Source: an optimization exercise on an open RTL-to-GDS flow (aim: small area, a short achievable clock period and few clock cycles per item). Production flows keep margins and buffers that such runs may drop.
At most, simulation tests tie the RTL to the original design; equivalence was not proved.
The series may have gaps, and a smaller design here may also do less where the tests do not look.
Only the layout flow was run in runs 1, 2, 5 and 6; the RTL was not checked for function there.
Power is estimated from default activity; no workload was simulated.

Run 1, zoomed window:
Window x 332 to 382, y 475 to 525 µm. Cells in grey, sequential cells in the stronger grey; small squares are vias.
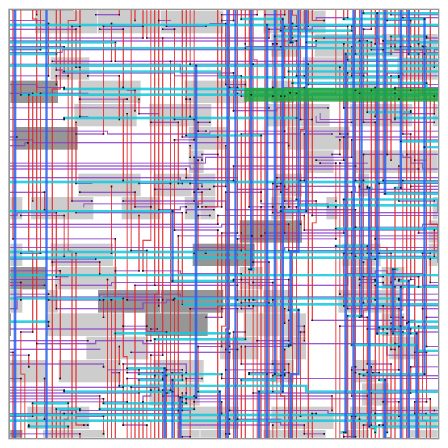
Run 1, port wiring:
Scale bar: 200 µm.
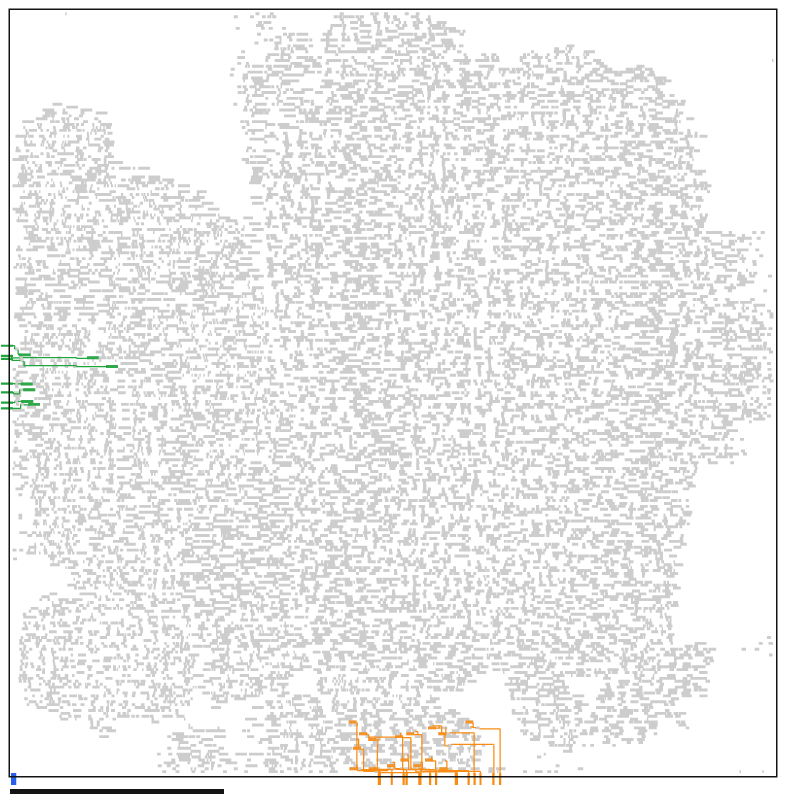
Run 1, clock distribution:
Scale bar: 200 µm.
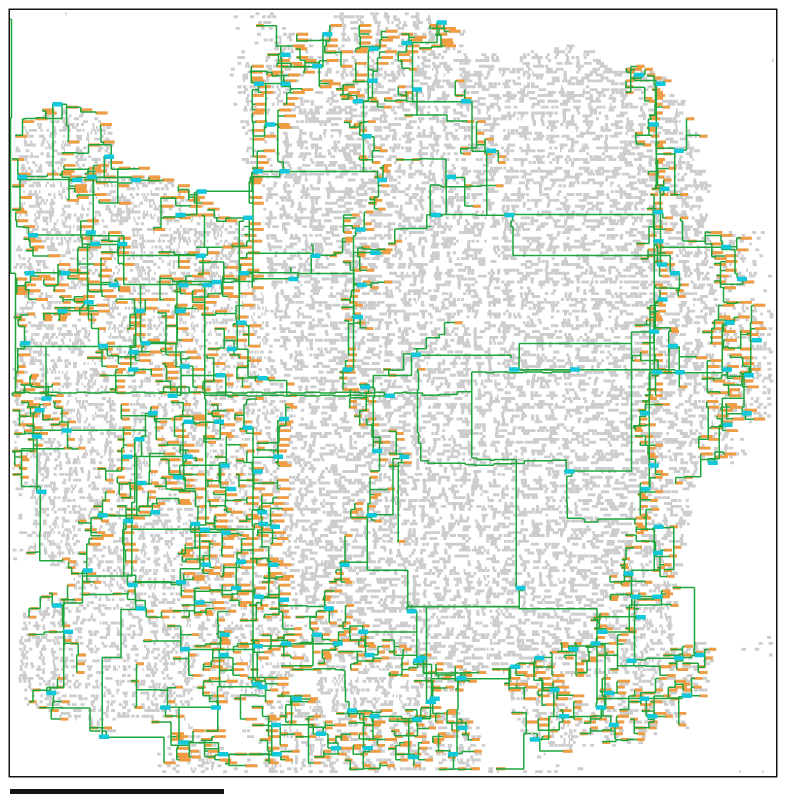
## flow/design.v in outline (module list and top-level ports)
// module DelayAndSum_dp: 11221 lines
// module DelayAndSum_fa: 3 lines
// module DelayAndSum_ha: 3 lines
// module DelayAndSum: 286 lines
// module DelayAndSum_ofifo: 29 lines
// module DelayAndSum_weights: 241 lines
// module DelayAndSum_ao4: 3 lines
// module DelayAndSum_ao5: 3 lines
// module DelayAndSum_add22: 19 lines
// module DelayAndSum_pg: 4 lines
// module DelayAndSum_g: 3 lines
module DelayAndSum (
        ap_clk,
        ap_rst_n,
        in1_real_TVALID,
        in1_imag_TVALID,
        in2_real_TVALID,
        in2_imag_TVALID,
        in3_real_TVALID,
        in3_imag_TVALID,
        in4_real_TVALID,
        in4_imag_TVALID,
        out_real_TREADY,
        out_imag_TREADY,
        in1_real_TDATA,
        in1_real_TREADY,
        in1_imag_TDATA,
        in1_imag_TREADY,
        in2_real_TDATA,
        in2_real_TREADY,
        in2_imag_TDATA,
        in2_imag_TREADY,
        in3_real_TDATA,
        in3_real_TREADY,
        in3_imag_TDATA,
        in3_imag_TREADY,
        in4_real_TDATA,
        in4_real_TREADY,
        in4_imag_TDATA,
        in4_imag_TREADY,
        out_real_TDATA,
        out_real_TVALID,
        out_real_TLAST,
        out_imag_TDATA,
        out_imag_TVALID,
        out_imag_TLAST,
        s_axi_control_AWVALID,
        s_axi_control_AWREADY,
        s_axi_control_AWADDR,
        s_axi_control_WVALID,
        s_axi_control_WREADY,
        s_axi_control_WDATA,
        s_axi_control_WSTRB,
        s_axi_control_ARVALID,
        s_axi_control_ARREADY,
        s_axi_control_ARADDR,
        s_axi_control_RVALID,
        s_axi_control_RREADY,
        s_axi_control_RDATA,
        s_axi_control_RRESP,
        s_axi_control_BVALID,
        s_axi_control_BREADY,
        s_axi_control_BRESP,
        interrupt
);
  // ...
==> flow/flow/run.sh <==
#!/bin/bash
set -uo pipefail
MARGIN=${MARGIN:-9.6}
bash standard.sh SETUP_SLACK_MARGIN=$MARGIN finish > standard_flow.log 2>&1
status=$?
exit $status
==> flow/standard.sh <==
#!/bin/bash
# synth_recipe.tcl (not shown) runs the flow's synth.tcl, then flattens the netlist and writes it again
# the make line also repeats each setting of config.mk as NAME=value (left out here)
make -C /OpenROAD-flow-scripts/flow DESIGN_CONFIG=/design/flow/config.mk WORK_HOME=/design/flow/orfs CLKGATE_MAP_FILE= SYNTH_SCRIPT=/design/flow/synth_recipe.tcl "${@:-finish}"
==> flow/config.mk <==
export PLATFORM = sky130hd
export DESIGN_NAME = DelayAndSum
export DESIGN_NICKNAME = DelayAndSum
export VERILOG_FILES = /design/flow/design.v
export SDC_FILE = /design/flow/constraint.sdc
export NUM_CORES = 8
export LEC_CHECK = 0
export CAP_MARGIN = 20
export CORE_MARGIN = 2
export CORE_UTILIZATION = 30
export PLACE_DENSITY = 0.4
export SLEW_MARGIN = 20
export SYNTH_HIERARCHICAL = 1
==> flow/constraint.sdc <==
create_clock -name core_clock -period 14.0 [get_ports {ap_clk}]
set_input_delay 2.8000 -clock core_clock [delete_from_list [all_inputs] [get_ports {ap_clk}]]
set_output_delay 2.8000 -clock core_clock [all_outputs]
set_load 0.01 [all_outputs]
==> summary.txt, run 1 <==
Status
  – Outcome: complete, no violations

STA
  – RSZ-0062 raised after global routing: yes
  – Final total negative setup slack: 0 ns
  – Final Critical Period: around 4.5 ns
  – Worst-case headroom to the max-slew limit: 0.1169
  – Period Utilization, post-route: 0.3199
  – Total of endpoints with negative setup slack in the final report: 0
  – Final Hold Slack: about 0.33 ns
  – Total count of max-transition violations in the final report: 0
  – Peak Freq: between 0.2 and 0.25 GHz
  – Fin Clk Skew: roughly 0.17 ns
  – Fin. Hold Viols: 0

Global route
  – First-pass GRT wire length: approximately 1100 mm
  – Global routing usage on met3: 0.1185
  – Layer with the highest usage: met2
  – Routing usage on met1: 0.3849
  – Global routing met2 resource utilization: 0.4814
  – Vias in the first global route: between 100k and 150k
  – Combined global-route utilization of all metal layers: 0.3223
  – Number of antenna violations at the first check in global routing: 87
  – Maximum number of pins on one net before global-route repair: between 70 and 80
  – Congestion Overflow GR: 0

Yosys
  – Yosys synthesis warning count: 10
  – Post-Synthesis Cell Area: ~150,000 µm²
  – Synthesized instance count: 14,250
  – Mean instance size in the synthesized netlist: between 10 and 15 µm²

Power
  – Comb pwr: roughly 20 mW
  – Power density relative to cell area: around 180 nW/µm²
  – Switching pwr: 14.56 mW
  – Leakage power: approximately 60 nW
  – Combinational share of power: 0.622
  – Clk pwr: 5.48 mW
  – VDD IR-drop max: between 0.5 and 0.6 mV
  – Part of the total power dissipated in the clock network: 0.175
  – Internal power: around 17 mW
  – Overall Power: 31.38 mW
  – Seq pwr share: 0.204
  – Largest Pwr Group: combinational logic

Floorplan
  – Inserted tap cell count: ~6,700
  – Number of core rows: between 200 and 300
  – Width of the die: 714.9 µm
  – Num ports: between 200 and 300
  – Core area: just over 500,000 µm²
  – Total die area: about 510,000 µm²

Worst setup path
  – Worst path top cell family by delay: adder cells
  – Maximum fanout count along the critical path: 32
  – Critical path cell sequence: buf_8 > a22oi_1 > xnor2_1 > fa_1 > fa_1 > fa_1 > fa_1 > fa_1
  – Largest stage delay on the critical path: 0.73 ns
  – Endpoint class of the critical path: flip-flop
  – Critical Setup Path Class: flip-flop to flip-flop
  – WP data arrival: 5.32 ns
  – Crit-path most repeated cell: fa_1
  – Logic depth of the worst setup path including buffers: 8
  – Crit path launch type: flip-flop
  – Data required time at the worst endpoint: 14.84 ns
  – Worst Path Buf+Inv: 1
  – Number of cells traversed by the worst register-to-register path: 8
  – Worst reg2reg setup slack: 9.52 ns

Finish
  – Non-clock buffer area fraction after layout: 0.04730
  – Clkbuf count: 279
  – Register area: around 36,000 µm²
  – Number of nets at the end of the flow: approximately 17,000
  – Number of cells in the finished layout apart from fillers: 20,940
  – Buffers, non-clock: just over 800
  – Most frequent cells in the layout: xnor2_1, a22oi_1, fa_1
  – Area used by multi-input combinational logic: 110,100 µm²
  – Fillers: around 51,000
  – Most area-hungry cell class in the final design: multi-input combinational cells
  – Most frequent standard cell in the layout excluding fill and tap cells: xnor2_1
  – Fraction of layout cells with a size suffix above 1: 0.09665
  – Post-route core utilization: 0.3391
  – Inverters: about 230
  – Fraction of area in clock buffers and inverters: 0.03981
  – Multi-input combinational cell count: around 11,000
  – Final Cell Area: roughly 170,000 µm²
  – P&R area growth vs syn: 12.78%
  – # diodes: between 100 and 150
  – Flip-flop and latch count: approximately 1,500

Run
  – Number of violations of the max-capacitance limit: 0

Placement
  – Number of buffers inserted by port buffering: between 200 and 300
  – Final Wtd Congestion: between 0.9 and 1
  – DP Cell Count: just over 20,000
  – Cell Area, Placed: 161,200 µm²
  – Half-perimeter wire length after placement: ~540 mm
  – Post-placement worst setup slack: 8.019 ns

Clocking
  – Count of H-tree levels built during CTS: 4
  – Setup bufs post-CTS: 55
  – Number of gates resized after CTS: 450
  – Inserted Clock Buffers: about 200
  – TritonCTS clock tree: done
  – Clk pin slew, worst setup/hold paths: about 0.06 ns
  – Maximum buffer depth of the clock tree: 4
  – Total clock sinks: 1,493
  – Root cell of the clock tree: clkbuf_16
  – Insertion delay to the later sink of the worst-skew pair: around 1.1 ns

Detailed routing
  – Detailed-router iteration count before antenna repair: 11
  – Length of routed wiring on met1: roughly 310 mm
  – Met2 routed WL: 360.1 mm
  – DRC violation count after routing: 0
  – Drt total wl: roughly 840 mm
  – DR vias: 129,200
  – Met3 WL post-DR: ~94 mm
  – Per-cell via count in the routed design: 6.170
  – Routed WL per cell: ~40 µm
  – Number of design-rule violations left by the first detailed-router iteration: between 15,000 and 20,000
  – Top sig layer: met5
  – Residual antenna-violating net count after detailed routing: 0

Min path
  – WHS Path Cells: 0
  – Kind of path behind the tightest hold check: flip-flop to flip-flop
## Picture notes: 'zoomed window'
[green] metal 5
[red] metal 2
[purple] metal 1
[cyan] metal 3
[blue] metal 4
most frequent: fa_1 (28), xnor2_1 (15), a22oi_1 (10)
sequential cells in the window: 8
cells with their middle in the window: 76

## Picture notes: 'port wiring'
[blue] s_axi_control_WSTRB | bits: 4 | direction: input | edge: south | end cells: 0 | buffers: 0
[green] s_axi_control_ARADDR | bits: 7 | direction: input | edge: west | end cells: 7 | buffers: 7 | wire: 236 µm
[orange] out_imag_TDATA | bits: 16 | direction: output | edge: south | end cells: 16 | buffers: 16 | wire: 951 µm

## Picture notes: 'clock distribution'
[green] clock wires | length: 29.0 mm
[orange] flip-flops | count: 1,493
[cyan] clock drivers | count: 201
routed clock nets: 202

Run 1, wires after detailed routing:
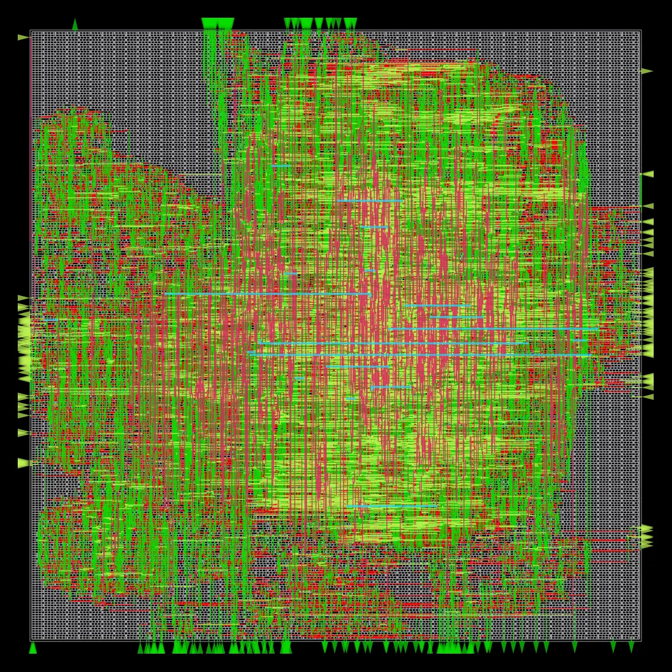

==> inputs of run 2 (changes only) <==
==> flow/flow/run.sh (replaced) <==
#!/bin/bash
set -uo pipefail
MARGIN=${MARGIN:-9.8}
bash standard.sh SETUP_SLACK_MARGIN=$MARGIN finish > standard_flow.log 2>&1
status=$?
exit $status
Run 2, wires after detailed routing:
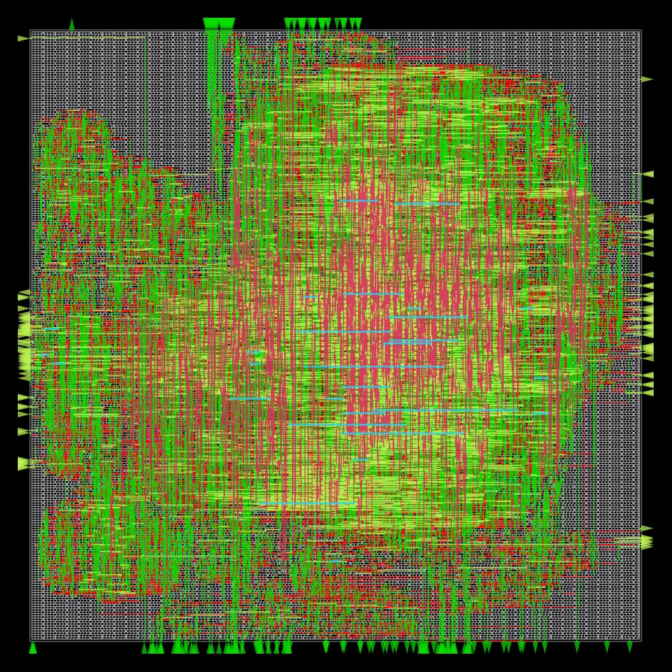
drt total wl: 859.7 mm
met2 routed WL: 366.4 mm
Routed WL per cell: 40.84 µm
DR vias: 131,700

Run 2, placed cells, one colour a class:
Fill, decap, tap and diode cells in grey.
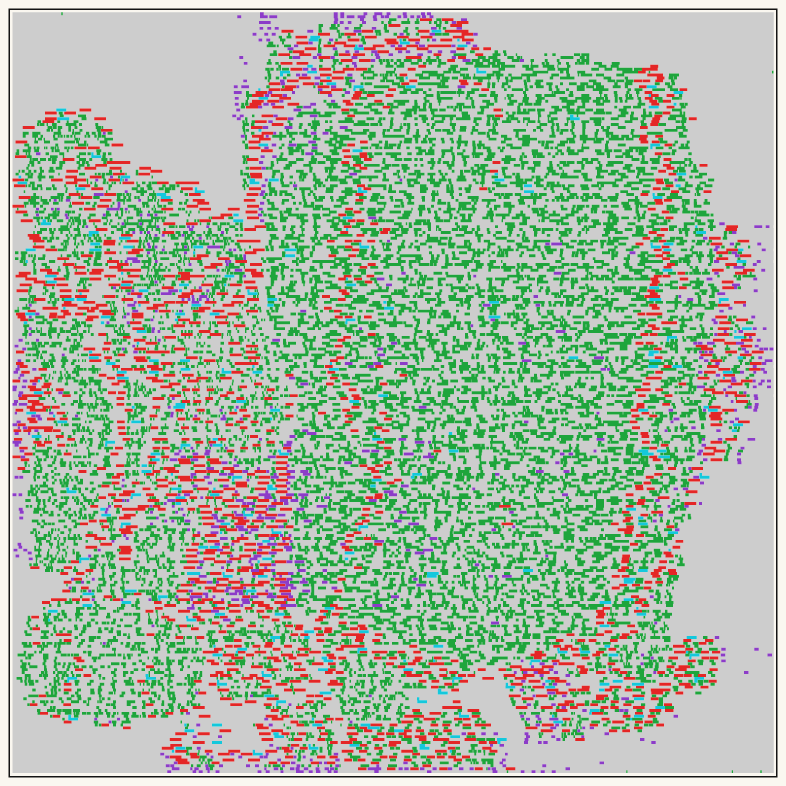
[red] flops | cells: 1,493
[cyan] clock drivers and dummy loads | cells: 373
[green] combinational and other logic | cells: 11,427
[purple] other buffers and delay cells | cells: 927

==> run 2 against run 1 <==
Maximum frequency shrank 0.26%. Die area is the same. Still clean. Utilization grew 0.71 points. Sequential power is essentially flat. Largest cell class unchanged. Sequential share of layout area shrank 0.38 points. Global-route usage shrank 0.053 points.
==> summary.txt, run 2 <==
Yosys
  – Post-Synthesis Cell Area: about 150,000 µm²
  – Mean instance size in the synthesized netlist: 10.64 µm²
  – Synthesized instance count: between 10,000 and 15,000

Worst setup path
  – Worst path top cell family by delay: flip-flops
  – Worst reg2reg setup slack: approximately 9.7 ns
  – Logic depth of the worst setup path including buffers: 2
  – Number of cells traversed by the worst register-to-register path: 8
  – Worst Path Buf+Inv: 1
  – Largest stage delay on the critical path: roughly 0.37 ns
  – WP data arrival: 1.69 ns

Min path
  – Kind of path behind the tightest hold check: flip-flop to flip-flop
  – WHS Path Cells: 0

Placement
  – Half-perimeter wire length after placement: about 540 mm
  – Cell Area, Placed: ~160,000 µm²
  – Post-placement worst setup slack: a little over 8 ns
  – DP Cell Count: around 20,000
  – Number of buffers inserted by port buffering: 271

Global route
  – Vias in the first global route: around 130k
  – Global routing met2 resource utilization: 0.4833
  – Layer with the highest usage: met2
  – Routing usage on met1: 0.3793
  – Congestion Overflow GR: 0

Finish
  – Most frequent cells in the layout: xnor2_1, a22oi_1, fa_1
  – Number of cells in the finished layout apart from fillers: approximately 21,000
  – Multi-input combinational cell count: ~11,000
  – Fraction of area in clock buffers and inverters: 0.03896
  – Flip-flop and latch count: 1,493
  – Inverters: approximately 230
  – Non-clock buffer area fraction after layout: 0.06182
  – Final Cell Area: 174,500 µm²
  – Area used by multi-input combinational logic: between 100,000 and 150,000 µm²
  – Clkbuf count: approximately 260
  – # diodes: 122
  – Most frequent standard cell in the layout excluding fill and tap cells: xnor2_1

Power
  – Part of the total power dissipated in the clock network: 0.171
  – Comb pwr: about 20 mW
  – Clk pwr: 5.47 mW
  – Overall Power: approximately 32 mW
  – Seq pwr share: 0.201
  – Switching pwr: around 15 mW
  – Leakage power: about 63 nW
  – Combinational share of power: 0.628

Run
  – Number of violations of the max-capacitance limit: 0

Clocking
  – Number of gates resized after CTS: 1,023
  – TritonCTS clock tree: done
  – Root cell of the clock tree: clkbuf_16
  – Clk pin slew, worst setup/hold paths: 0.06 ns
  – Count of H-tree levels built during CTS: 4
  – Maximum buffer depth of the clock tree: 4

Floorplan
  – Core area: slightly above 500,000 µm²
  – Num ports: roughly 280

Detailed routing
  – Detailed-router iteration count before antenna repair: 12
  – Length of routed wiring on met1: 311.1 mm
  – Top sig layer: met5
  – DRC violation count after routing: 0

STA
  – Worst-case headroom to the max-slew limit: 0.1508
  – Peak Freq: 0.2227 GHz
  – Period Utilization, post-route: 0.3208
  – Fin. Hold Viols: 0
  – Final Critical Period: ~4.5 ns

Status
  – Outcome: complete, no violations
Run 2, clock distribution:
Scale bar: 200 µm.
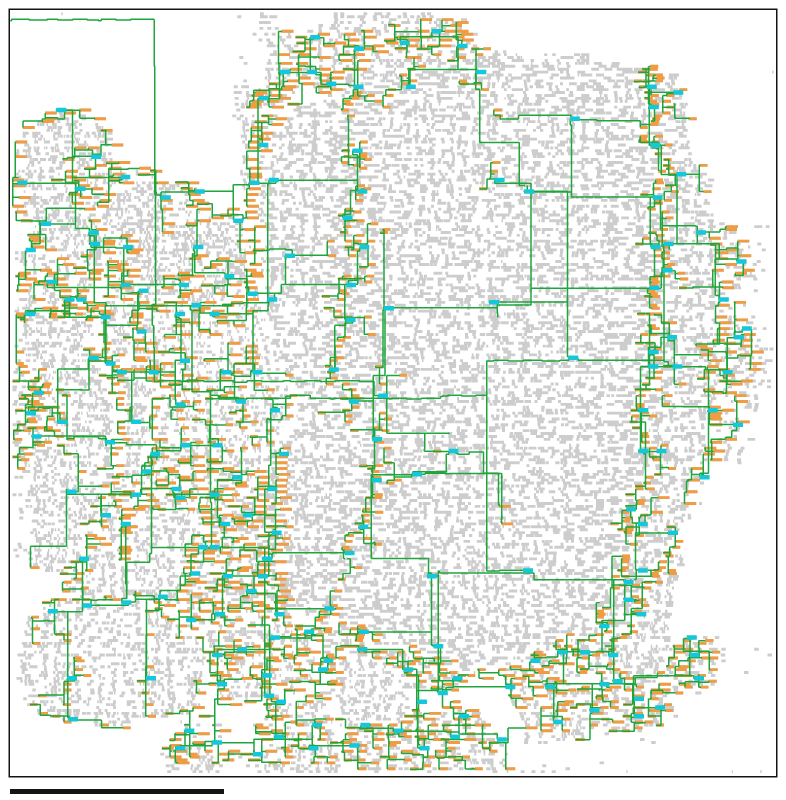
[green] clock wires | length: 28.4 mm
[cyan] clock drivers | count: 201
[orange] flip-flops | count: 1,493
flops lie: widely spread
routed clock nets: 202

Run 2, port wiring:
Scale bar: 200 µm.
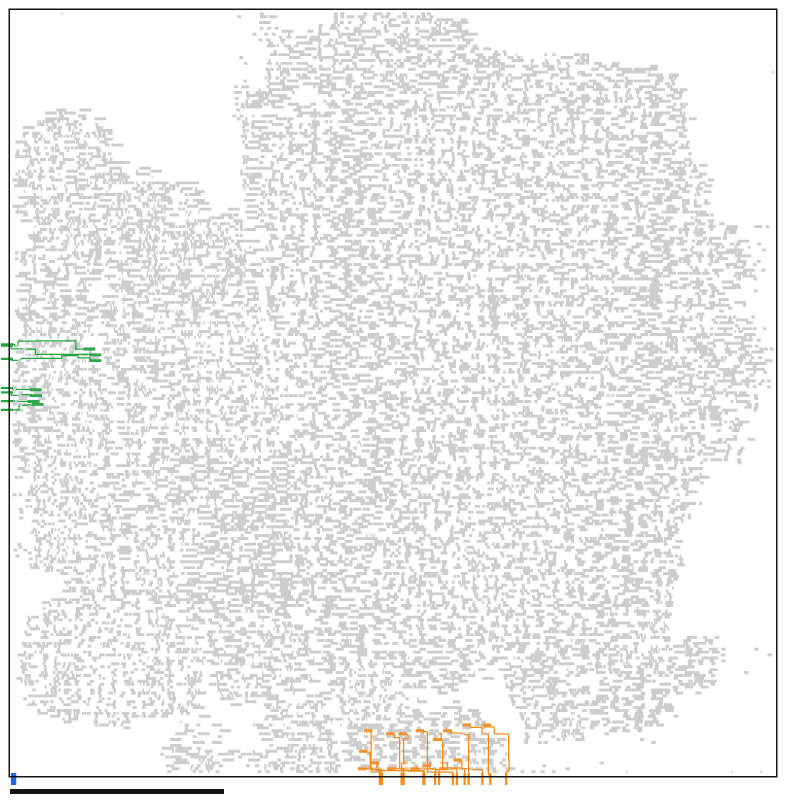
[blue] s_axi_control_WSTRB | bits: 4 | direction: input | edge: south | end cells: 0 | buffers: 0
[orange] out_imag_TDATA | bits: 16 | direction: output | edge: south | end cells: 16 | buffers: 16 | wire: 686 µm
[green] s_axi_control_ARADDR | bits: 7 | direction: input | edge: west | end cells: 7 | buffers: 7 | wire: 319 µm

Run 2, zoomed window:
Window x 332 to 382, y 475 to 525 µm. Cells in grey, sequential cells in the stronger grey; small squares are vias.
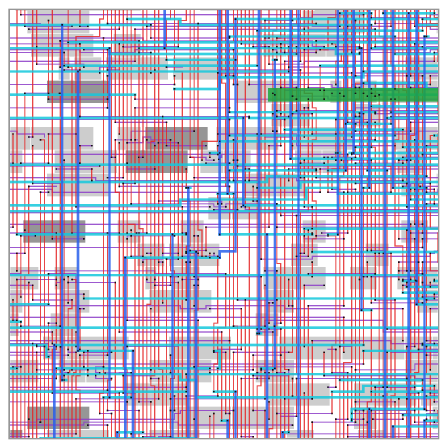

==> inputs of run 3 (changes only) <==
--- a/flow/design.v
+++ b/flow/design.v
@@ -11347,11 +11347,12 @@
 reg  [6:0]  ar_addr;
 reg  [31:0] rdata;
-wire aw_hs = s_axi_control_AWVALID & ~aw_full & ~bvalid & ~rst;
-wire w_hs  = s_axi_control_WVALID & ~w_full & ~bvalid & ~rst;
-assign s_axi_control_AWREADY = ~aw_full & ~bvalid & ~rst;
-assign s_axi_control_WREADY  = ~w_full & ~bvalid & ~rst;
+reg  awready_r, wready_r, arready_r;
+wire aw_hs = s_axi_control_AWVALID & awready_r;
+wire w_hs  = s_axi_control_WVALID & wready_r;
+assign s_axi_control_AWREADY = awready_r;
+assign s_axi_control_WREADY  = wready_r;
 assign s_axi_control_BVALID  = bvalid;
 assign s_axi_control_BRESP   = 2'b00;
-assign s_axi_control_ARREADY = ~ar_full & ~rvalid & ~rst;
+assign s_axi_control_ARREADY = arready_r;
 assign s_axi_control_RVALID  = rvalid;
 assign s_axi_control_RDATA   = rdata;
@@ -11361,18 +11362,17 @@
 wire [1:0]  eng_k;
 wire [29:0] eng_w;
-always @(posedge ap_clk) begin
-    if (rst) begin
-        aw_full <= 1'b0; w_full <= 1'b0; bvalid <= 1'b0; wr_go <= 1'b0;
-    end else begin
-        if (aw_hs) begin aw_full <= 1'b1; aw_addr <= s_axi_control_AWADDR; end
-        if (w_hs)  begin w_full <= 1'b1;  w_data <= s_axi_control_WDATA; end
-        if (~bvalid & (aw_full | aw_hs) & (w_full | w_hs)) begin
-            bvalid <= 1'b1; wr_go <= 1'b1;
-        end
-        if (wr_go) begin
-            wr_go <= 1'b0; aw_full <= 1'b0; w_full <= 1'b0;
-        end
-        if (bvalid & s_axi_control_BREADY) bvalid <= 1'b0;
-    end
+wire bv_set    = ~bvalid & (aw_full | aw_hs) & (w_full | w_hs);
+wire aw_full_n = ~rst & ~wr_go & (aw_full | aw_hs);
+wire w_full_n  = ~rst & ~wr_go & (w_full | w_hs);
+wire bvalid_n  = ~rst & (bv_set | (bvalid & ~s_axi_control_BREADY));
+always @(posedge ap_clk) begin
+    aw_full <= aw_full_n;
+    w_full  <= w_full_n;
+    bvalid  <= bvalid_n;
+    wr_go   <= ~rst & bv_set;
+    awready_r <= ap_rst_n & ~aw_full_n & ~bvalid_n;
+    wready_r  <= ap_rst_n & ~w_full_n & ~bvalid_n;
+    if (aw_hs) aw_addr <= s_axi_control_AWADDR;
+    if (w_hs)  w_data <= s_axi_control_WDATA;
 end
 always @(posedge ap_clk) begin
@@ -11398,5 +11398,5 @@
     end
 end
-wire ar_hs = s_axi_control_ARVALID & ~ar_full & ~rvalid & ~rst;
+wire ar_hs = s_axi_control_ARVALID & arready_r;
 always @(posedge ap_clk) begin
     case (ar_addr)
@@ -11412,14 +11412,11 @@
     endcase
 end
+wire ar_full_n = ~rst & ~ar_full & ar_hs;           
+wire rvalid_n  = ~rst & (ar_full | (rvalid & ~s_axi_control_RREADY));
 always @(posedge ap_clk) begin
-    if (rst) begin
-        ar_full <= 1'b0; rvalid <= 1'b0;
-    end else begin
-        if (ar_hs) begin ar_full <= 1'b1; ar_addr <= s_axi_control_ARADDR; end
-        if (ar_full) begin
-            ar_full <= 1'b0; rvalid <= 1'b1;
-        end
-        if (rvalid & s_axi_control_RREADY) rvalid <= 1'b0;
-    end
+    ar_full <= ar_full_n;
+    rvalid  <= rvalid_n;
+    arready_r <= ap_rst_n & ~ar_full_n & ~rvalid_n;
+    if (ar_hs) ar_addr <= s_axi_control_ARADDR;
 end
 reg started_d;
@@ -11486,12 +11483,11 @@
         end
 end
-reg [25:0] prem, pm1;
+reg [25:0] prem;
 reg        pk_zero;
 wire last0 = ~pk_zero & (prem == 26'd0);
 always @(posedge ap_clk) begin
-    pm1 <= pkt - 26'd1;
     pk_zero <= (pkt == 26'd0);
-    if (~started) prem <= pm1;
-    else if (fire) prem <= (prem == 26'd0) ? pm1 : prem - 26'd1;
+    if (~started) prem <= pkt - 26'd1;
+    else if (fire) prem <= (prem == 26'd0) ? pkt - 26'd1 : prem - 26'd1;
 end
 wire [15:0] dre, dim;
--- a/flow/config.mk
+++ b/flow/config.mk
@@ -9,4 +9,6 @@
 export CORE_MARGIN = 2
 export CORE_UTILIZATION = 30
+export CTS_CLUSTER_DIAMETER = 150
+export CTS_CLUSTER_SIZE = 16
 export PLACE_DENSITY = 0.4
 export SLEW_MARGIN = 20
Run 3, zoomed window:
Window x 330 to 380, y 473 to 523 µm. Cells in grey, sequential cells in the stronger grey; small squares are vias.
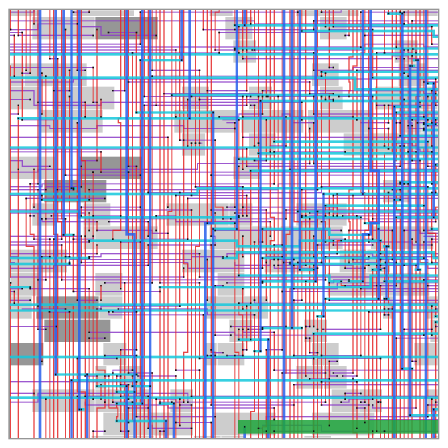
[green] metal 5
[purple] metal 1
[blue] metal 4
[red] metal 2
[cyan] metal 3
sequential cells in the window: 6
most frequent: xnor2_1 (22), fa_1 (22), a22oi_1 (18)
cells with their middle in the window: 76

Run 3, the clock network:
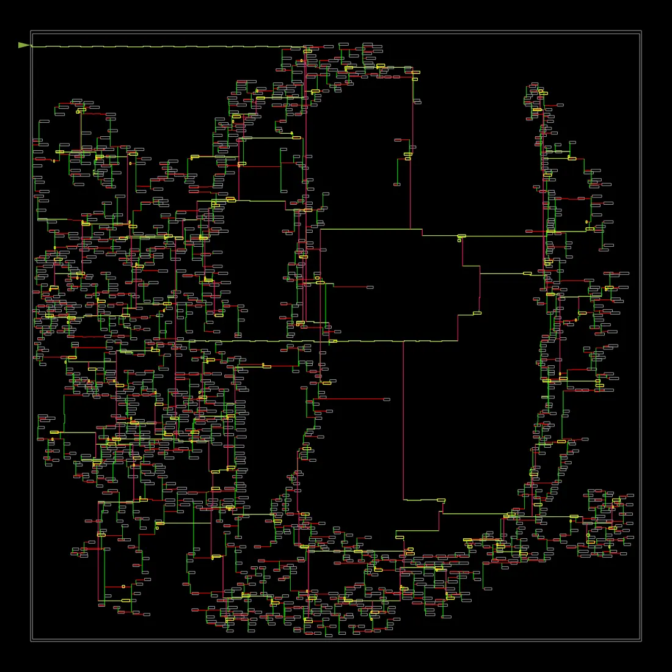
Inserted Clock Buffers: 112
flip-flop and latch count: 1,470

Run 3, clock distribution:
Scale bar: 200 µm.
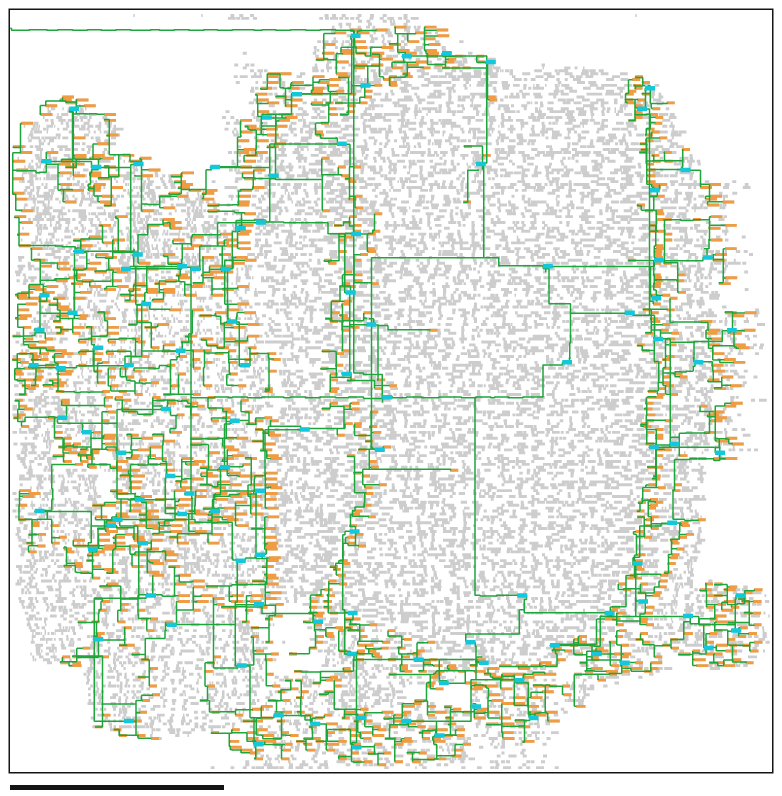
[cyan] clock drivers | count: 112
[orange] flip-flops | count: 1,470
[green] clock wires | length: 25.5 mm
routed clock nets: 113

Run 3, wires after detailed routing:
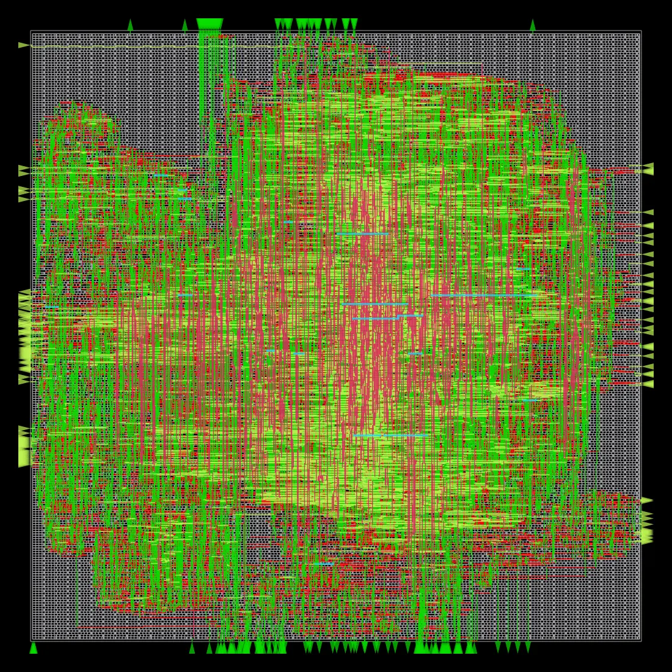
combined global-route utilization of all metal layers: 0.3128
met3 WL post-DR: 90.99 mm

==> run 3 against run 2 <==
Largest power group unchanged. Sequential cell count shrank 23. Highest routed layer unchanged. Via count decreased by 4.6%. Worst setup slack gained 0.071 ns. Still clean on timing, DRC and antenna.
==> summary.txt, run 3 <==
Power
  – Combinational share of power: 0.664
  – Part of the total power dissipated in the clock network: 0.118
  – Switching pwr: 13.67 mW
  – Leakage power: between 60 and 70 nW
  – Power density relative to cell area: 170.2 nW/µm²
  – Clk pwr: around 3.4 mW
  – Comb pwr: around 19 mW
  – Seq pwr share: 0.218
  – Overall Power: approximately 29 mW

Worst setup path
  – Maximum fanout count along the critical path: 18
  – Largest stage delay on the critical path: about 0.44 ns
  – Critical path cell sequence: buf_12 > nor2b_4 > buf_6 > buf_8 > a22oi_1 > xnor2_1 > ha_1 > and4_1 > a2bb2oi_1 > a31oi_1 > a221oi_2 > o21ai_2 > a311oi_4 > o221a_4 > o31a_1 > o21bai_1 > xnor2_1 > nor2_1
  – Worst reg2reg setup slack: approximately 9.6 ns
  – Critical Setup Path Class: flip-flop to flip-flop
  – Endpoint class of the critical path: flip-flop
  – Data required time at the worst endpoint: 14.69 ns
  – Crit path launch type: flip-flop
  – Logic depth of the worst setup path including buffers: 18

Floorplan
  – Inserted tap cell count: 6,655
  – Number of core rows: roughly 260
  – Width of the die: 710.9 µm
  – Total die area: slightly above 500,000 µm²
  – Core area: around 500,000 µm²

Placement
  – Number of buffers inserted by port buffering: between 200 and 300
  – DP Cell Count: approximately 20,000
  – Half-perimeter wire length after placement: 534.2 mm
  – Cell Area, Placed: roughly 160,000 µm²

Finish
  – Area used by multi-input combinational logic: 110,100 µm²
  – P&R area growth vs syn: 13.09%
  – Post-route core utilization: 0.3406
  – Fraction of area in clock buffers and inverters: 0.01939
  – Most area-hungry cell class in the final design: multi-input combinational cells
  – Buffers, non-clock: 939
  – # diodes: 83
  – Inverters: roughly 220
  – Number of nets at the end of the flow: roughly 16,000
  – Non-clock buffer area fraction after layout: 0.06336
  – Multi-input combinational cell count: 11,040
  – Most frequent standard cell in the layout excluding fill and tap cells: xnor2_1
  – Clkbuf count: 181
  – Register area: ~36,000 µm²
  – Fraction of layout cells with a size suffix above 1: 0.1124

Yosys
  – Post-Synthesis Cell Area: 149,900 µm²
  – Yosys synthesis warning count: 10
  – Synthesized instance count: 14,030

Detailed routing
  – DR vias: 125,700
  – Routed WL per cell: approximately 40 µm
  – DRC violation count after routing: 0
  – Per-cell via count in the routed design: between 6 and 7
  – Number of design-rule violations left by the first detailed-router iteration: approximately 17,000
  – Top sig layer: met5

Global route
  – Global routing met2 resource utilization: 0.4807
  – Number of antenna violations at the first check in global routing: 107
  – Layer with the highest usage: met2
  – Congestion Overflow GR: 0
  – Global routing usage on met3: 0.1111
  – First-pass GRT wire length: 1097 mm

Clocking
  – Clk pin slew, worst setup/hold paths: ~0.10 ns
  – Root cell of the clock tree: clkbuf_16
  – Setup bufs post-CTS: 135
  – Maximum buffer depth of the clock tree: 4
  – Insertion delay to the later sink of the worst-skew pair: a little under 1 ns
  – Number of gates resized after CTS: 1,074
  – Total clock sinks: ~1,500

STA
  – Worst-case headroom to the max-slew limit: 0.1828
  – Peak Freq: approximately 0.23 GHz
  – Total of endpoints with negative setup slack in the final report: 0
  – Final Hold Slack: around 0.37 ns
  – RSZ-0062 raised after global routing: yes
  – Final Critical Period: around 4.4 ns
  – Total count of max-transition violations in the final report: 0
  – Fin. Hold Viols: 0

Status
  – Outcome: complete, no violations

Min path
  – Kind of path behind the tightest hold check: flip-flop to flip-flop

Run
  – Number of violations of the max-capacitance limit: 0
Testbench counts for the RTL of run 3, summed over its fixed seeds: cycles 9,292, items 8,192.
Run 3, port wiring:
Scale bar: 200 µm.
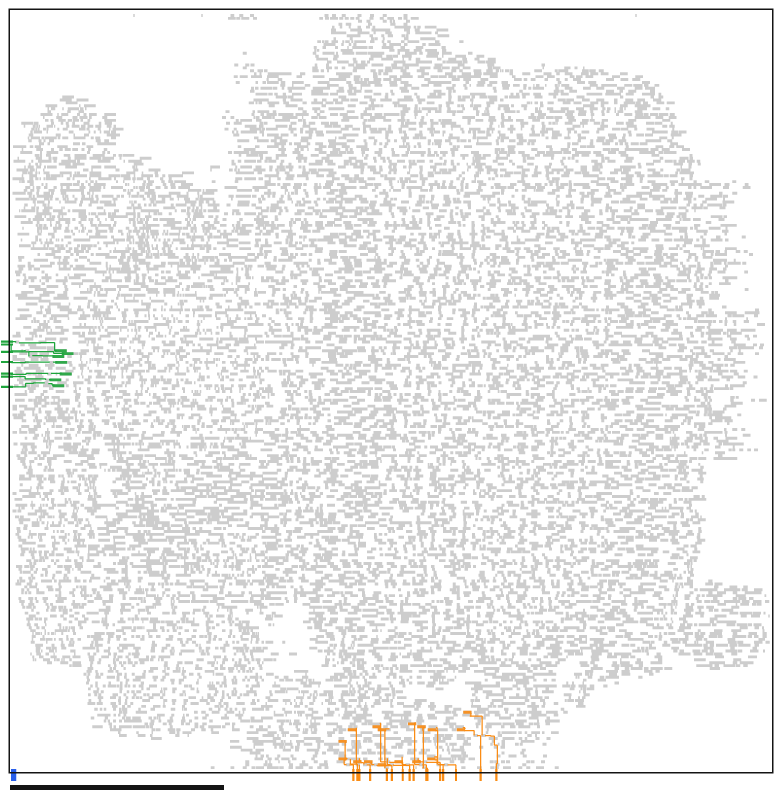

==> inputs of run 4 (changes only) <==
==> flow/flow/run.sh (replaced) <==
#!/bin/bash
set -uo pipefail
MARGIN=${MARGIN:-9.7}
bash standard.sh SETUP_SLACK_MARGIN=$MARGIN finish > standard_flow.log 2>&1
status=$?
exit $status
Run 4, port wiring:
Scale bar: 200 µm.
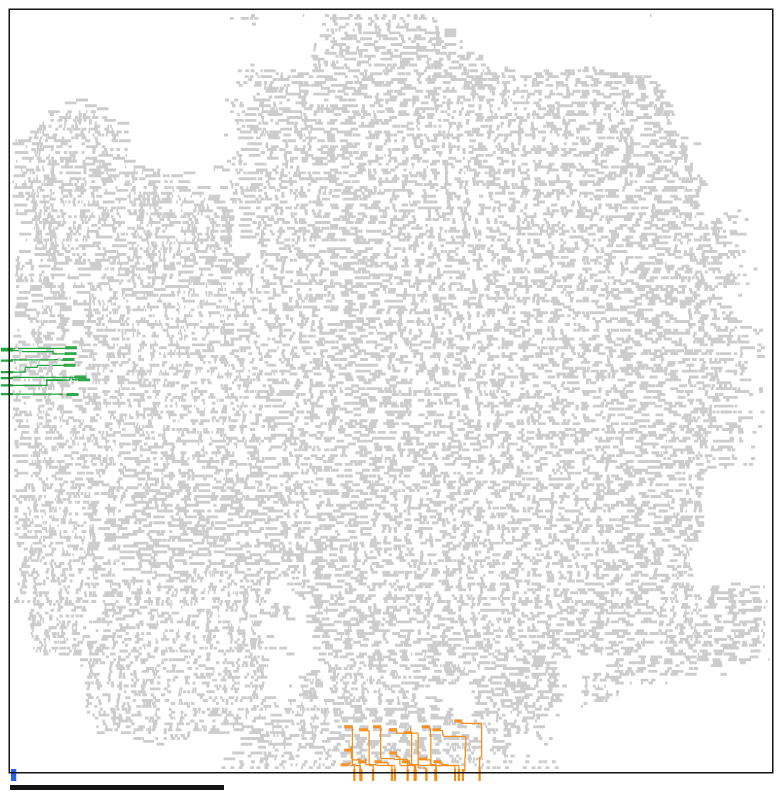
[orange] out_imag_TDATA | bits: 16 | direction: output | edge: south | end cells: 16 | buffers: 16 | wire: 663 µm
[blue] s_axi_control_WSTRB | bits: 4 | direction: input | edge: south | end cells: 0 | buffers: 0
[green] s_axi_control_ARADDR | bits: 7 | direction: input | edge: west | end cells: 7 | buffers: 7 | wire: 391 µm

Run 4, zoomed window:
Window x 330 to 380, y 473 to 523 µm. Cells in grey, sequential cells in the stronger grey; small squares are vias.
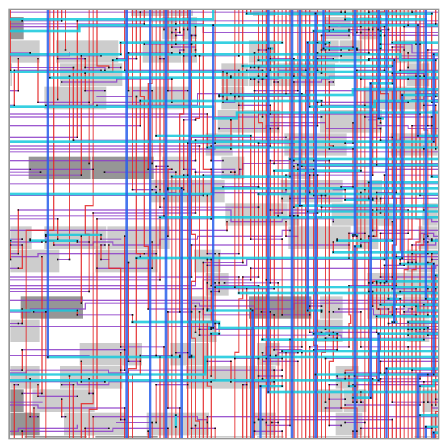
[cyan] metal 3
[red] metal 2
[blue] metal 4
[purple] metal 1
sequential cells in the window: 4
cells with their middle in the window: 78
most frequent: fa_1 (26), xnor2_1 (20), a22oi_1 (17)

Run 4, the clock network:
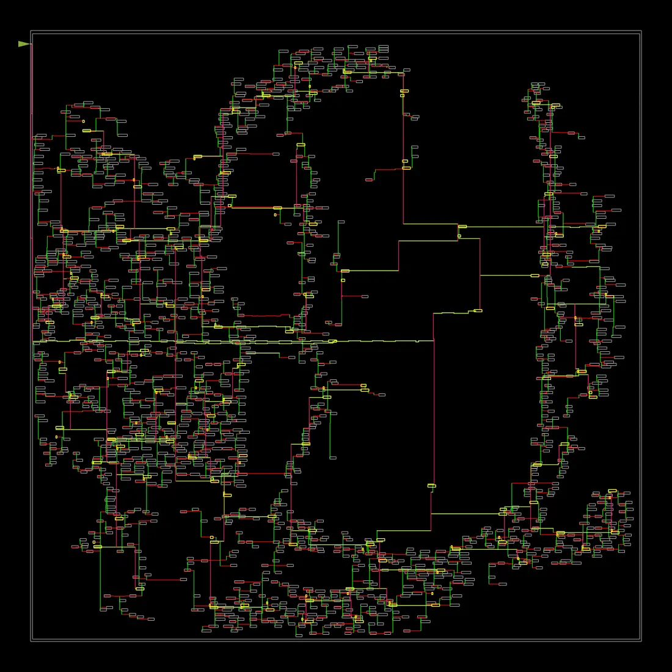
insertion delay to the later sink of the worst-skew pair: 0.98 ns
total clock sinks: 1,470
clk pwr: 3.32 mW
Fin Clk Skew: 0.1026 ns
Inserted Clock Buffers: 111

Run 4, placed cells, one colour a class:
Fill, decap, tap and diode cells in grey.
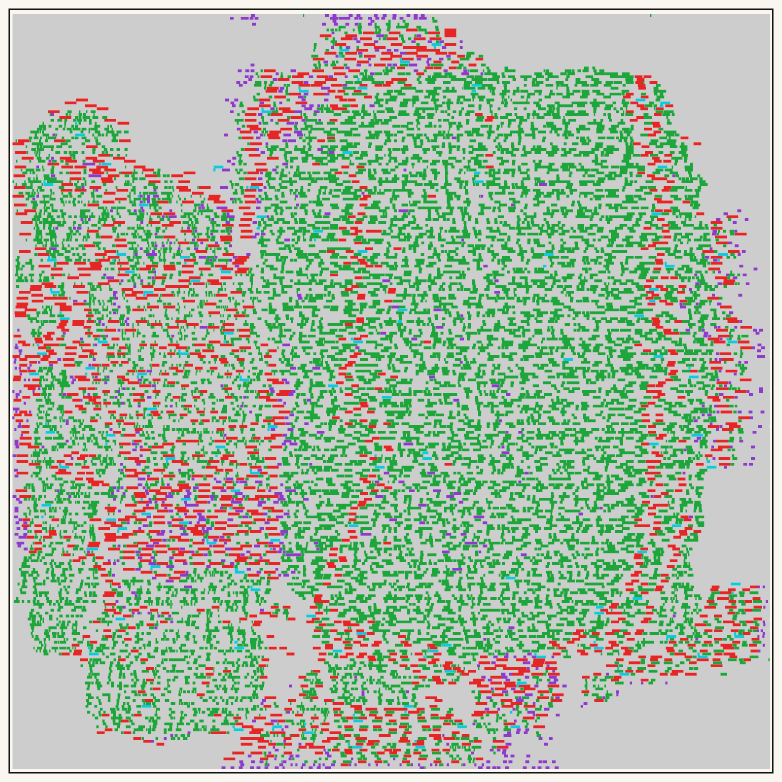
[red] flops | cells: 1,470
[green] combinational and other logic | cells: 11,251
[cyan] clock drivers and dummy loads | cells: 194
[purple] other buffers and delay cells | cells: 893

==> run 4 against run 3 <==
Total power is 0.71% lower. Clock power decreased by 2%. Via count down 0.77%. Sequential share of layout area is 0.27 points higher. Sequential cell count did not move. Combinational power about the same. First-iteration DRC count shrank 11%. Cell count down 0.34%. Clock-buffer cell count down 3. Sequential power is essentially flat. Maximum frequency increased by 1.7%. Critical path type unchanged. Largest power group unchanged.
==> summary.txt, run 4 <==
STA
  – Total of endpoints with negative setup slack in the final report: 0
  – RSZ-0062 raised after global routing: yes
  – Final Critical Period: 4.345 ns
  – Peak Freq: approximately 0.23 GHz
  – Final total negative setup slack: 0 ns
  – Fin. Hold Viols: 0
  – Total count of max-transition violations in the final report: 0
  – Final Hold Slack: 0.3337 ns

Yosys
  – Post-Synthesis Cell Area: 149,900 µm²
  – Synthesized instance count: 14,030

Detailed routing
  – Residual antenna-violating net count after detailed routing: 0
  – Top sig layer: met5
  – Per-cell via count in the routed design: a little over 6
  – Number of design-rule violations left by the first detailed-router iteration: ~15,000
  – Length of routed wiring on met1: ~300 mm
  – Drt total wl: 809.9 mm
  – Met3 WL post-DR: slightly below 90 mm

Floorplan
  – Inserted tap cell count: 6,655
  – Num ports: roughly 280
  – Total die area: between 500,000 and 600,000 µm²
  – Number of core rows: 259

Status
  – Outcome: complete, no violations

Global route
  – Combined global-route utilization of all metal layers: 0.3104
  – Routing usage on met1: 0.3683
  – Number of antenna violations at the first check in global routing: 90
  – Layer with the highest usage: met2
  – Global routing usage on met3: 0.1047
  – Global routing met2 resource utilization: 0.4813
  – First-pass GRT wire length: 1090 mm

Clocking
  – Count of H-tree levels built during CTS: 3
  – Root cell of the clock tree: clkbuf_16
  – Number of gates resized after CTS: 767
  – Setup bufs post-CTS: 97

Min path
  – Kind of path behind the tightest hold check: flip-flop to flip-flop

Run
  – Number of violations of the max-capacitance limit: 0

Placement
  – Cell Area, Placed: 159,600 µm²
  – Post-placement worst setup slack: between 7 and 8 ns
  – Number of buffers inserted by port buffering: around 270
  – Half-perimeter wire length after placement: 535.1 mm

Power
  – VDD IR-drop max: around 0.46 mV
  – Leakage power: just under 60 nW
  – Combinational share of power: 0.664
  – Switching pwr: 13.61 mW
  – Comb pwr: 19.0 mW
  – Part of the total power dissipated in the clock network: 0.116
  – Seq pwr share: 0.220
  – Power density relative to cell area: about 170 nW/µm²
  – Internal power: around 15 mW

Finish
  – Number of cells in the finished layout apart from fillers: between 20,000 and 25,000
  – Area used by multi-input combinational logic: roughly 110,000 µm²
  – Most frequent cells in the layout: xnor2_1, a22oi_1, fa_1
  – Multi-input combinational cell count: 11,040
  – Final Cell Area: ~170,000 µm²
  – Register area: between 30,000 and 40,000 µm²
  – P&R area growth vs syn: 11.48%
  – # diodes: between 50 and 60
  – Post-route core utilization: 0.3358
  – Number of nets at the end of the flow: roughly 16,000
  – Fraction of layout cells with a size suffix above 1: 0.1000
  – Non-clock buffer area fraction after layout: 0.05459
  – Flip-flop and latch count: around 1,500
  – Most frequent standard cell in the layout excluding fill and tap cells: xnor2_1
  – Inverters: ~220

Worst setup path
  – Worst Path Buf+Inv: 4
  – Crit path launch type: flip-flop
  – Data required time at the worst endpoint: ~15 ns
  – Endpoint class of the critical path: flip-flop
  – Critical path cell sequence: buf_6 > nor2b_4 > buf_4 > buf_12 > a22oi_1 > xnor2_1 > ha_1 > a21oi_2 > nand2_1 > a31oi_4 > o211ai_1 > buf_4 > a31o_2 > a311oi_4 > o221a_4 > o31a_1 > o21bai_1 > xnor2_1 > nor2_1
  – Worst path top cell family by delay: compound AO/OA/AOI/OAI gates
  – Largest stage delay on the critical path: about 0.45 ns
  – Critical Setup Path Class: flip-flop to flip-flop
Run 4, wires after detailed routing:
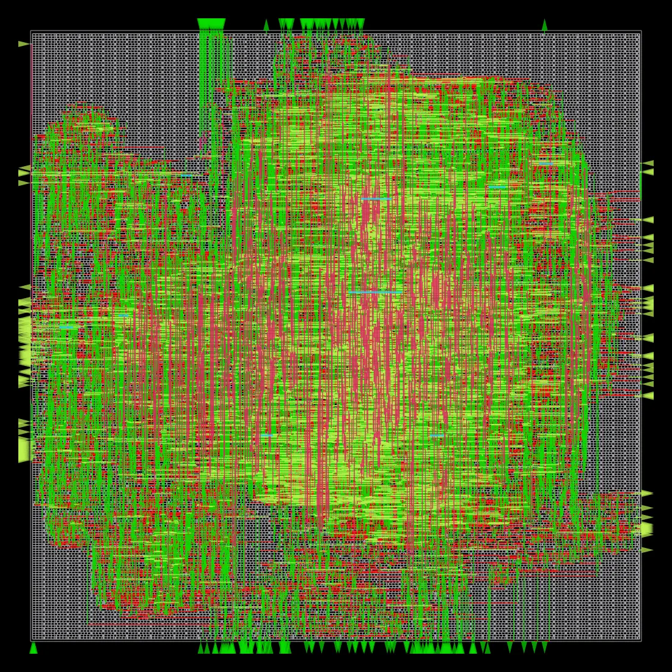

==> inputs of run 5 (changes only) <==
--- a/flow/design.v
+++ b/flow/design.v
@@ -11423,10 +11423,12 @@
 always @(posedge ap_clk) started_d <= rst ? 1'b0 : started;
 wire go = started & ~started_d;
-wire wready;
+wire wready0;
+reg  wready;
+always @(posedge ap_clk) wready <= rst ? 1'b0 : wready0;
 DelayAndSum_weights eng (
     .clk(ap_clk), .rst(rst), .started(started),
     .wr_phi(wr_go & (aw_addr == 7'h14)), .wr_fc(wr_go & (aw_addr == 7'h1c)),
     .phi(phi), .fc(fc), .x0(xp[0]), .x1(xp[1]), .x2(xp[2]), .x3(xp[3]),
-    .wr(eng_wr), .wk(eng_k), .w(eng_w), .ready(wready)
+    .wr(eng_wr), .wk(eng_k), .w(eng_w), .ready(wready0)
 );
 wire [7:0]   tvalid = {in4_imag_TVALID, in4_real_TVALID, in3_imag_TVALID, in3_real_TVALID,
@@ -11491,9 +11493,13 @@
     else if (fire) prem <= (prem == 26'd0) ? pkt - 26'd1 : prem - 26'd1;
 end
+reg [59:0] wc_q, ws_q;
+always @(posedge ap_clk) begin
+    wc_q <= {xp[3][14:0], xp[2][14:0], xp[1][14:0], xp[0][14:0]};
+    ws_q <= {xp[3][29:15], xp[2][29:15], xp[1][29:15], xp[0][29:15]};
+end
 wire [15:0] dre, dim;
 DelayAndSum_dp dp (
     .clk(ap_clk), .bone(bone), .btwo(btwo), .bneg(bneg), .inv(inv),
-    .wc({xp[3][14:0], xp[2][14:0], xp[1][14:0], xp[0][14:0]}),
-    .ws({xp[3][29:15], xp[2][29:15], xp[1][29:15], xp[0][29:15]}),
+    .wc(wc_q), .ws(ws_q),
     .ore(dre), .oim(dim)
 );
Run 5, wires after detailed routing:
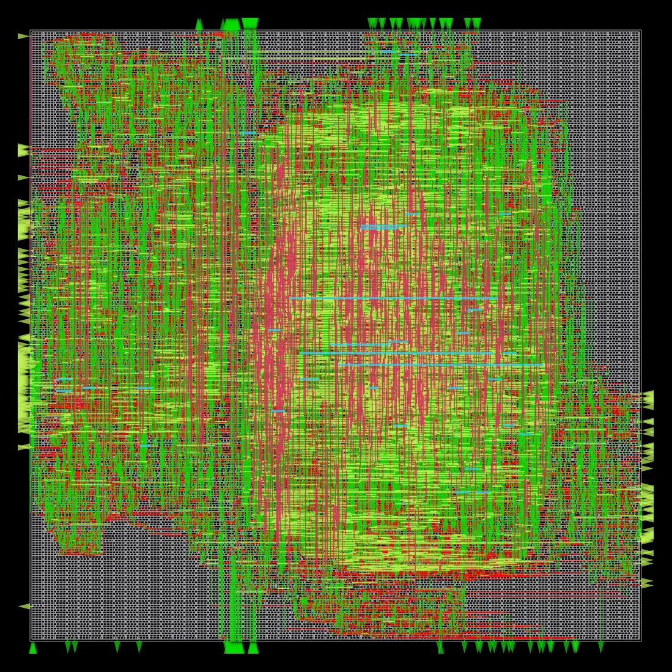
drt total wl: 839.0 mm
combined global-route utilization of all metal layers: 0.3127
length of routed wiring on met1: 310.7 mm
met2 routed WL: 367.0 mm

Run 5, placed cells, one colour a class:
Fill, decap, tap and diode cells in grey.
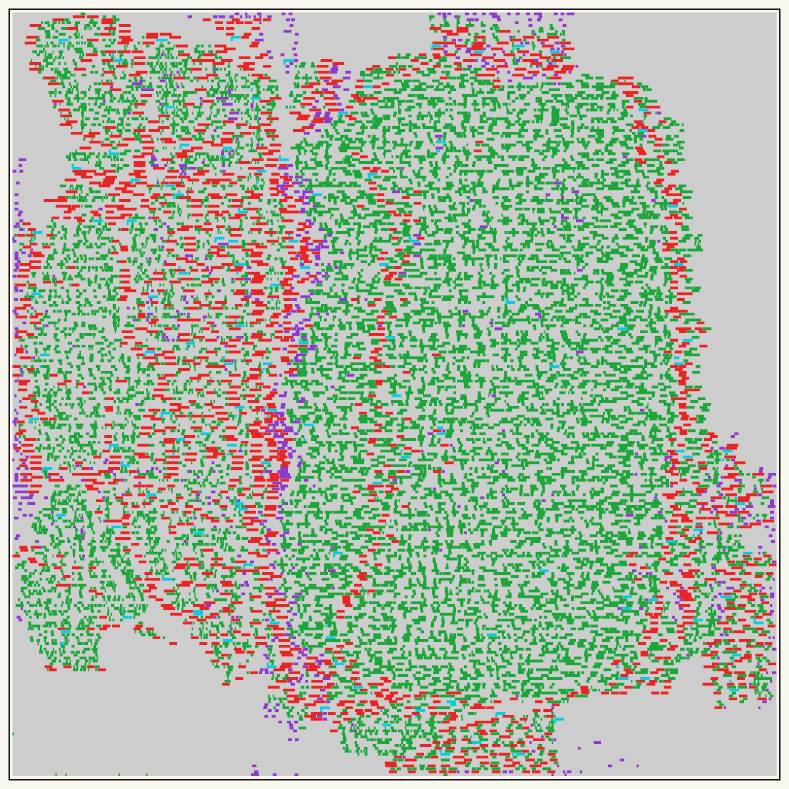
[red] flops | cells: 1,591
[purple] other buffers and delay cells | cells: 834
[green] combinational and other logic | cells: 11,301
[cyan] clock drivers and dummy loads | cells: 208

Run 5, port wiring:
Scale bar: 200 µm.
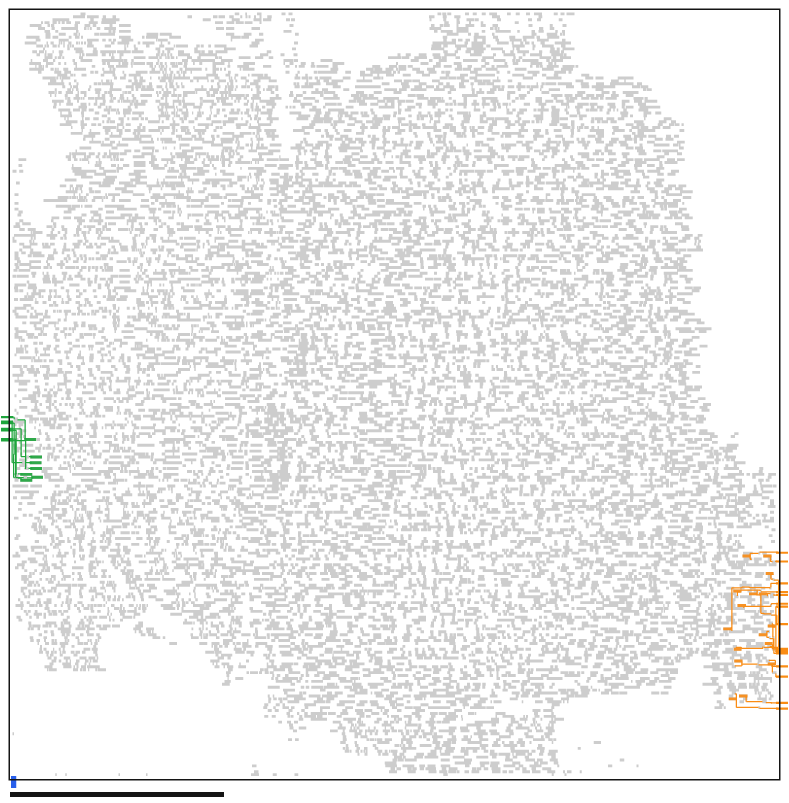
[blue] s_axi_control_WSTRB | bits: 4 | direction: input | edge: south | end cells: 0 | buffers: 0
[green] s_axi_control_ARADDR | bits: 7 | direction: input | edge: west | end cells: 7 | buffers: 7 | wire: 339 µm
[orange] out_imag_TDATA | bits: 16 | direction: output | edge: east | end cells: 16 | buffers: 16 | wire: 660 µm

Run 5, the clock network:
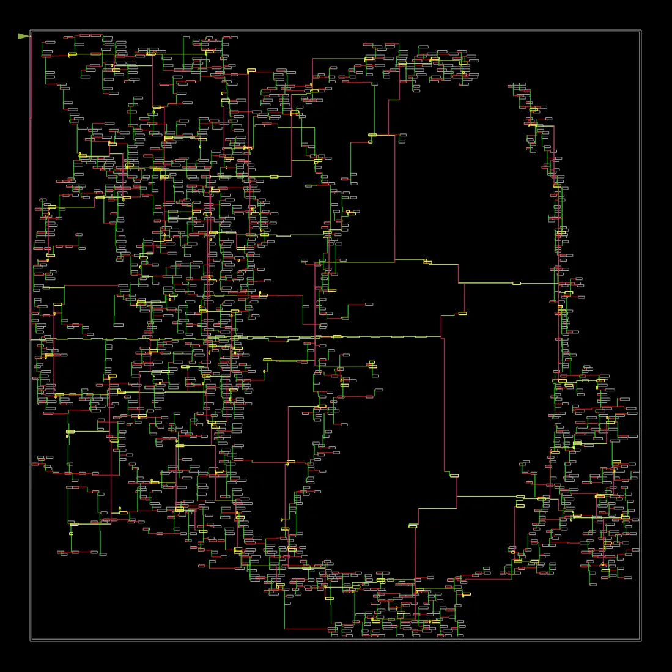
Fin Clk Skew: 0.2039 ns
clkbuf count: 196
total clock sinks: 1,591

==> run 5 against run 4 <==
First-iteration DRC count is 13% higher. Utilization is essentially flat. Largest power group unchanged. Via count is 2.1% higher. Highest routed layer unchanged. Clock skew increased by 0.10 ns. Synthesized cell count up 1.3%.
==> summary.txt, run 5 <==
Floorplan
  – Total die area: around 510,000 µm²
  – Core area: slightly above 500,000 µm²
  – Width of the die: between 700 and 800 µm
  – Inserted tap cell count: roughly 6,700
  – Number of core rows: 262

Yosys
  – Synthesized instance count: between 10,000 and 15,000
  – Post-Synthesis Cell Area: 152,800 µm²
  – Mean instance size in the synthesized netlist: approximately 11 µm²

Global route
  – Number of antenna violations at the first check in global routing: 113
  – First-pass GRT wire length: ~1100 mm
  – Global routing usage on met3: 0.1064
  – Maximum number of pins on one net before global-route repair: just under 70
  – Routing usage on met1: 0.3726
  – Global routing met2 resource utilization: 0.4813
  – Layer with the highest usage: met2
  – Congestion Overflow GR: 0

Worst setup path
  – Worst Path Buf+Inv: 1
  – Number of cells traversed by the worst register-to-register path: 8
  – Worst path top cell family by delay: adder cells
  – Critical path cell sequence: buf_4 > o21ai_0 > xnor2_4 > fa_1 > fa_1 > fa_1 > fa_1 > fa_1
  – Logic depth of the worst setup path including buffers: 8
  – Critical Setup Path Class: flip-flop to flip-flop
  – WP data arrival: ~5.2 ns
  – Worst reg2reg setup slack: around 9.6 ns
  – Crit path launch type: flip-flop

Power
  – Seq pwr share: 0.231
  – Clk pwr: approximately 3.6 mW
  – Part of the total power dissipated in the clock network: 0.121
  – Overall Power: around 29 mW
  – Largest Pwr Group: combinational logic
  – Power density relative to cell area: between 150 and 200 nW/µm²
  – Combinational share of power: 0.648
  – Internal power: between 15 and 20 mW
  – VDD IR-drop max: around 0.47 mV
  – Switching pwr: 13.65 mW

Placement
  – Half-perimeter wire length after placement: roughly 540 mm
  – Final Wtd Congestion: just under 1
  – Number of buffers inserted by port buffering: about 270
  – Cell Area, Placed: between 150,000 and 200,000 µm²

Finish
  – Area used by multi-input combinational logic: 110,000 µm²
  – Register area: roughly 39,000 µm²
  – Most area-hungry cell class in the final design: multi-input combinational cells
  – Number of cells in the finished layout apart from fillers: around 21,000
  – Buffers, non-clock: 834
  – Most frequent cells in the layout: xnor2_1, fa_1, a22oi_1
  – # diodes: approximately 140
  – Non-clock buffer area fraction after layout: 0.05267
  – Fraction of area in clock buffers and inverters: 0.02001
  – Number of nets at the end of the flow: 16,420

Detailed routing
  – Per-cell via count in the routed design: between 6 and 7
  – DRC violation count after routing: 0
  – Residual antenna-violating net count after detailed routing: 0
  – Number of design-rule violations left by the first detailed-router iteration: 17,110
  – Routed WL per cell: 40.33 µm
  – Met3 WL post-DR: 91.95 mm
  – Detailed-router iteration count before antenna repair: 10
  – DR vias: between 100k and 150k

STA
  – Period Utilization, post-route: 0.3153
  – Peak Freq: between 0.2 and 0.25 GHz
  – Total count of max-transition violations in the final report: 0
  – Total of endpoints with negative setup slack in the final report: 0
  – Fin. Hold Viols: 0
  – Final Hold Slack: about 0.33 ns
  – RSZ-0062 raised after global routing: yes
  – Final Critical Period: 4.415 ns

Min path
  – WHS Path Cells: 0
  – Kind of path behind the tightest hold check: flip-flop to flip-flop

Clocking
  – Root cell of the clock tree: clkbuf_16
  – Clk pin slew, worst setup/hold paths: roughly 0.10 ns
  – Setup bufs post-CTS: 55
  – Count of H-tree levels built during CTS: 3
  – Maximum buffer depth of the clock tree: 4
  – Number of gates resized after CTS: approximately 750
  – Insertion delay to the later sink of the worst-skew pair: around 1.0 ns

Status
  – Outcome: complete, no violations
Run 5, clock distribution:
Scale bar: 200 µm.
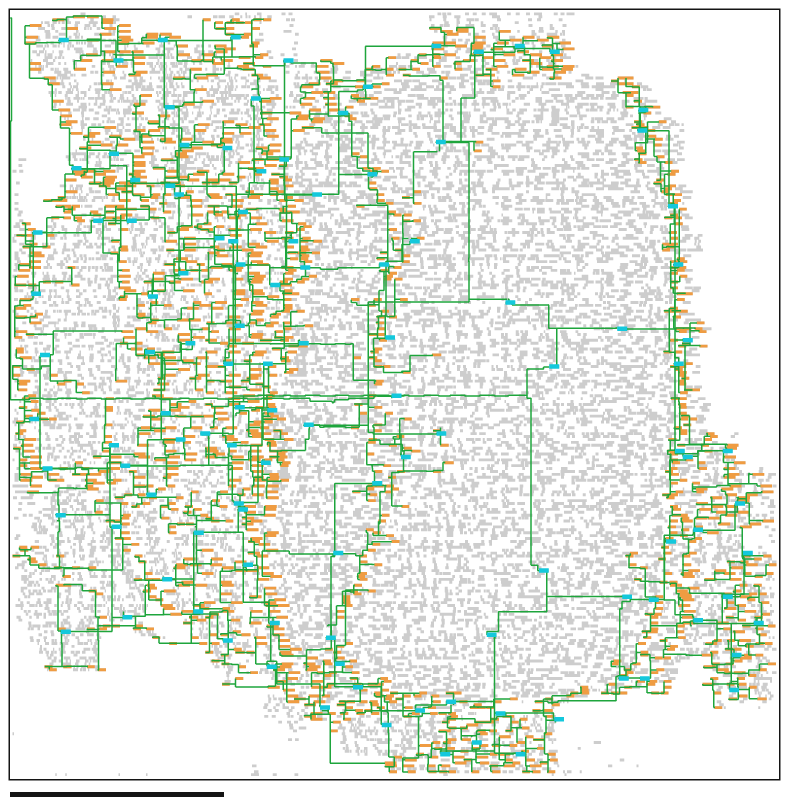

--- run 6: outline of the changes from run 5 ---
flow/design.v: 11818 -> 12109 lines; modules unchanged: 9
  DelayAndSum_dp: edited, 11221 -> 11481 lines
  DelayAndSum_ks34: new, 21 lines
  DelayAndSum_inc16: new, 12 lines
  DelayAndSum_and2: new, 3 lines
  DelayAndSum: edited, 288 -> 283 lines
==> module DelayAndSum_and2 as of run 6 <==
module DelayAndSum_and2 (input a, input b, output y);
    assign y = a & b;
endmodule
==> module DelayAndSum_ks34 as of run 6 <==
module DelayAndSum_ks34 (input [33:0] a, input [33:0] b, output [33:0] s);
    wire [33:0] p0 = a ^ b;
    wire [33:0] g0 = a & b;
    wire [33:0] g1, p1, g2, p2, g3, p3, g4, p4, g5, p5, g6;
    genvar i;
    generate for (i = 0; i < 34; i = i + 1) begin : lv
        if (i >= 1)  begin : a1 DelayAndSum_pg c (.gh(g0[i]), .ph(p0[i]), .gl(g0[i-1]),  .pl(p0[i-1]),  .g(g1[i]), .p(p1[i])); end
        else         begin : b1 assign g1[i] = g0[i]; assign p1[i] = p0[i]; end
        if (i >= 2)  begin : a2 DelayAndSum_pg c (.gh(g1[i]), .ph(p1[i]), .gl(g1[i-2]),  .pl(p1[i-2]),  .g(g2[i]), .p(p2[i])); end
        else         begin : b2 assign g2[i] = g1[i]; assign p2[i] = p1[i]; end
        if (i >= 4)  begin : a3 DelayAndSum_pg c (.gh(g2[i]), .ph(p2[i]), .gl(g2[i-4]),  .pl(p2[i-4]),  .g(g3[i]), .p(p3[i])); end
        else         begin : b3 assign g3[i] = g2[i]; assign p3[i] = p2[i]; end
        if (i >= 8)  begin : a4 DelayAndSum_pg c (.gh(g3[i]), .ph(p3[i]), .gl(g3[i-8]),  .pl(p3[i-8]),  .g(g4[i]), .p(p4[i])); end
        else         begin : b4 assign g4[i] = g3[i]; assign p4[i] = p3[i]; end
        if (i >= 16) begin : a5 DelayAndSum_pg c (.gh(g4[i]), .ph(p4[i]), .gl(g4[i-16]), .pl(p4[i-16]), .g(g5[i]), .p(p5[i])); end
        else         begin : b5 assign g5[i] = g4[i]; assign p5[i] = p4[i]; end
        if (i >= 32) begin : a6 DelayAndSum_g  c (.gh(g5[i]), .ph(p5[i]), .gl(g5[i-32]), .g(g6[i])); end
        else         begin : b6 assign g6[i] = g5[i]; end
    end endgenerate
    assign s = p0 ^ {g6[32:0], 1'b0};
endmodule
==> module DelayAndSum as of run 6 <==
module DelayAndSum (
        ap_clk,
        ap_rst_n,
        in1_real_TVALID,
        in1_imag_TVALID,
        in2_real_TVALID,
        in2_imag_TVALID,
        in3_real_TVALID,
        in3_imag_TVALID,
        in4_real_TVALID,
        in4_imag_TVALID,
        out_real_TREADY,
        out_imag_TREADY,
        in1_real_TDATA,
        in1_real_TREADY,
        in1_imag_TDATA,
        in1_imag_TREADY,
        in2_real_TDATA,
        in2_real_TREADY,
        in2_imag_TDATA,
        in2_imag_TREADY,
        in3_real_TDATA,
        in3_real_TREADY,
        in3_imag_TDATA,
        in3_imag_TREADY,
        in4_real_TDATA,
        in4_real_TREADY,
        in4_imag_TDATA,
        in4_imag_TREADY,
        out_real_TDATA,
        out_real_TVALID,
        out_real_TLAST,
        out_imag_TDATA,
        out_imag_TVALID,
        out_imag_TLAST,
        s_axi_control_AWVALID,
        s_axi_control_AWREADY,
        s_axi_control_AWADDR,
        s_axi_control_WVALID,
        s_axi_control_WREADY,
        s_axi_control_WDATA,
        s_axi_control_WSTRB,
        s_axi_control_ARVALID,
        s_axi_control_ARREADY,
        s_axi_control_ARADDR,
        s_axi_control_RVALID,
        s_axi_control_RREADY,
        s_axi_control_RDATA,
        s_axi_control_RRESP,
        s_axi_control_BVALID,
        s_axi_control_BREADY,
        s_axi_control_BRESP,
        interrupt
);
input   ap_clk;
input   ap_rst_n;
input   in1_real_TVALID;
input   in1_imag_TVALID;
input   in2_real_TVALID;
input   in2_imag_TVALID;
input   in3_real_TVALID;
input   in3_imag_TVALID;
input   in4_real_TVALID;
input   in4_imag_TVALID;
input   out_real_TREADY;
input   out_imag_TREADY;
input  [15:0] in1_real_TDATA;
output   in1_real_TREADY;
input  [15:0] in1_imag_TDATA;
output   in1_imag_TREADY;
input  [15:0] in2_real_TDATA;
output   in2_real_TREADY;
input  [15:0] in2_imag_TDATA;
output   in2_imag_TREADY;
input  [15:0] in3_real_TDATA;
output   in3_real_TREADY;
input  [15:0] in3_imag_TDATA;
output   in3_imag_TREADY;
input  [15:0] in4_real_TDATA;
output   in4_real_TREADY;
input  [15:0] in4_imag_TDATA;
output   in4_imag_TREADY;
output  [15:0] out_real_TDATA;
output   out_real_TVALID;
output  [0:0] out_real_TLAST;
output  [15:0] out_imag_TDATA;
output   out_imag_TVALID;
output  [0:0] out_imag_TLAST;
input   s_axi_control_AWVALID;
output   s_axi_control_AWREADY;
input  [6:0] s_axi_control_AWADDR;
input   s_axi_control_WVALID;
output   s_axi_control_WREADY;
input  [31:0] s_axi_control_WDATA;
input  [3:0] s_axi_control_WSTRB;
input   s_axi_control_ARVALID;
output   s_axi_control_ARREADY;
input  [6:0] s_axi_control_ARADDR;
output   s_axi_control_RVALID;
input   s_axi_control_RREADY;
output  [31:0] s_axi_control_RDATA;
output  [1:0] s_axi_control_RRESP;
output   s_axi_control_BVALID;
input   s_axi_control_BREADY;
output  [1:0] s_axi_control_BRESP;
output   interrupt;
reg rst;
always @(posedge ap_clk) rst <= ~ap_rst_n;
reg  [19:0] phi;
reg  [31:0] fc;
reg  [31:0] xp [0:3];       
reg  [25:0] pkt;
reg  [9:0]  inv;
reg         started;
reg         aw_full, w_full, bvalid, wr_go;
reg  [6:0]  aw_addr;
reg  [31:0] w_data;
reg         ar_full, rvalid;
reg  [6:0]  ar_addr;
reg  [31:0] rdata;
reg  awready_r, wready_r, arready_r;
wire aw_hs = s_axi_control_AWVALID & awready_r;
wire w_hs  = s_axi_control_WVALID & wready_r;
assign s_axi_control_AWREADY = awready_r;
assign s_axi_control_WREADY  = wready_r;
assign s_axi_control_BVALID  = bvalid;
assign s_axi_control_BRESP   = 2'b00;
assign s_axi_control_ARREADY = arready_r;
assign s_axi_control_RVALID  = rvalid;
assign s_axi_control_RDATA   = rdata;
assign s_axi_control_RRESP   = 2'b00;
assign interrupt = 1'b0;
wire        eng_wr;             
wire [1:0]  eng_k;
wire [29:0] eng_w;
wire bv_set    = ~bvalid & (aw_full | aw_hs) & (w_full | w_hs);
wire aw_full_n = ~rst & ~wr_go & (aw_full | aw_hs);
wire w_full_n  = ~rst & ~wr_go & (w_full | w_hs);
wire bvalid_n  = ~rst & (bv_set | (bvalid & ~s_axi_control_BREADY));
always @(posedge ap_clk) begin
    aw_full <= aw_full_n;
    w_full  <= w_full_n;
    bvalid  <= bvalid_n;
    wr_go   <= ~rst & bv_set;
    awready_r <= ap_rst_n & ~aw_full_n & ~bvalid_n;
    wready_r  <= ap_rst_n & ~w_full_n & ~bvalid_n;
    if (aw_hs) aw_addr <= s_axi_control_AWADDR;
    if (w_hs)  w_data <= s_axi_control_WDATA;
end
always @(posedge ap_clk) begin
    if (rst) begin
        phi <= 20'd0; fc <= 32'd0; pkt <= 26'd0; inv <= 10'd0; started <= 1'b0;
        xp[0] <= 32'd0; xp[1] <= 32'd0; xp[2] <= 32'd0; xp[3] <= 32'd0;
    end else begin
        if (wr_go) begin
            case (aw_addr)
                7'h00: if (w_data[0]) started <= 1'b1;
                7'h14: phi <= w_data[19:0];
                7'h1c: fc <= w_data;
                7'h24: xp[0] <= w_data;
                7'h2c: xp[1] <= w_data;
                7'h34: xp[2] <= w_data;
                7'h3c: xp[3] <= w_data;
                7'h44: pkt <= w_data[25:0];
                7'h4c: inv <= w_data[9:0];
                default: ;
            endcase
        end
        if (eng_wr) xp[eng_k] <= {2'b00, eng_w};
    end
end
wire ar_hs = s_axi_control_ARVALID & arready_r;
always @(posedge ap_clk) begin
    case (ar_addr)
        7'h14: rdata <= {12'd0, phi};
        7'h1c: rdata <= fc;
        7'h24: rdata <= xp[0];
        7'h2c: rdata <= xp[1];
        7'h34: rdata <= xp[2];
        7'h3c: rdata <= xp[3];
        7'h44: rdata <= {6'd0, pkt};
        7'h4c: rdata <= {22'd0, inv};
        default: rdata <= 32'd0;
    endcase
end
wire ar_full_n = ~rst & ~ar_full & ar_hs;           
wire rvalid_n  = ~rst & (ar_full | (rvalid & ~s_axi_control_RREADY));
always @(posedge ap_clk) begin
    ar_full <= ar_full_n;
    rvalid  <= rvalid_n;
    arready_r <= ap_rst_n & ~ar_full_n & ~rvalid_n;
    if (ar_hs) ar_addr <= s_axi_control_ARADDR;
end
reg started_d;
always @(posedge ap_clk) started_d <= rst ? 1'b0 : started;
wire go = started & ~started_d;
wire wready;
DelayAndSum_weights eng (
    .clk(ap_clk), .rst(rst), .started(started),
    .wr_phi(wr_go & (aw_addr == 7'h14)), .wr_fc(wr_go & (aw_addr == 7'h1c)),
    .phi(phi), .fc(fc), .x0(xp[0]), .x1(xp[1]), .x2(xp[2]), .x3(xp[3]),
    .wr(eng_wr), .wk(eng_k), .w(eng_w), .ready(wready)
);
wire [7:0]   tvalid = {in4_imag_TVALID, in4_real_TVALID, in3_imag_TVALID, in3_real_TVALID,
                       in2_imag_TVALID, in2_real_TVALID, in1_imag_TVALID, in1_real_TVALID};
wire [127:0] tdata  = {in4_imag_TDATA, in4_real_TDATA, in3_imag_TDATA, in3_real_TDATA,
                       in2_imag_TDATA, in2_real_TDATA, in1_imag_TDATA, in1_real_TDATA};
reg  [7:0]   trdy;
reg  [7:0]   full;
reg  [63:0]  bone, btwo, bneg;
assign {in4_imag_TREADY, in4_real_TREADY, in3_imag_TREADY, in3_real_TREADY,
        in2_imag_TREADY, in2_real_TREADY, in1_imag_TREADY, in1_real_TREADY} = trdy;
localparam D = 3'd4;        
reg  [2:0] cnt_re, cnt_im;
wire pop_re, pop_im;
wire credit = (cnt_re < D) & (cnt_im < D);
wire fire = (&full) & wready & credit;
wire [7:0] hs_in = tvalid & trdy;
wire [7:0] full_n = hs_in | (full & {8{~fire}});
wire [2:0] cnt_re_n = cnt_re + {2'b0, fire} - {2'b0, pop_re};
wire [2:0] cnt_im_n = cnt_im + {2'b0, fire} - {2'b0, pop_im};
wire [2:0] cnt_re_f = cnt_re + {2'b0, fire};
wire [2:0] cnt_im_f = cnt_im + {2'b0, fire};
wire ok_re = pop_re ? (cnt_re_f <= D) : (cnt_re_f < D);
wire ok_im = pop_im ? (cnt_im_f <= D) : (cnt_im_f < D);
wire fire_ok_n = (&full_n) & wready & ok_re & ok_im;
reg [63:0] b_one, b_two, b_neg;
reg [16:0] bx;
reg        be;
integer c, k;
always @(*) begin
    for (c = 0; c < 8; c = c + 1) begin
        bx = {tdata[16*c +: 16], 1'b0};
        be = inv[c] & (tdata[16*c +: 16] != 16'h8000);
        for (k = 0; k < 8; k = k + 1) begin
            b_one[8*c+k] = bx[2*k+1] ^ bx[2*k];
            b_two[8*c+k] = (bx[2*k+2] & ~bx[2*k+1] & ~bx[2*k]) | (~bx[2*k+2] & bx[2*k+1] & bx[2*k]);
            b_neg[8*c+k] = bx[2*k+2] ^ be;
        end
    end
end
always @(posedge ap_clk) begin
    if (rst) begin
        full <= 8'd0; trdy <= 8'd0; cnt_re <= 3'd0; cnt_im <= 3'd0;
    end else begin
        full <= full_n;
        cnt_re <= cnt_re_n; cnt_im <= cnt_im_n;
        trdy <= {8{started}} & (~full_n | {8{fire_ok_n}});
    end
    for (c = 0; c < 8; c = c + 1)
        if (hs_in[c]) begin
            bone[8*c +: 8] <= b_one[8*c +: 8];
            btwo[8*c +: 8] <= b_two[8*c +: 8];
            bneg[8*c +: 8] <= b_neg[8*c +: 8];
        end
end
reg [25:0] prem, pm1;
reg        pk_zero;
wire last0 = ~pk_zero & (prem == 26'd0);
always @(posedge ap_clk) begin
    pm1 <= pkt - 26'd1;
    pk_zero <= (pkt == 26'd0);
    if (~started) prem <= pm1;
    else if (fire) prem <= (prem == 26'd0) ? pm1 : prem - 26'd1;
end
wire [15:0] dre, dim;
DelayAndSum_dp dp (
    .clk(ap_clk), .bone(bone), .btwo(btwo), .bneg(bneg), .inv(inv),
    .wc({xp[3][14:0], xp[2][14:0], xp[1][14:0], xp[0][14:0]}),
    .ws({xp[3][29:15], xp[2][29:15], xp[1][29:15], xp[0][29:15]}),
    .ore(dre), .oim(dim)
);
reg v1, v2, l1, l2;
always @(posedge ap_clk) begin
    if (rst) begin v1 <= 1'b0; v2 <= 1'b0; end
    else begin v1 <= fire; v2 <= v1; end
    l1 <= last0; l2 <= l1;
end
DelayAndSum_ofifo fre (.clk(ap_clk), .rst(rst), .push(v2), .din({l2, dre}),
    .ready(out_real_TREADY), .valid(out_real_TVALID), .dout({out_real_TLAST, out_real_TDATA}), .pop(pop_re));
DelayAndSum_ofifo fim (.clk(ap_clk), .rst(rst), .push(v2), .din({l2, dim}),
    .ready(out_imag_TREADY), .valid(out_imag_TVALID), .dout({out_imag_TLAST, out_imag_TDATA}), .pop(pop_im));
endmodule
==> module DelayAndSum_inc16 as of run 6 <==
module DelayAndSum_inc16 (input [15:0] a, input ci, output [15:0] s);
    wire [15:0] q0 = a;
    wire [15:0] q1, q2, q3, q4;
    genvar i;
    generate for (i = 0; i < 16; i = i + 1) begin : lv
        if (i >= 1) begin : a1 DelayAndSum_and2 c (.a(q0[i]), .b(q0[i-1]), .y(q1[i])); end else begin : b1 assign q1[i] = q0[i]; end
        if (i >= 2) begin : a2 DelayAndSum_and2 c (.a(q1[i]), .b(q1[i-2]), .y(q2[i])); end else begin : b2 assign q2[i] = q1[i]; end
        if (i >= 4) begin : a3 DelayAndSum_and2 c (.a(q2[i]), .b(q2[i-4]), .y(q3[i])); end else begin : b3 assign q3[i] = q2[i]; end
        if (i >= 8) begin : a4 DelayAndSum_and2 c (.a(q3[i]), .b(q3[i-8]), .y(q4[i])); end else begin : b4 assign q4[i] = q3[i]; end
    end endgenerate
    assign s = a ^ ({q4[14:0], 1'b1} & {16{ci}});
endmodule
==> flow/flow/run.sh (replaced) <==
#!/bin/bash
set -uo pipefail
MARGIN=${MARGIN:-9.6}
bash standard.sh SETUP_SLACK_MARGIN=$MARGIN finish > standard_flow.log 2>&1
status=$?
exit $status
--- a/flow/config.mk
+++ b/flow/config.mk
@@ -9,6 +9,4 @@
 export CORE_MARGIN = 2
 export CORE_UTILIZATION = 30
-export CTS_CLUSTER_DIAMETER = 150
-export CTS_CLUSTER_SIZE = 16
 export PLACE_DENSITY = 0.4
 export SLEW_MARGIN = 20
Run 6, clock distribution:
Scale bar: 200 µm.
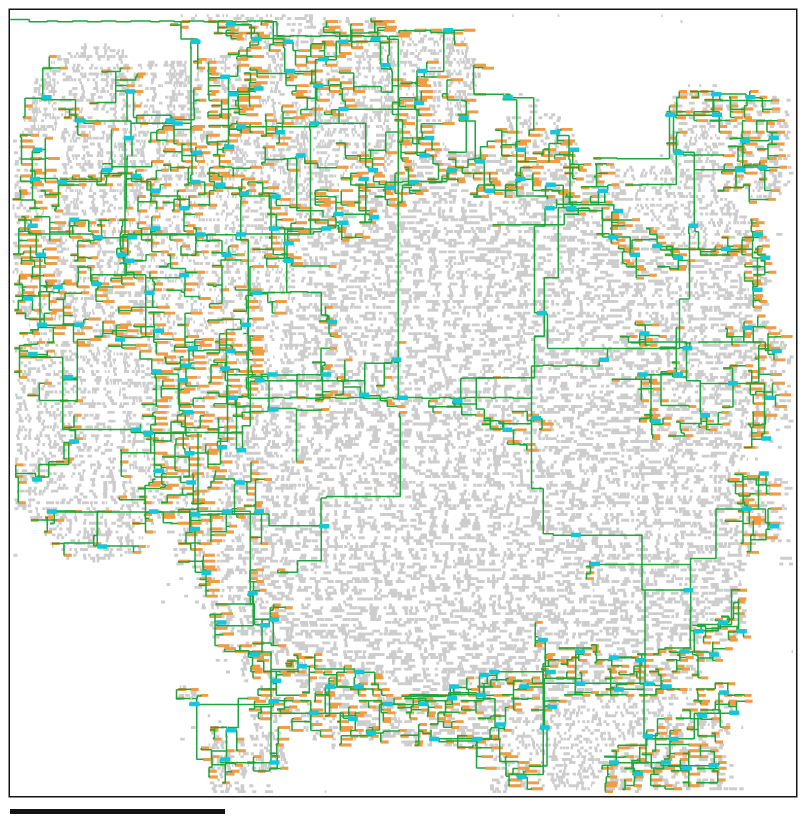
[orange] flip-flops | count: 1,686
[green] clock wires | length: 30.4 mm
[cyan] clock drivers | count: 222
routed clock nets: 223

Run 6, placed cells, one colour a class:
Fill, decap, tap and diode cells in grey.
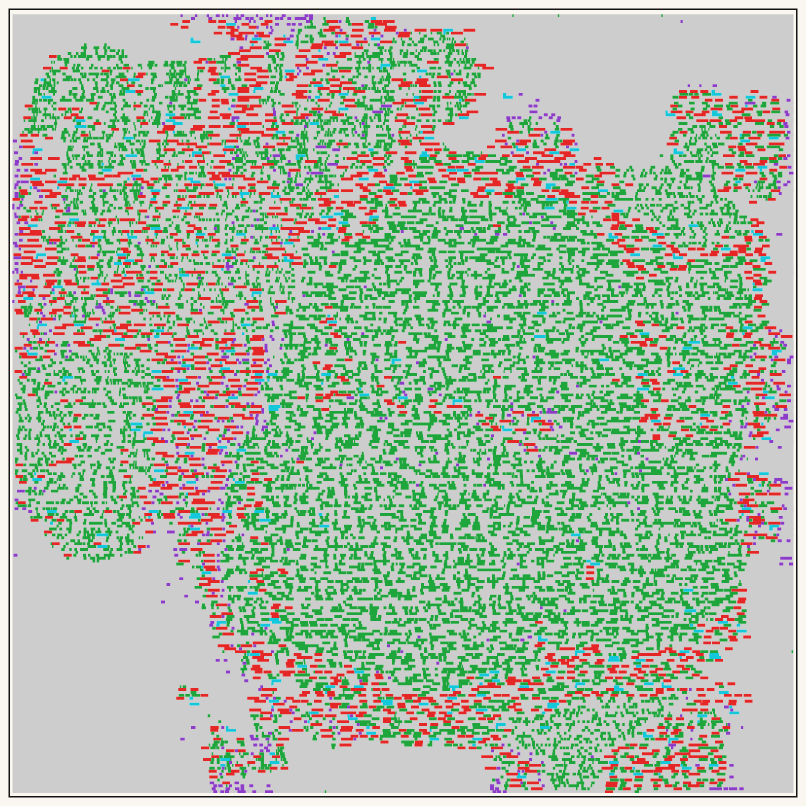
[red] flops | cells: 1,686
[cyan] clock drivers and dummy loads | cells: 412
[purple] other buffers and delay cells | cells: 815
[green] combinational and other logic | cells: 11,713

Run 6, wires after detailed routing:
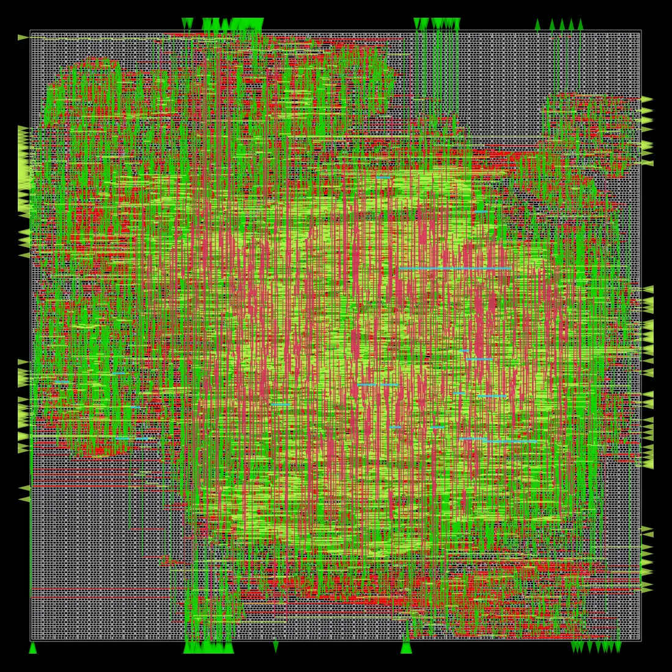
met3 WL post-DR: 110.3 mm
met2 routed WL: 364.5 mm
length of routed wiring on met1: 345.3 mm
top sig layer: met5

Run 6, zoomed window:
Window x 341 to 391, y 488 to 538 µm. Cells in grey, sequential cells in the stronger grey; small squares are vias.
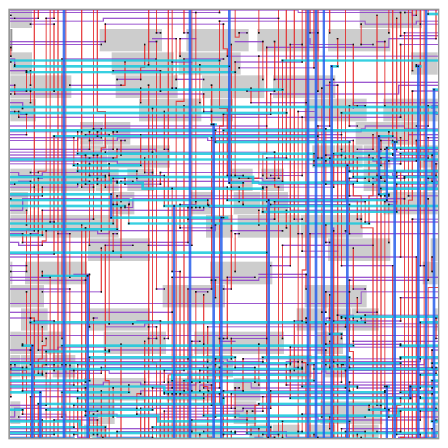
[red] metal 2
[blue] metal 4
[cyan] metal 3
[purple] metal 1
sequential cells in the window: 0
cells with their middle in the window: 78
most frequent: fa_1 (36), xnor2_1 (24), a22oi_1 (17)

==> run 6 against run 5 <==
Still clean on timing, DRC and antenna. Via count rose by 4.5%. Sequential share of layout area is 0.13 points higher. Worst hold slack about the same. Clock skew decreased by 0.040 ns. Register-to-register slack worse by 0.097 ns. Combinational power increased by 14%. First-iteration DRC count grew 16%. Clock power rose by 68%.
==> summary.txt, run 6 <==
Finish
  – Multi-input combinational cell count: about 11,000
  – Most frequent cells in the layout: xnor2_1, a22oi_1, fa_1
  – Fraction of area in clock buffers and inverters: 0.04218
  – Inverters: between 200 and 250
  – Fraction of layout cells with a size suffix above 1: 0.09941
  – Clkbuf count: around 310
  – Non-clock buffer area fraction after layout: 0.03934
  – Post-route core utilization: 0.3342
  – Buffers, non-clock: between 800 and 900
  – Fillers: between 50,000 and 60,000
  – Register area: about 40,000 µm²
  – Number of nets at the end of the flow: 17,010
  – Most area-hungry cell class in the final design: multi-input combinational cells

Placement
  – Cell Area, Placed: around 170,000 µm²
  – DP Cell Count: 21,130
  – Final Wtd Congestion: just under 1
  – Post-placement worst setup slack: roughly 7.7 ns

Global route
  – Maximum number of pins on one net before global-route repair: 55
  – Vias in the first global route: around 130k
  – Layer with the highest usage: met2
  – First-pass GRT wire length: 1188 mm
  – Global routing met2 resource utilization: 0.4583
  – Global routing usage on met3: 0.1280
  – Routing usage on met1: 0.4020
  – Number of antenna violations at the first check in global routing: 86
  – Combined global-route utilization of all metal layers: 0.3222

Run
  – Number of violations of the max-capacitance limit: 0

Worst setup path
  – Maximum fanout count along the critical path: 26
  – Largest stage delay on the critical path: 0.92 ns
  – Critical path cell sequence: buf_4 > xnor2_1 > fa_1 > fa_1 > fa_1 > fa_1
  – Worst reg2reg setup slack: 9.49 ns
  – Crit path launch type: flip-flop
  – Number of cells traversed by the worst register-to-register path: 6
  – Logic depth of the worst setup path including buffers: 6
  – WP data arrival: 5.29 ns
  – Endpoint class of the critical path: flip-flop

Power
  – Clk pwr: 5.97 mW
  – Overall Power: about 35 mW
  – Combinational share of power: 0.619
  – Power density relative to cell area: around 200 nW/µm²
  – Part of the total power dissipated in the clock network: 0.171
  – Largest Pwr Group: combinational logic
  – Leakage power: 65.47 nW
  – Comb pwr: 21.6 mW
  – Switching pwr: 15.79 mW

Detailed routing
  – Routed WL per cell: roughly 41 µm
  – Detailed-router iteration count before antenna repair: 10
  – DR vias: approximately 130k
  – Number of design-rule violations left by the first detailed-router iteration: ~20,000
  – Per-cell via count in the routed design: 6.139

Yosys
  – Yosys synthesis warning count: 10
  – Synthesized instance count: 14,710
  – Mean instance size in the synthesized netlist: 10.83 µm²

Clocking
  – TritonCTS clock tree: done
  – Clk pin slew, worst setup/hold paths: approximately 0.06 ns
  – Maximum buffer depth of the clock tree: 4
  – Count of H-tree levels built during CTS: 4
  – Setup bufs post-CTS: 26
  – Total clock sinks: between 1,500 and 2,000
  – Inserted Clock Buffers: 222

Min path
  – WHS Path Cells: 0
  – Kind of path behind the tightest hold check: flip-flop to flip-flop

STA
  – Final Hold Slack: between 0.3 and 0.4 ns
  – RSZ-0062 raised after global routing: yes
  – Fin Clk Skew: approximately 0.16 ns
  – Total of endpoints with negative setup slack in the final report: 0
  – Fin. Hold Viols: 0
  – Period Utilization, post-route: 0.3223

Floorplan
  – Width of the die: approximately 730 µm
  – Number of core rows: ~270
  – Num ports: ~280
  – Inserted tap cell count: about 7,000

Status
  – Outcome: complete, no violations

re-timing with driven ports:
The flow's constraints put no driver on any port. The routed layouts listed below were extracted and timed again, unchanged, in two steps.
Step 1: set_driving_cell puts a clkbuf_16 on ap_clk and a buf_2 on each other input, an assumption about the parent block.
Step 2 also shifts input and output timing later by t, the mid clock arrival at the registers, as if the neighbouring blocks saw the same clock.
Slacks: ideal / step 1 / step 2; pairs: ideal / step 1.
run	t (ns)	slack for setup (ns)	cell pins on the clock port's net
run 1	1.107	9.521 / 9.402 / 8.920	1
run 2	1.096	9.509 / 9.393 / 8.855	1
run 3	1.061	9.579 / 9.579 / 8.927	1
run 4	1.060	9.655 / 9.615 / 8.832	1
run 5	1.072	9.585 / 9.534 / 8.859	1
run 6	1.103	9.488 / 9.488 / 8.723	1
After both steps every run listed still meets setup and hold. For run 4, which loses most, drivers alone change the setup slack by -0.040 ns; drivers and shift together by -0.823 ns.
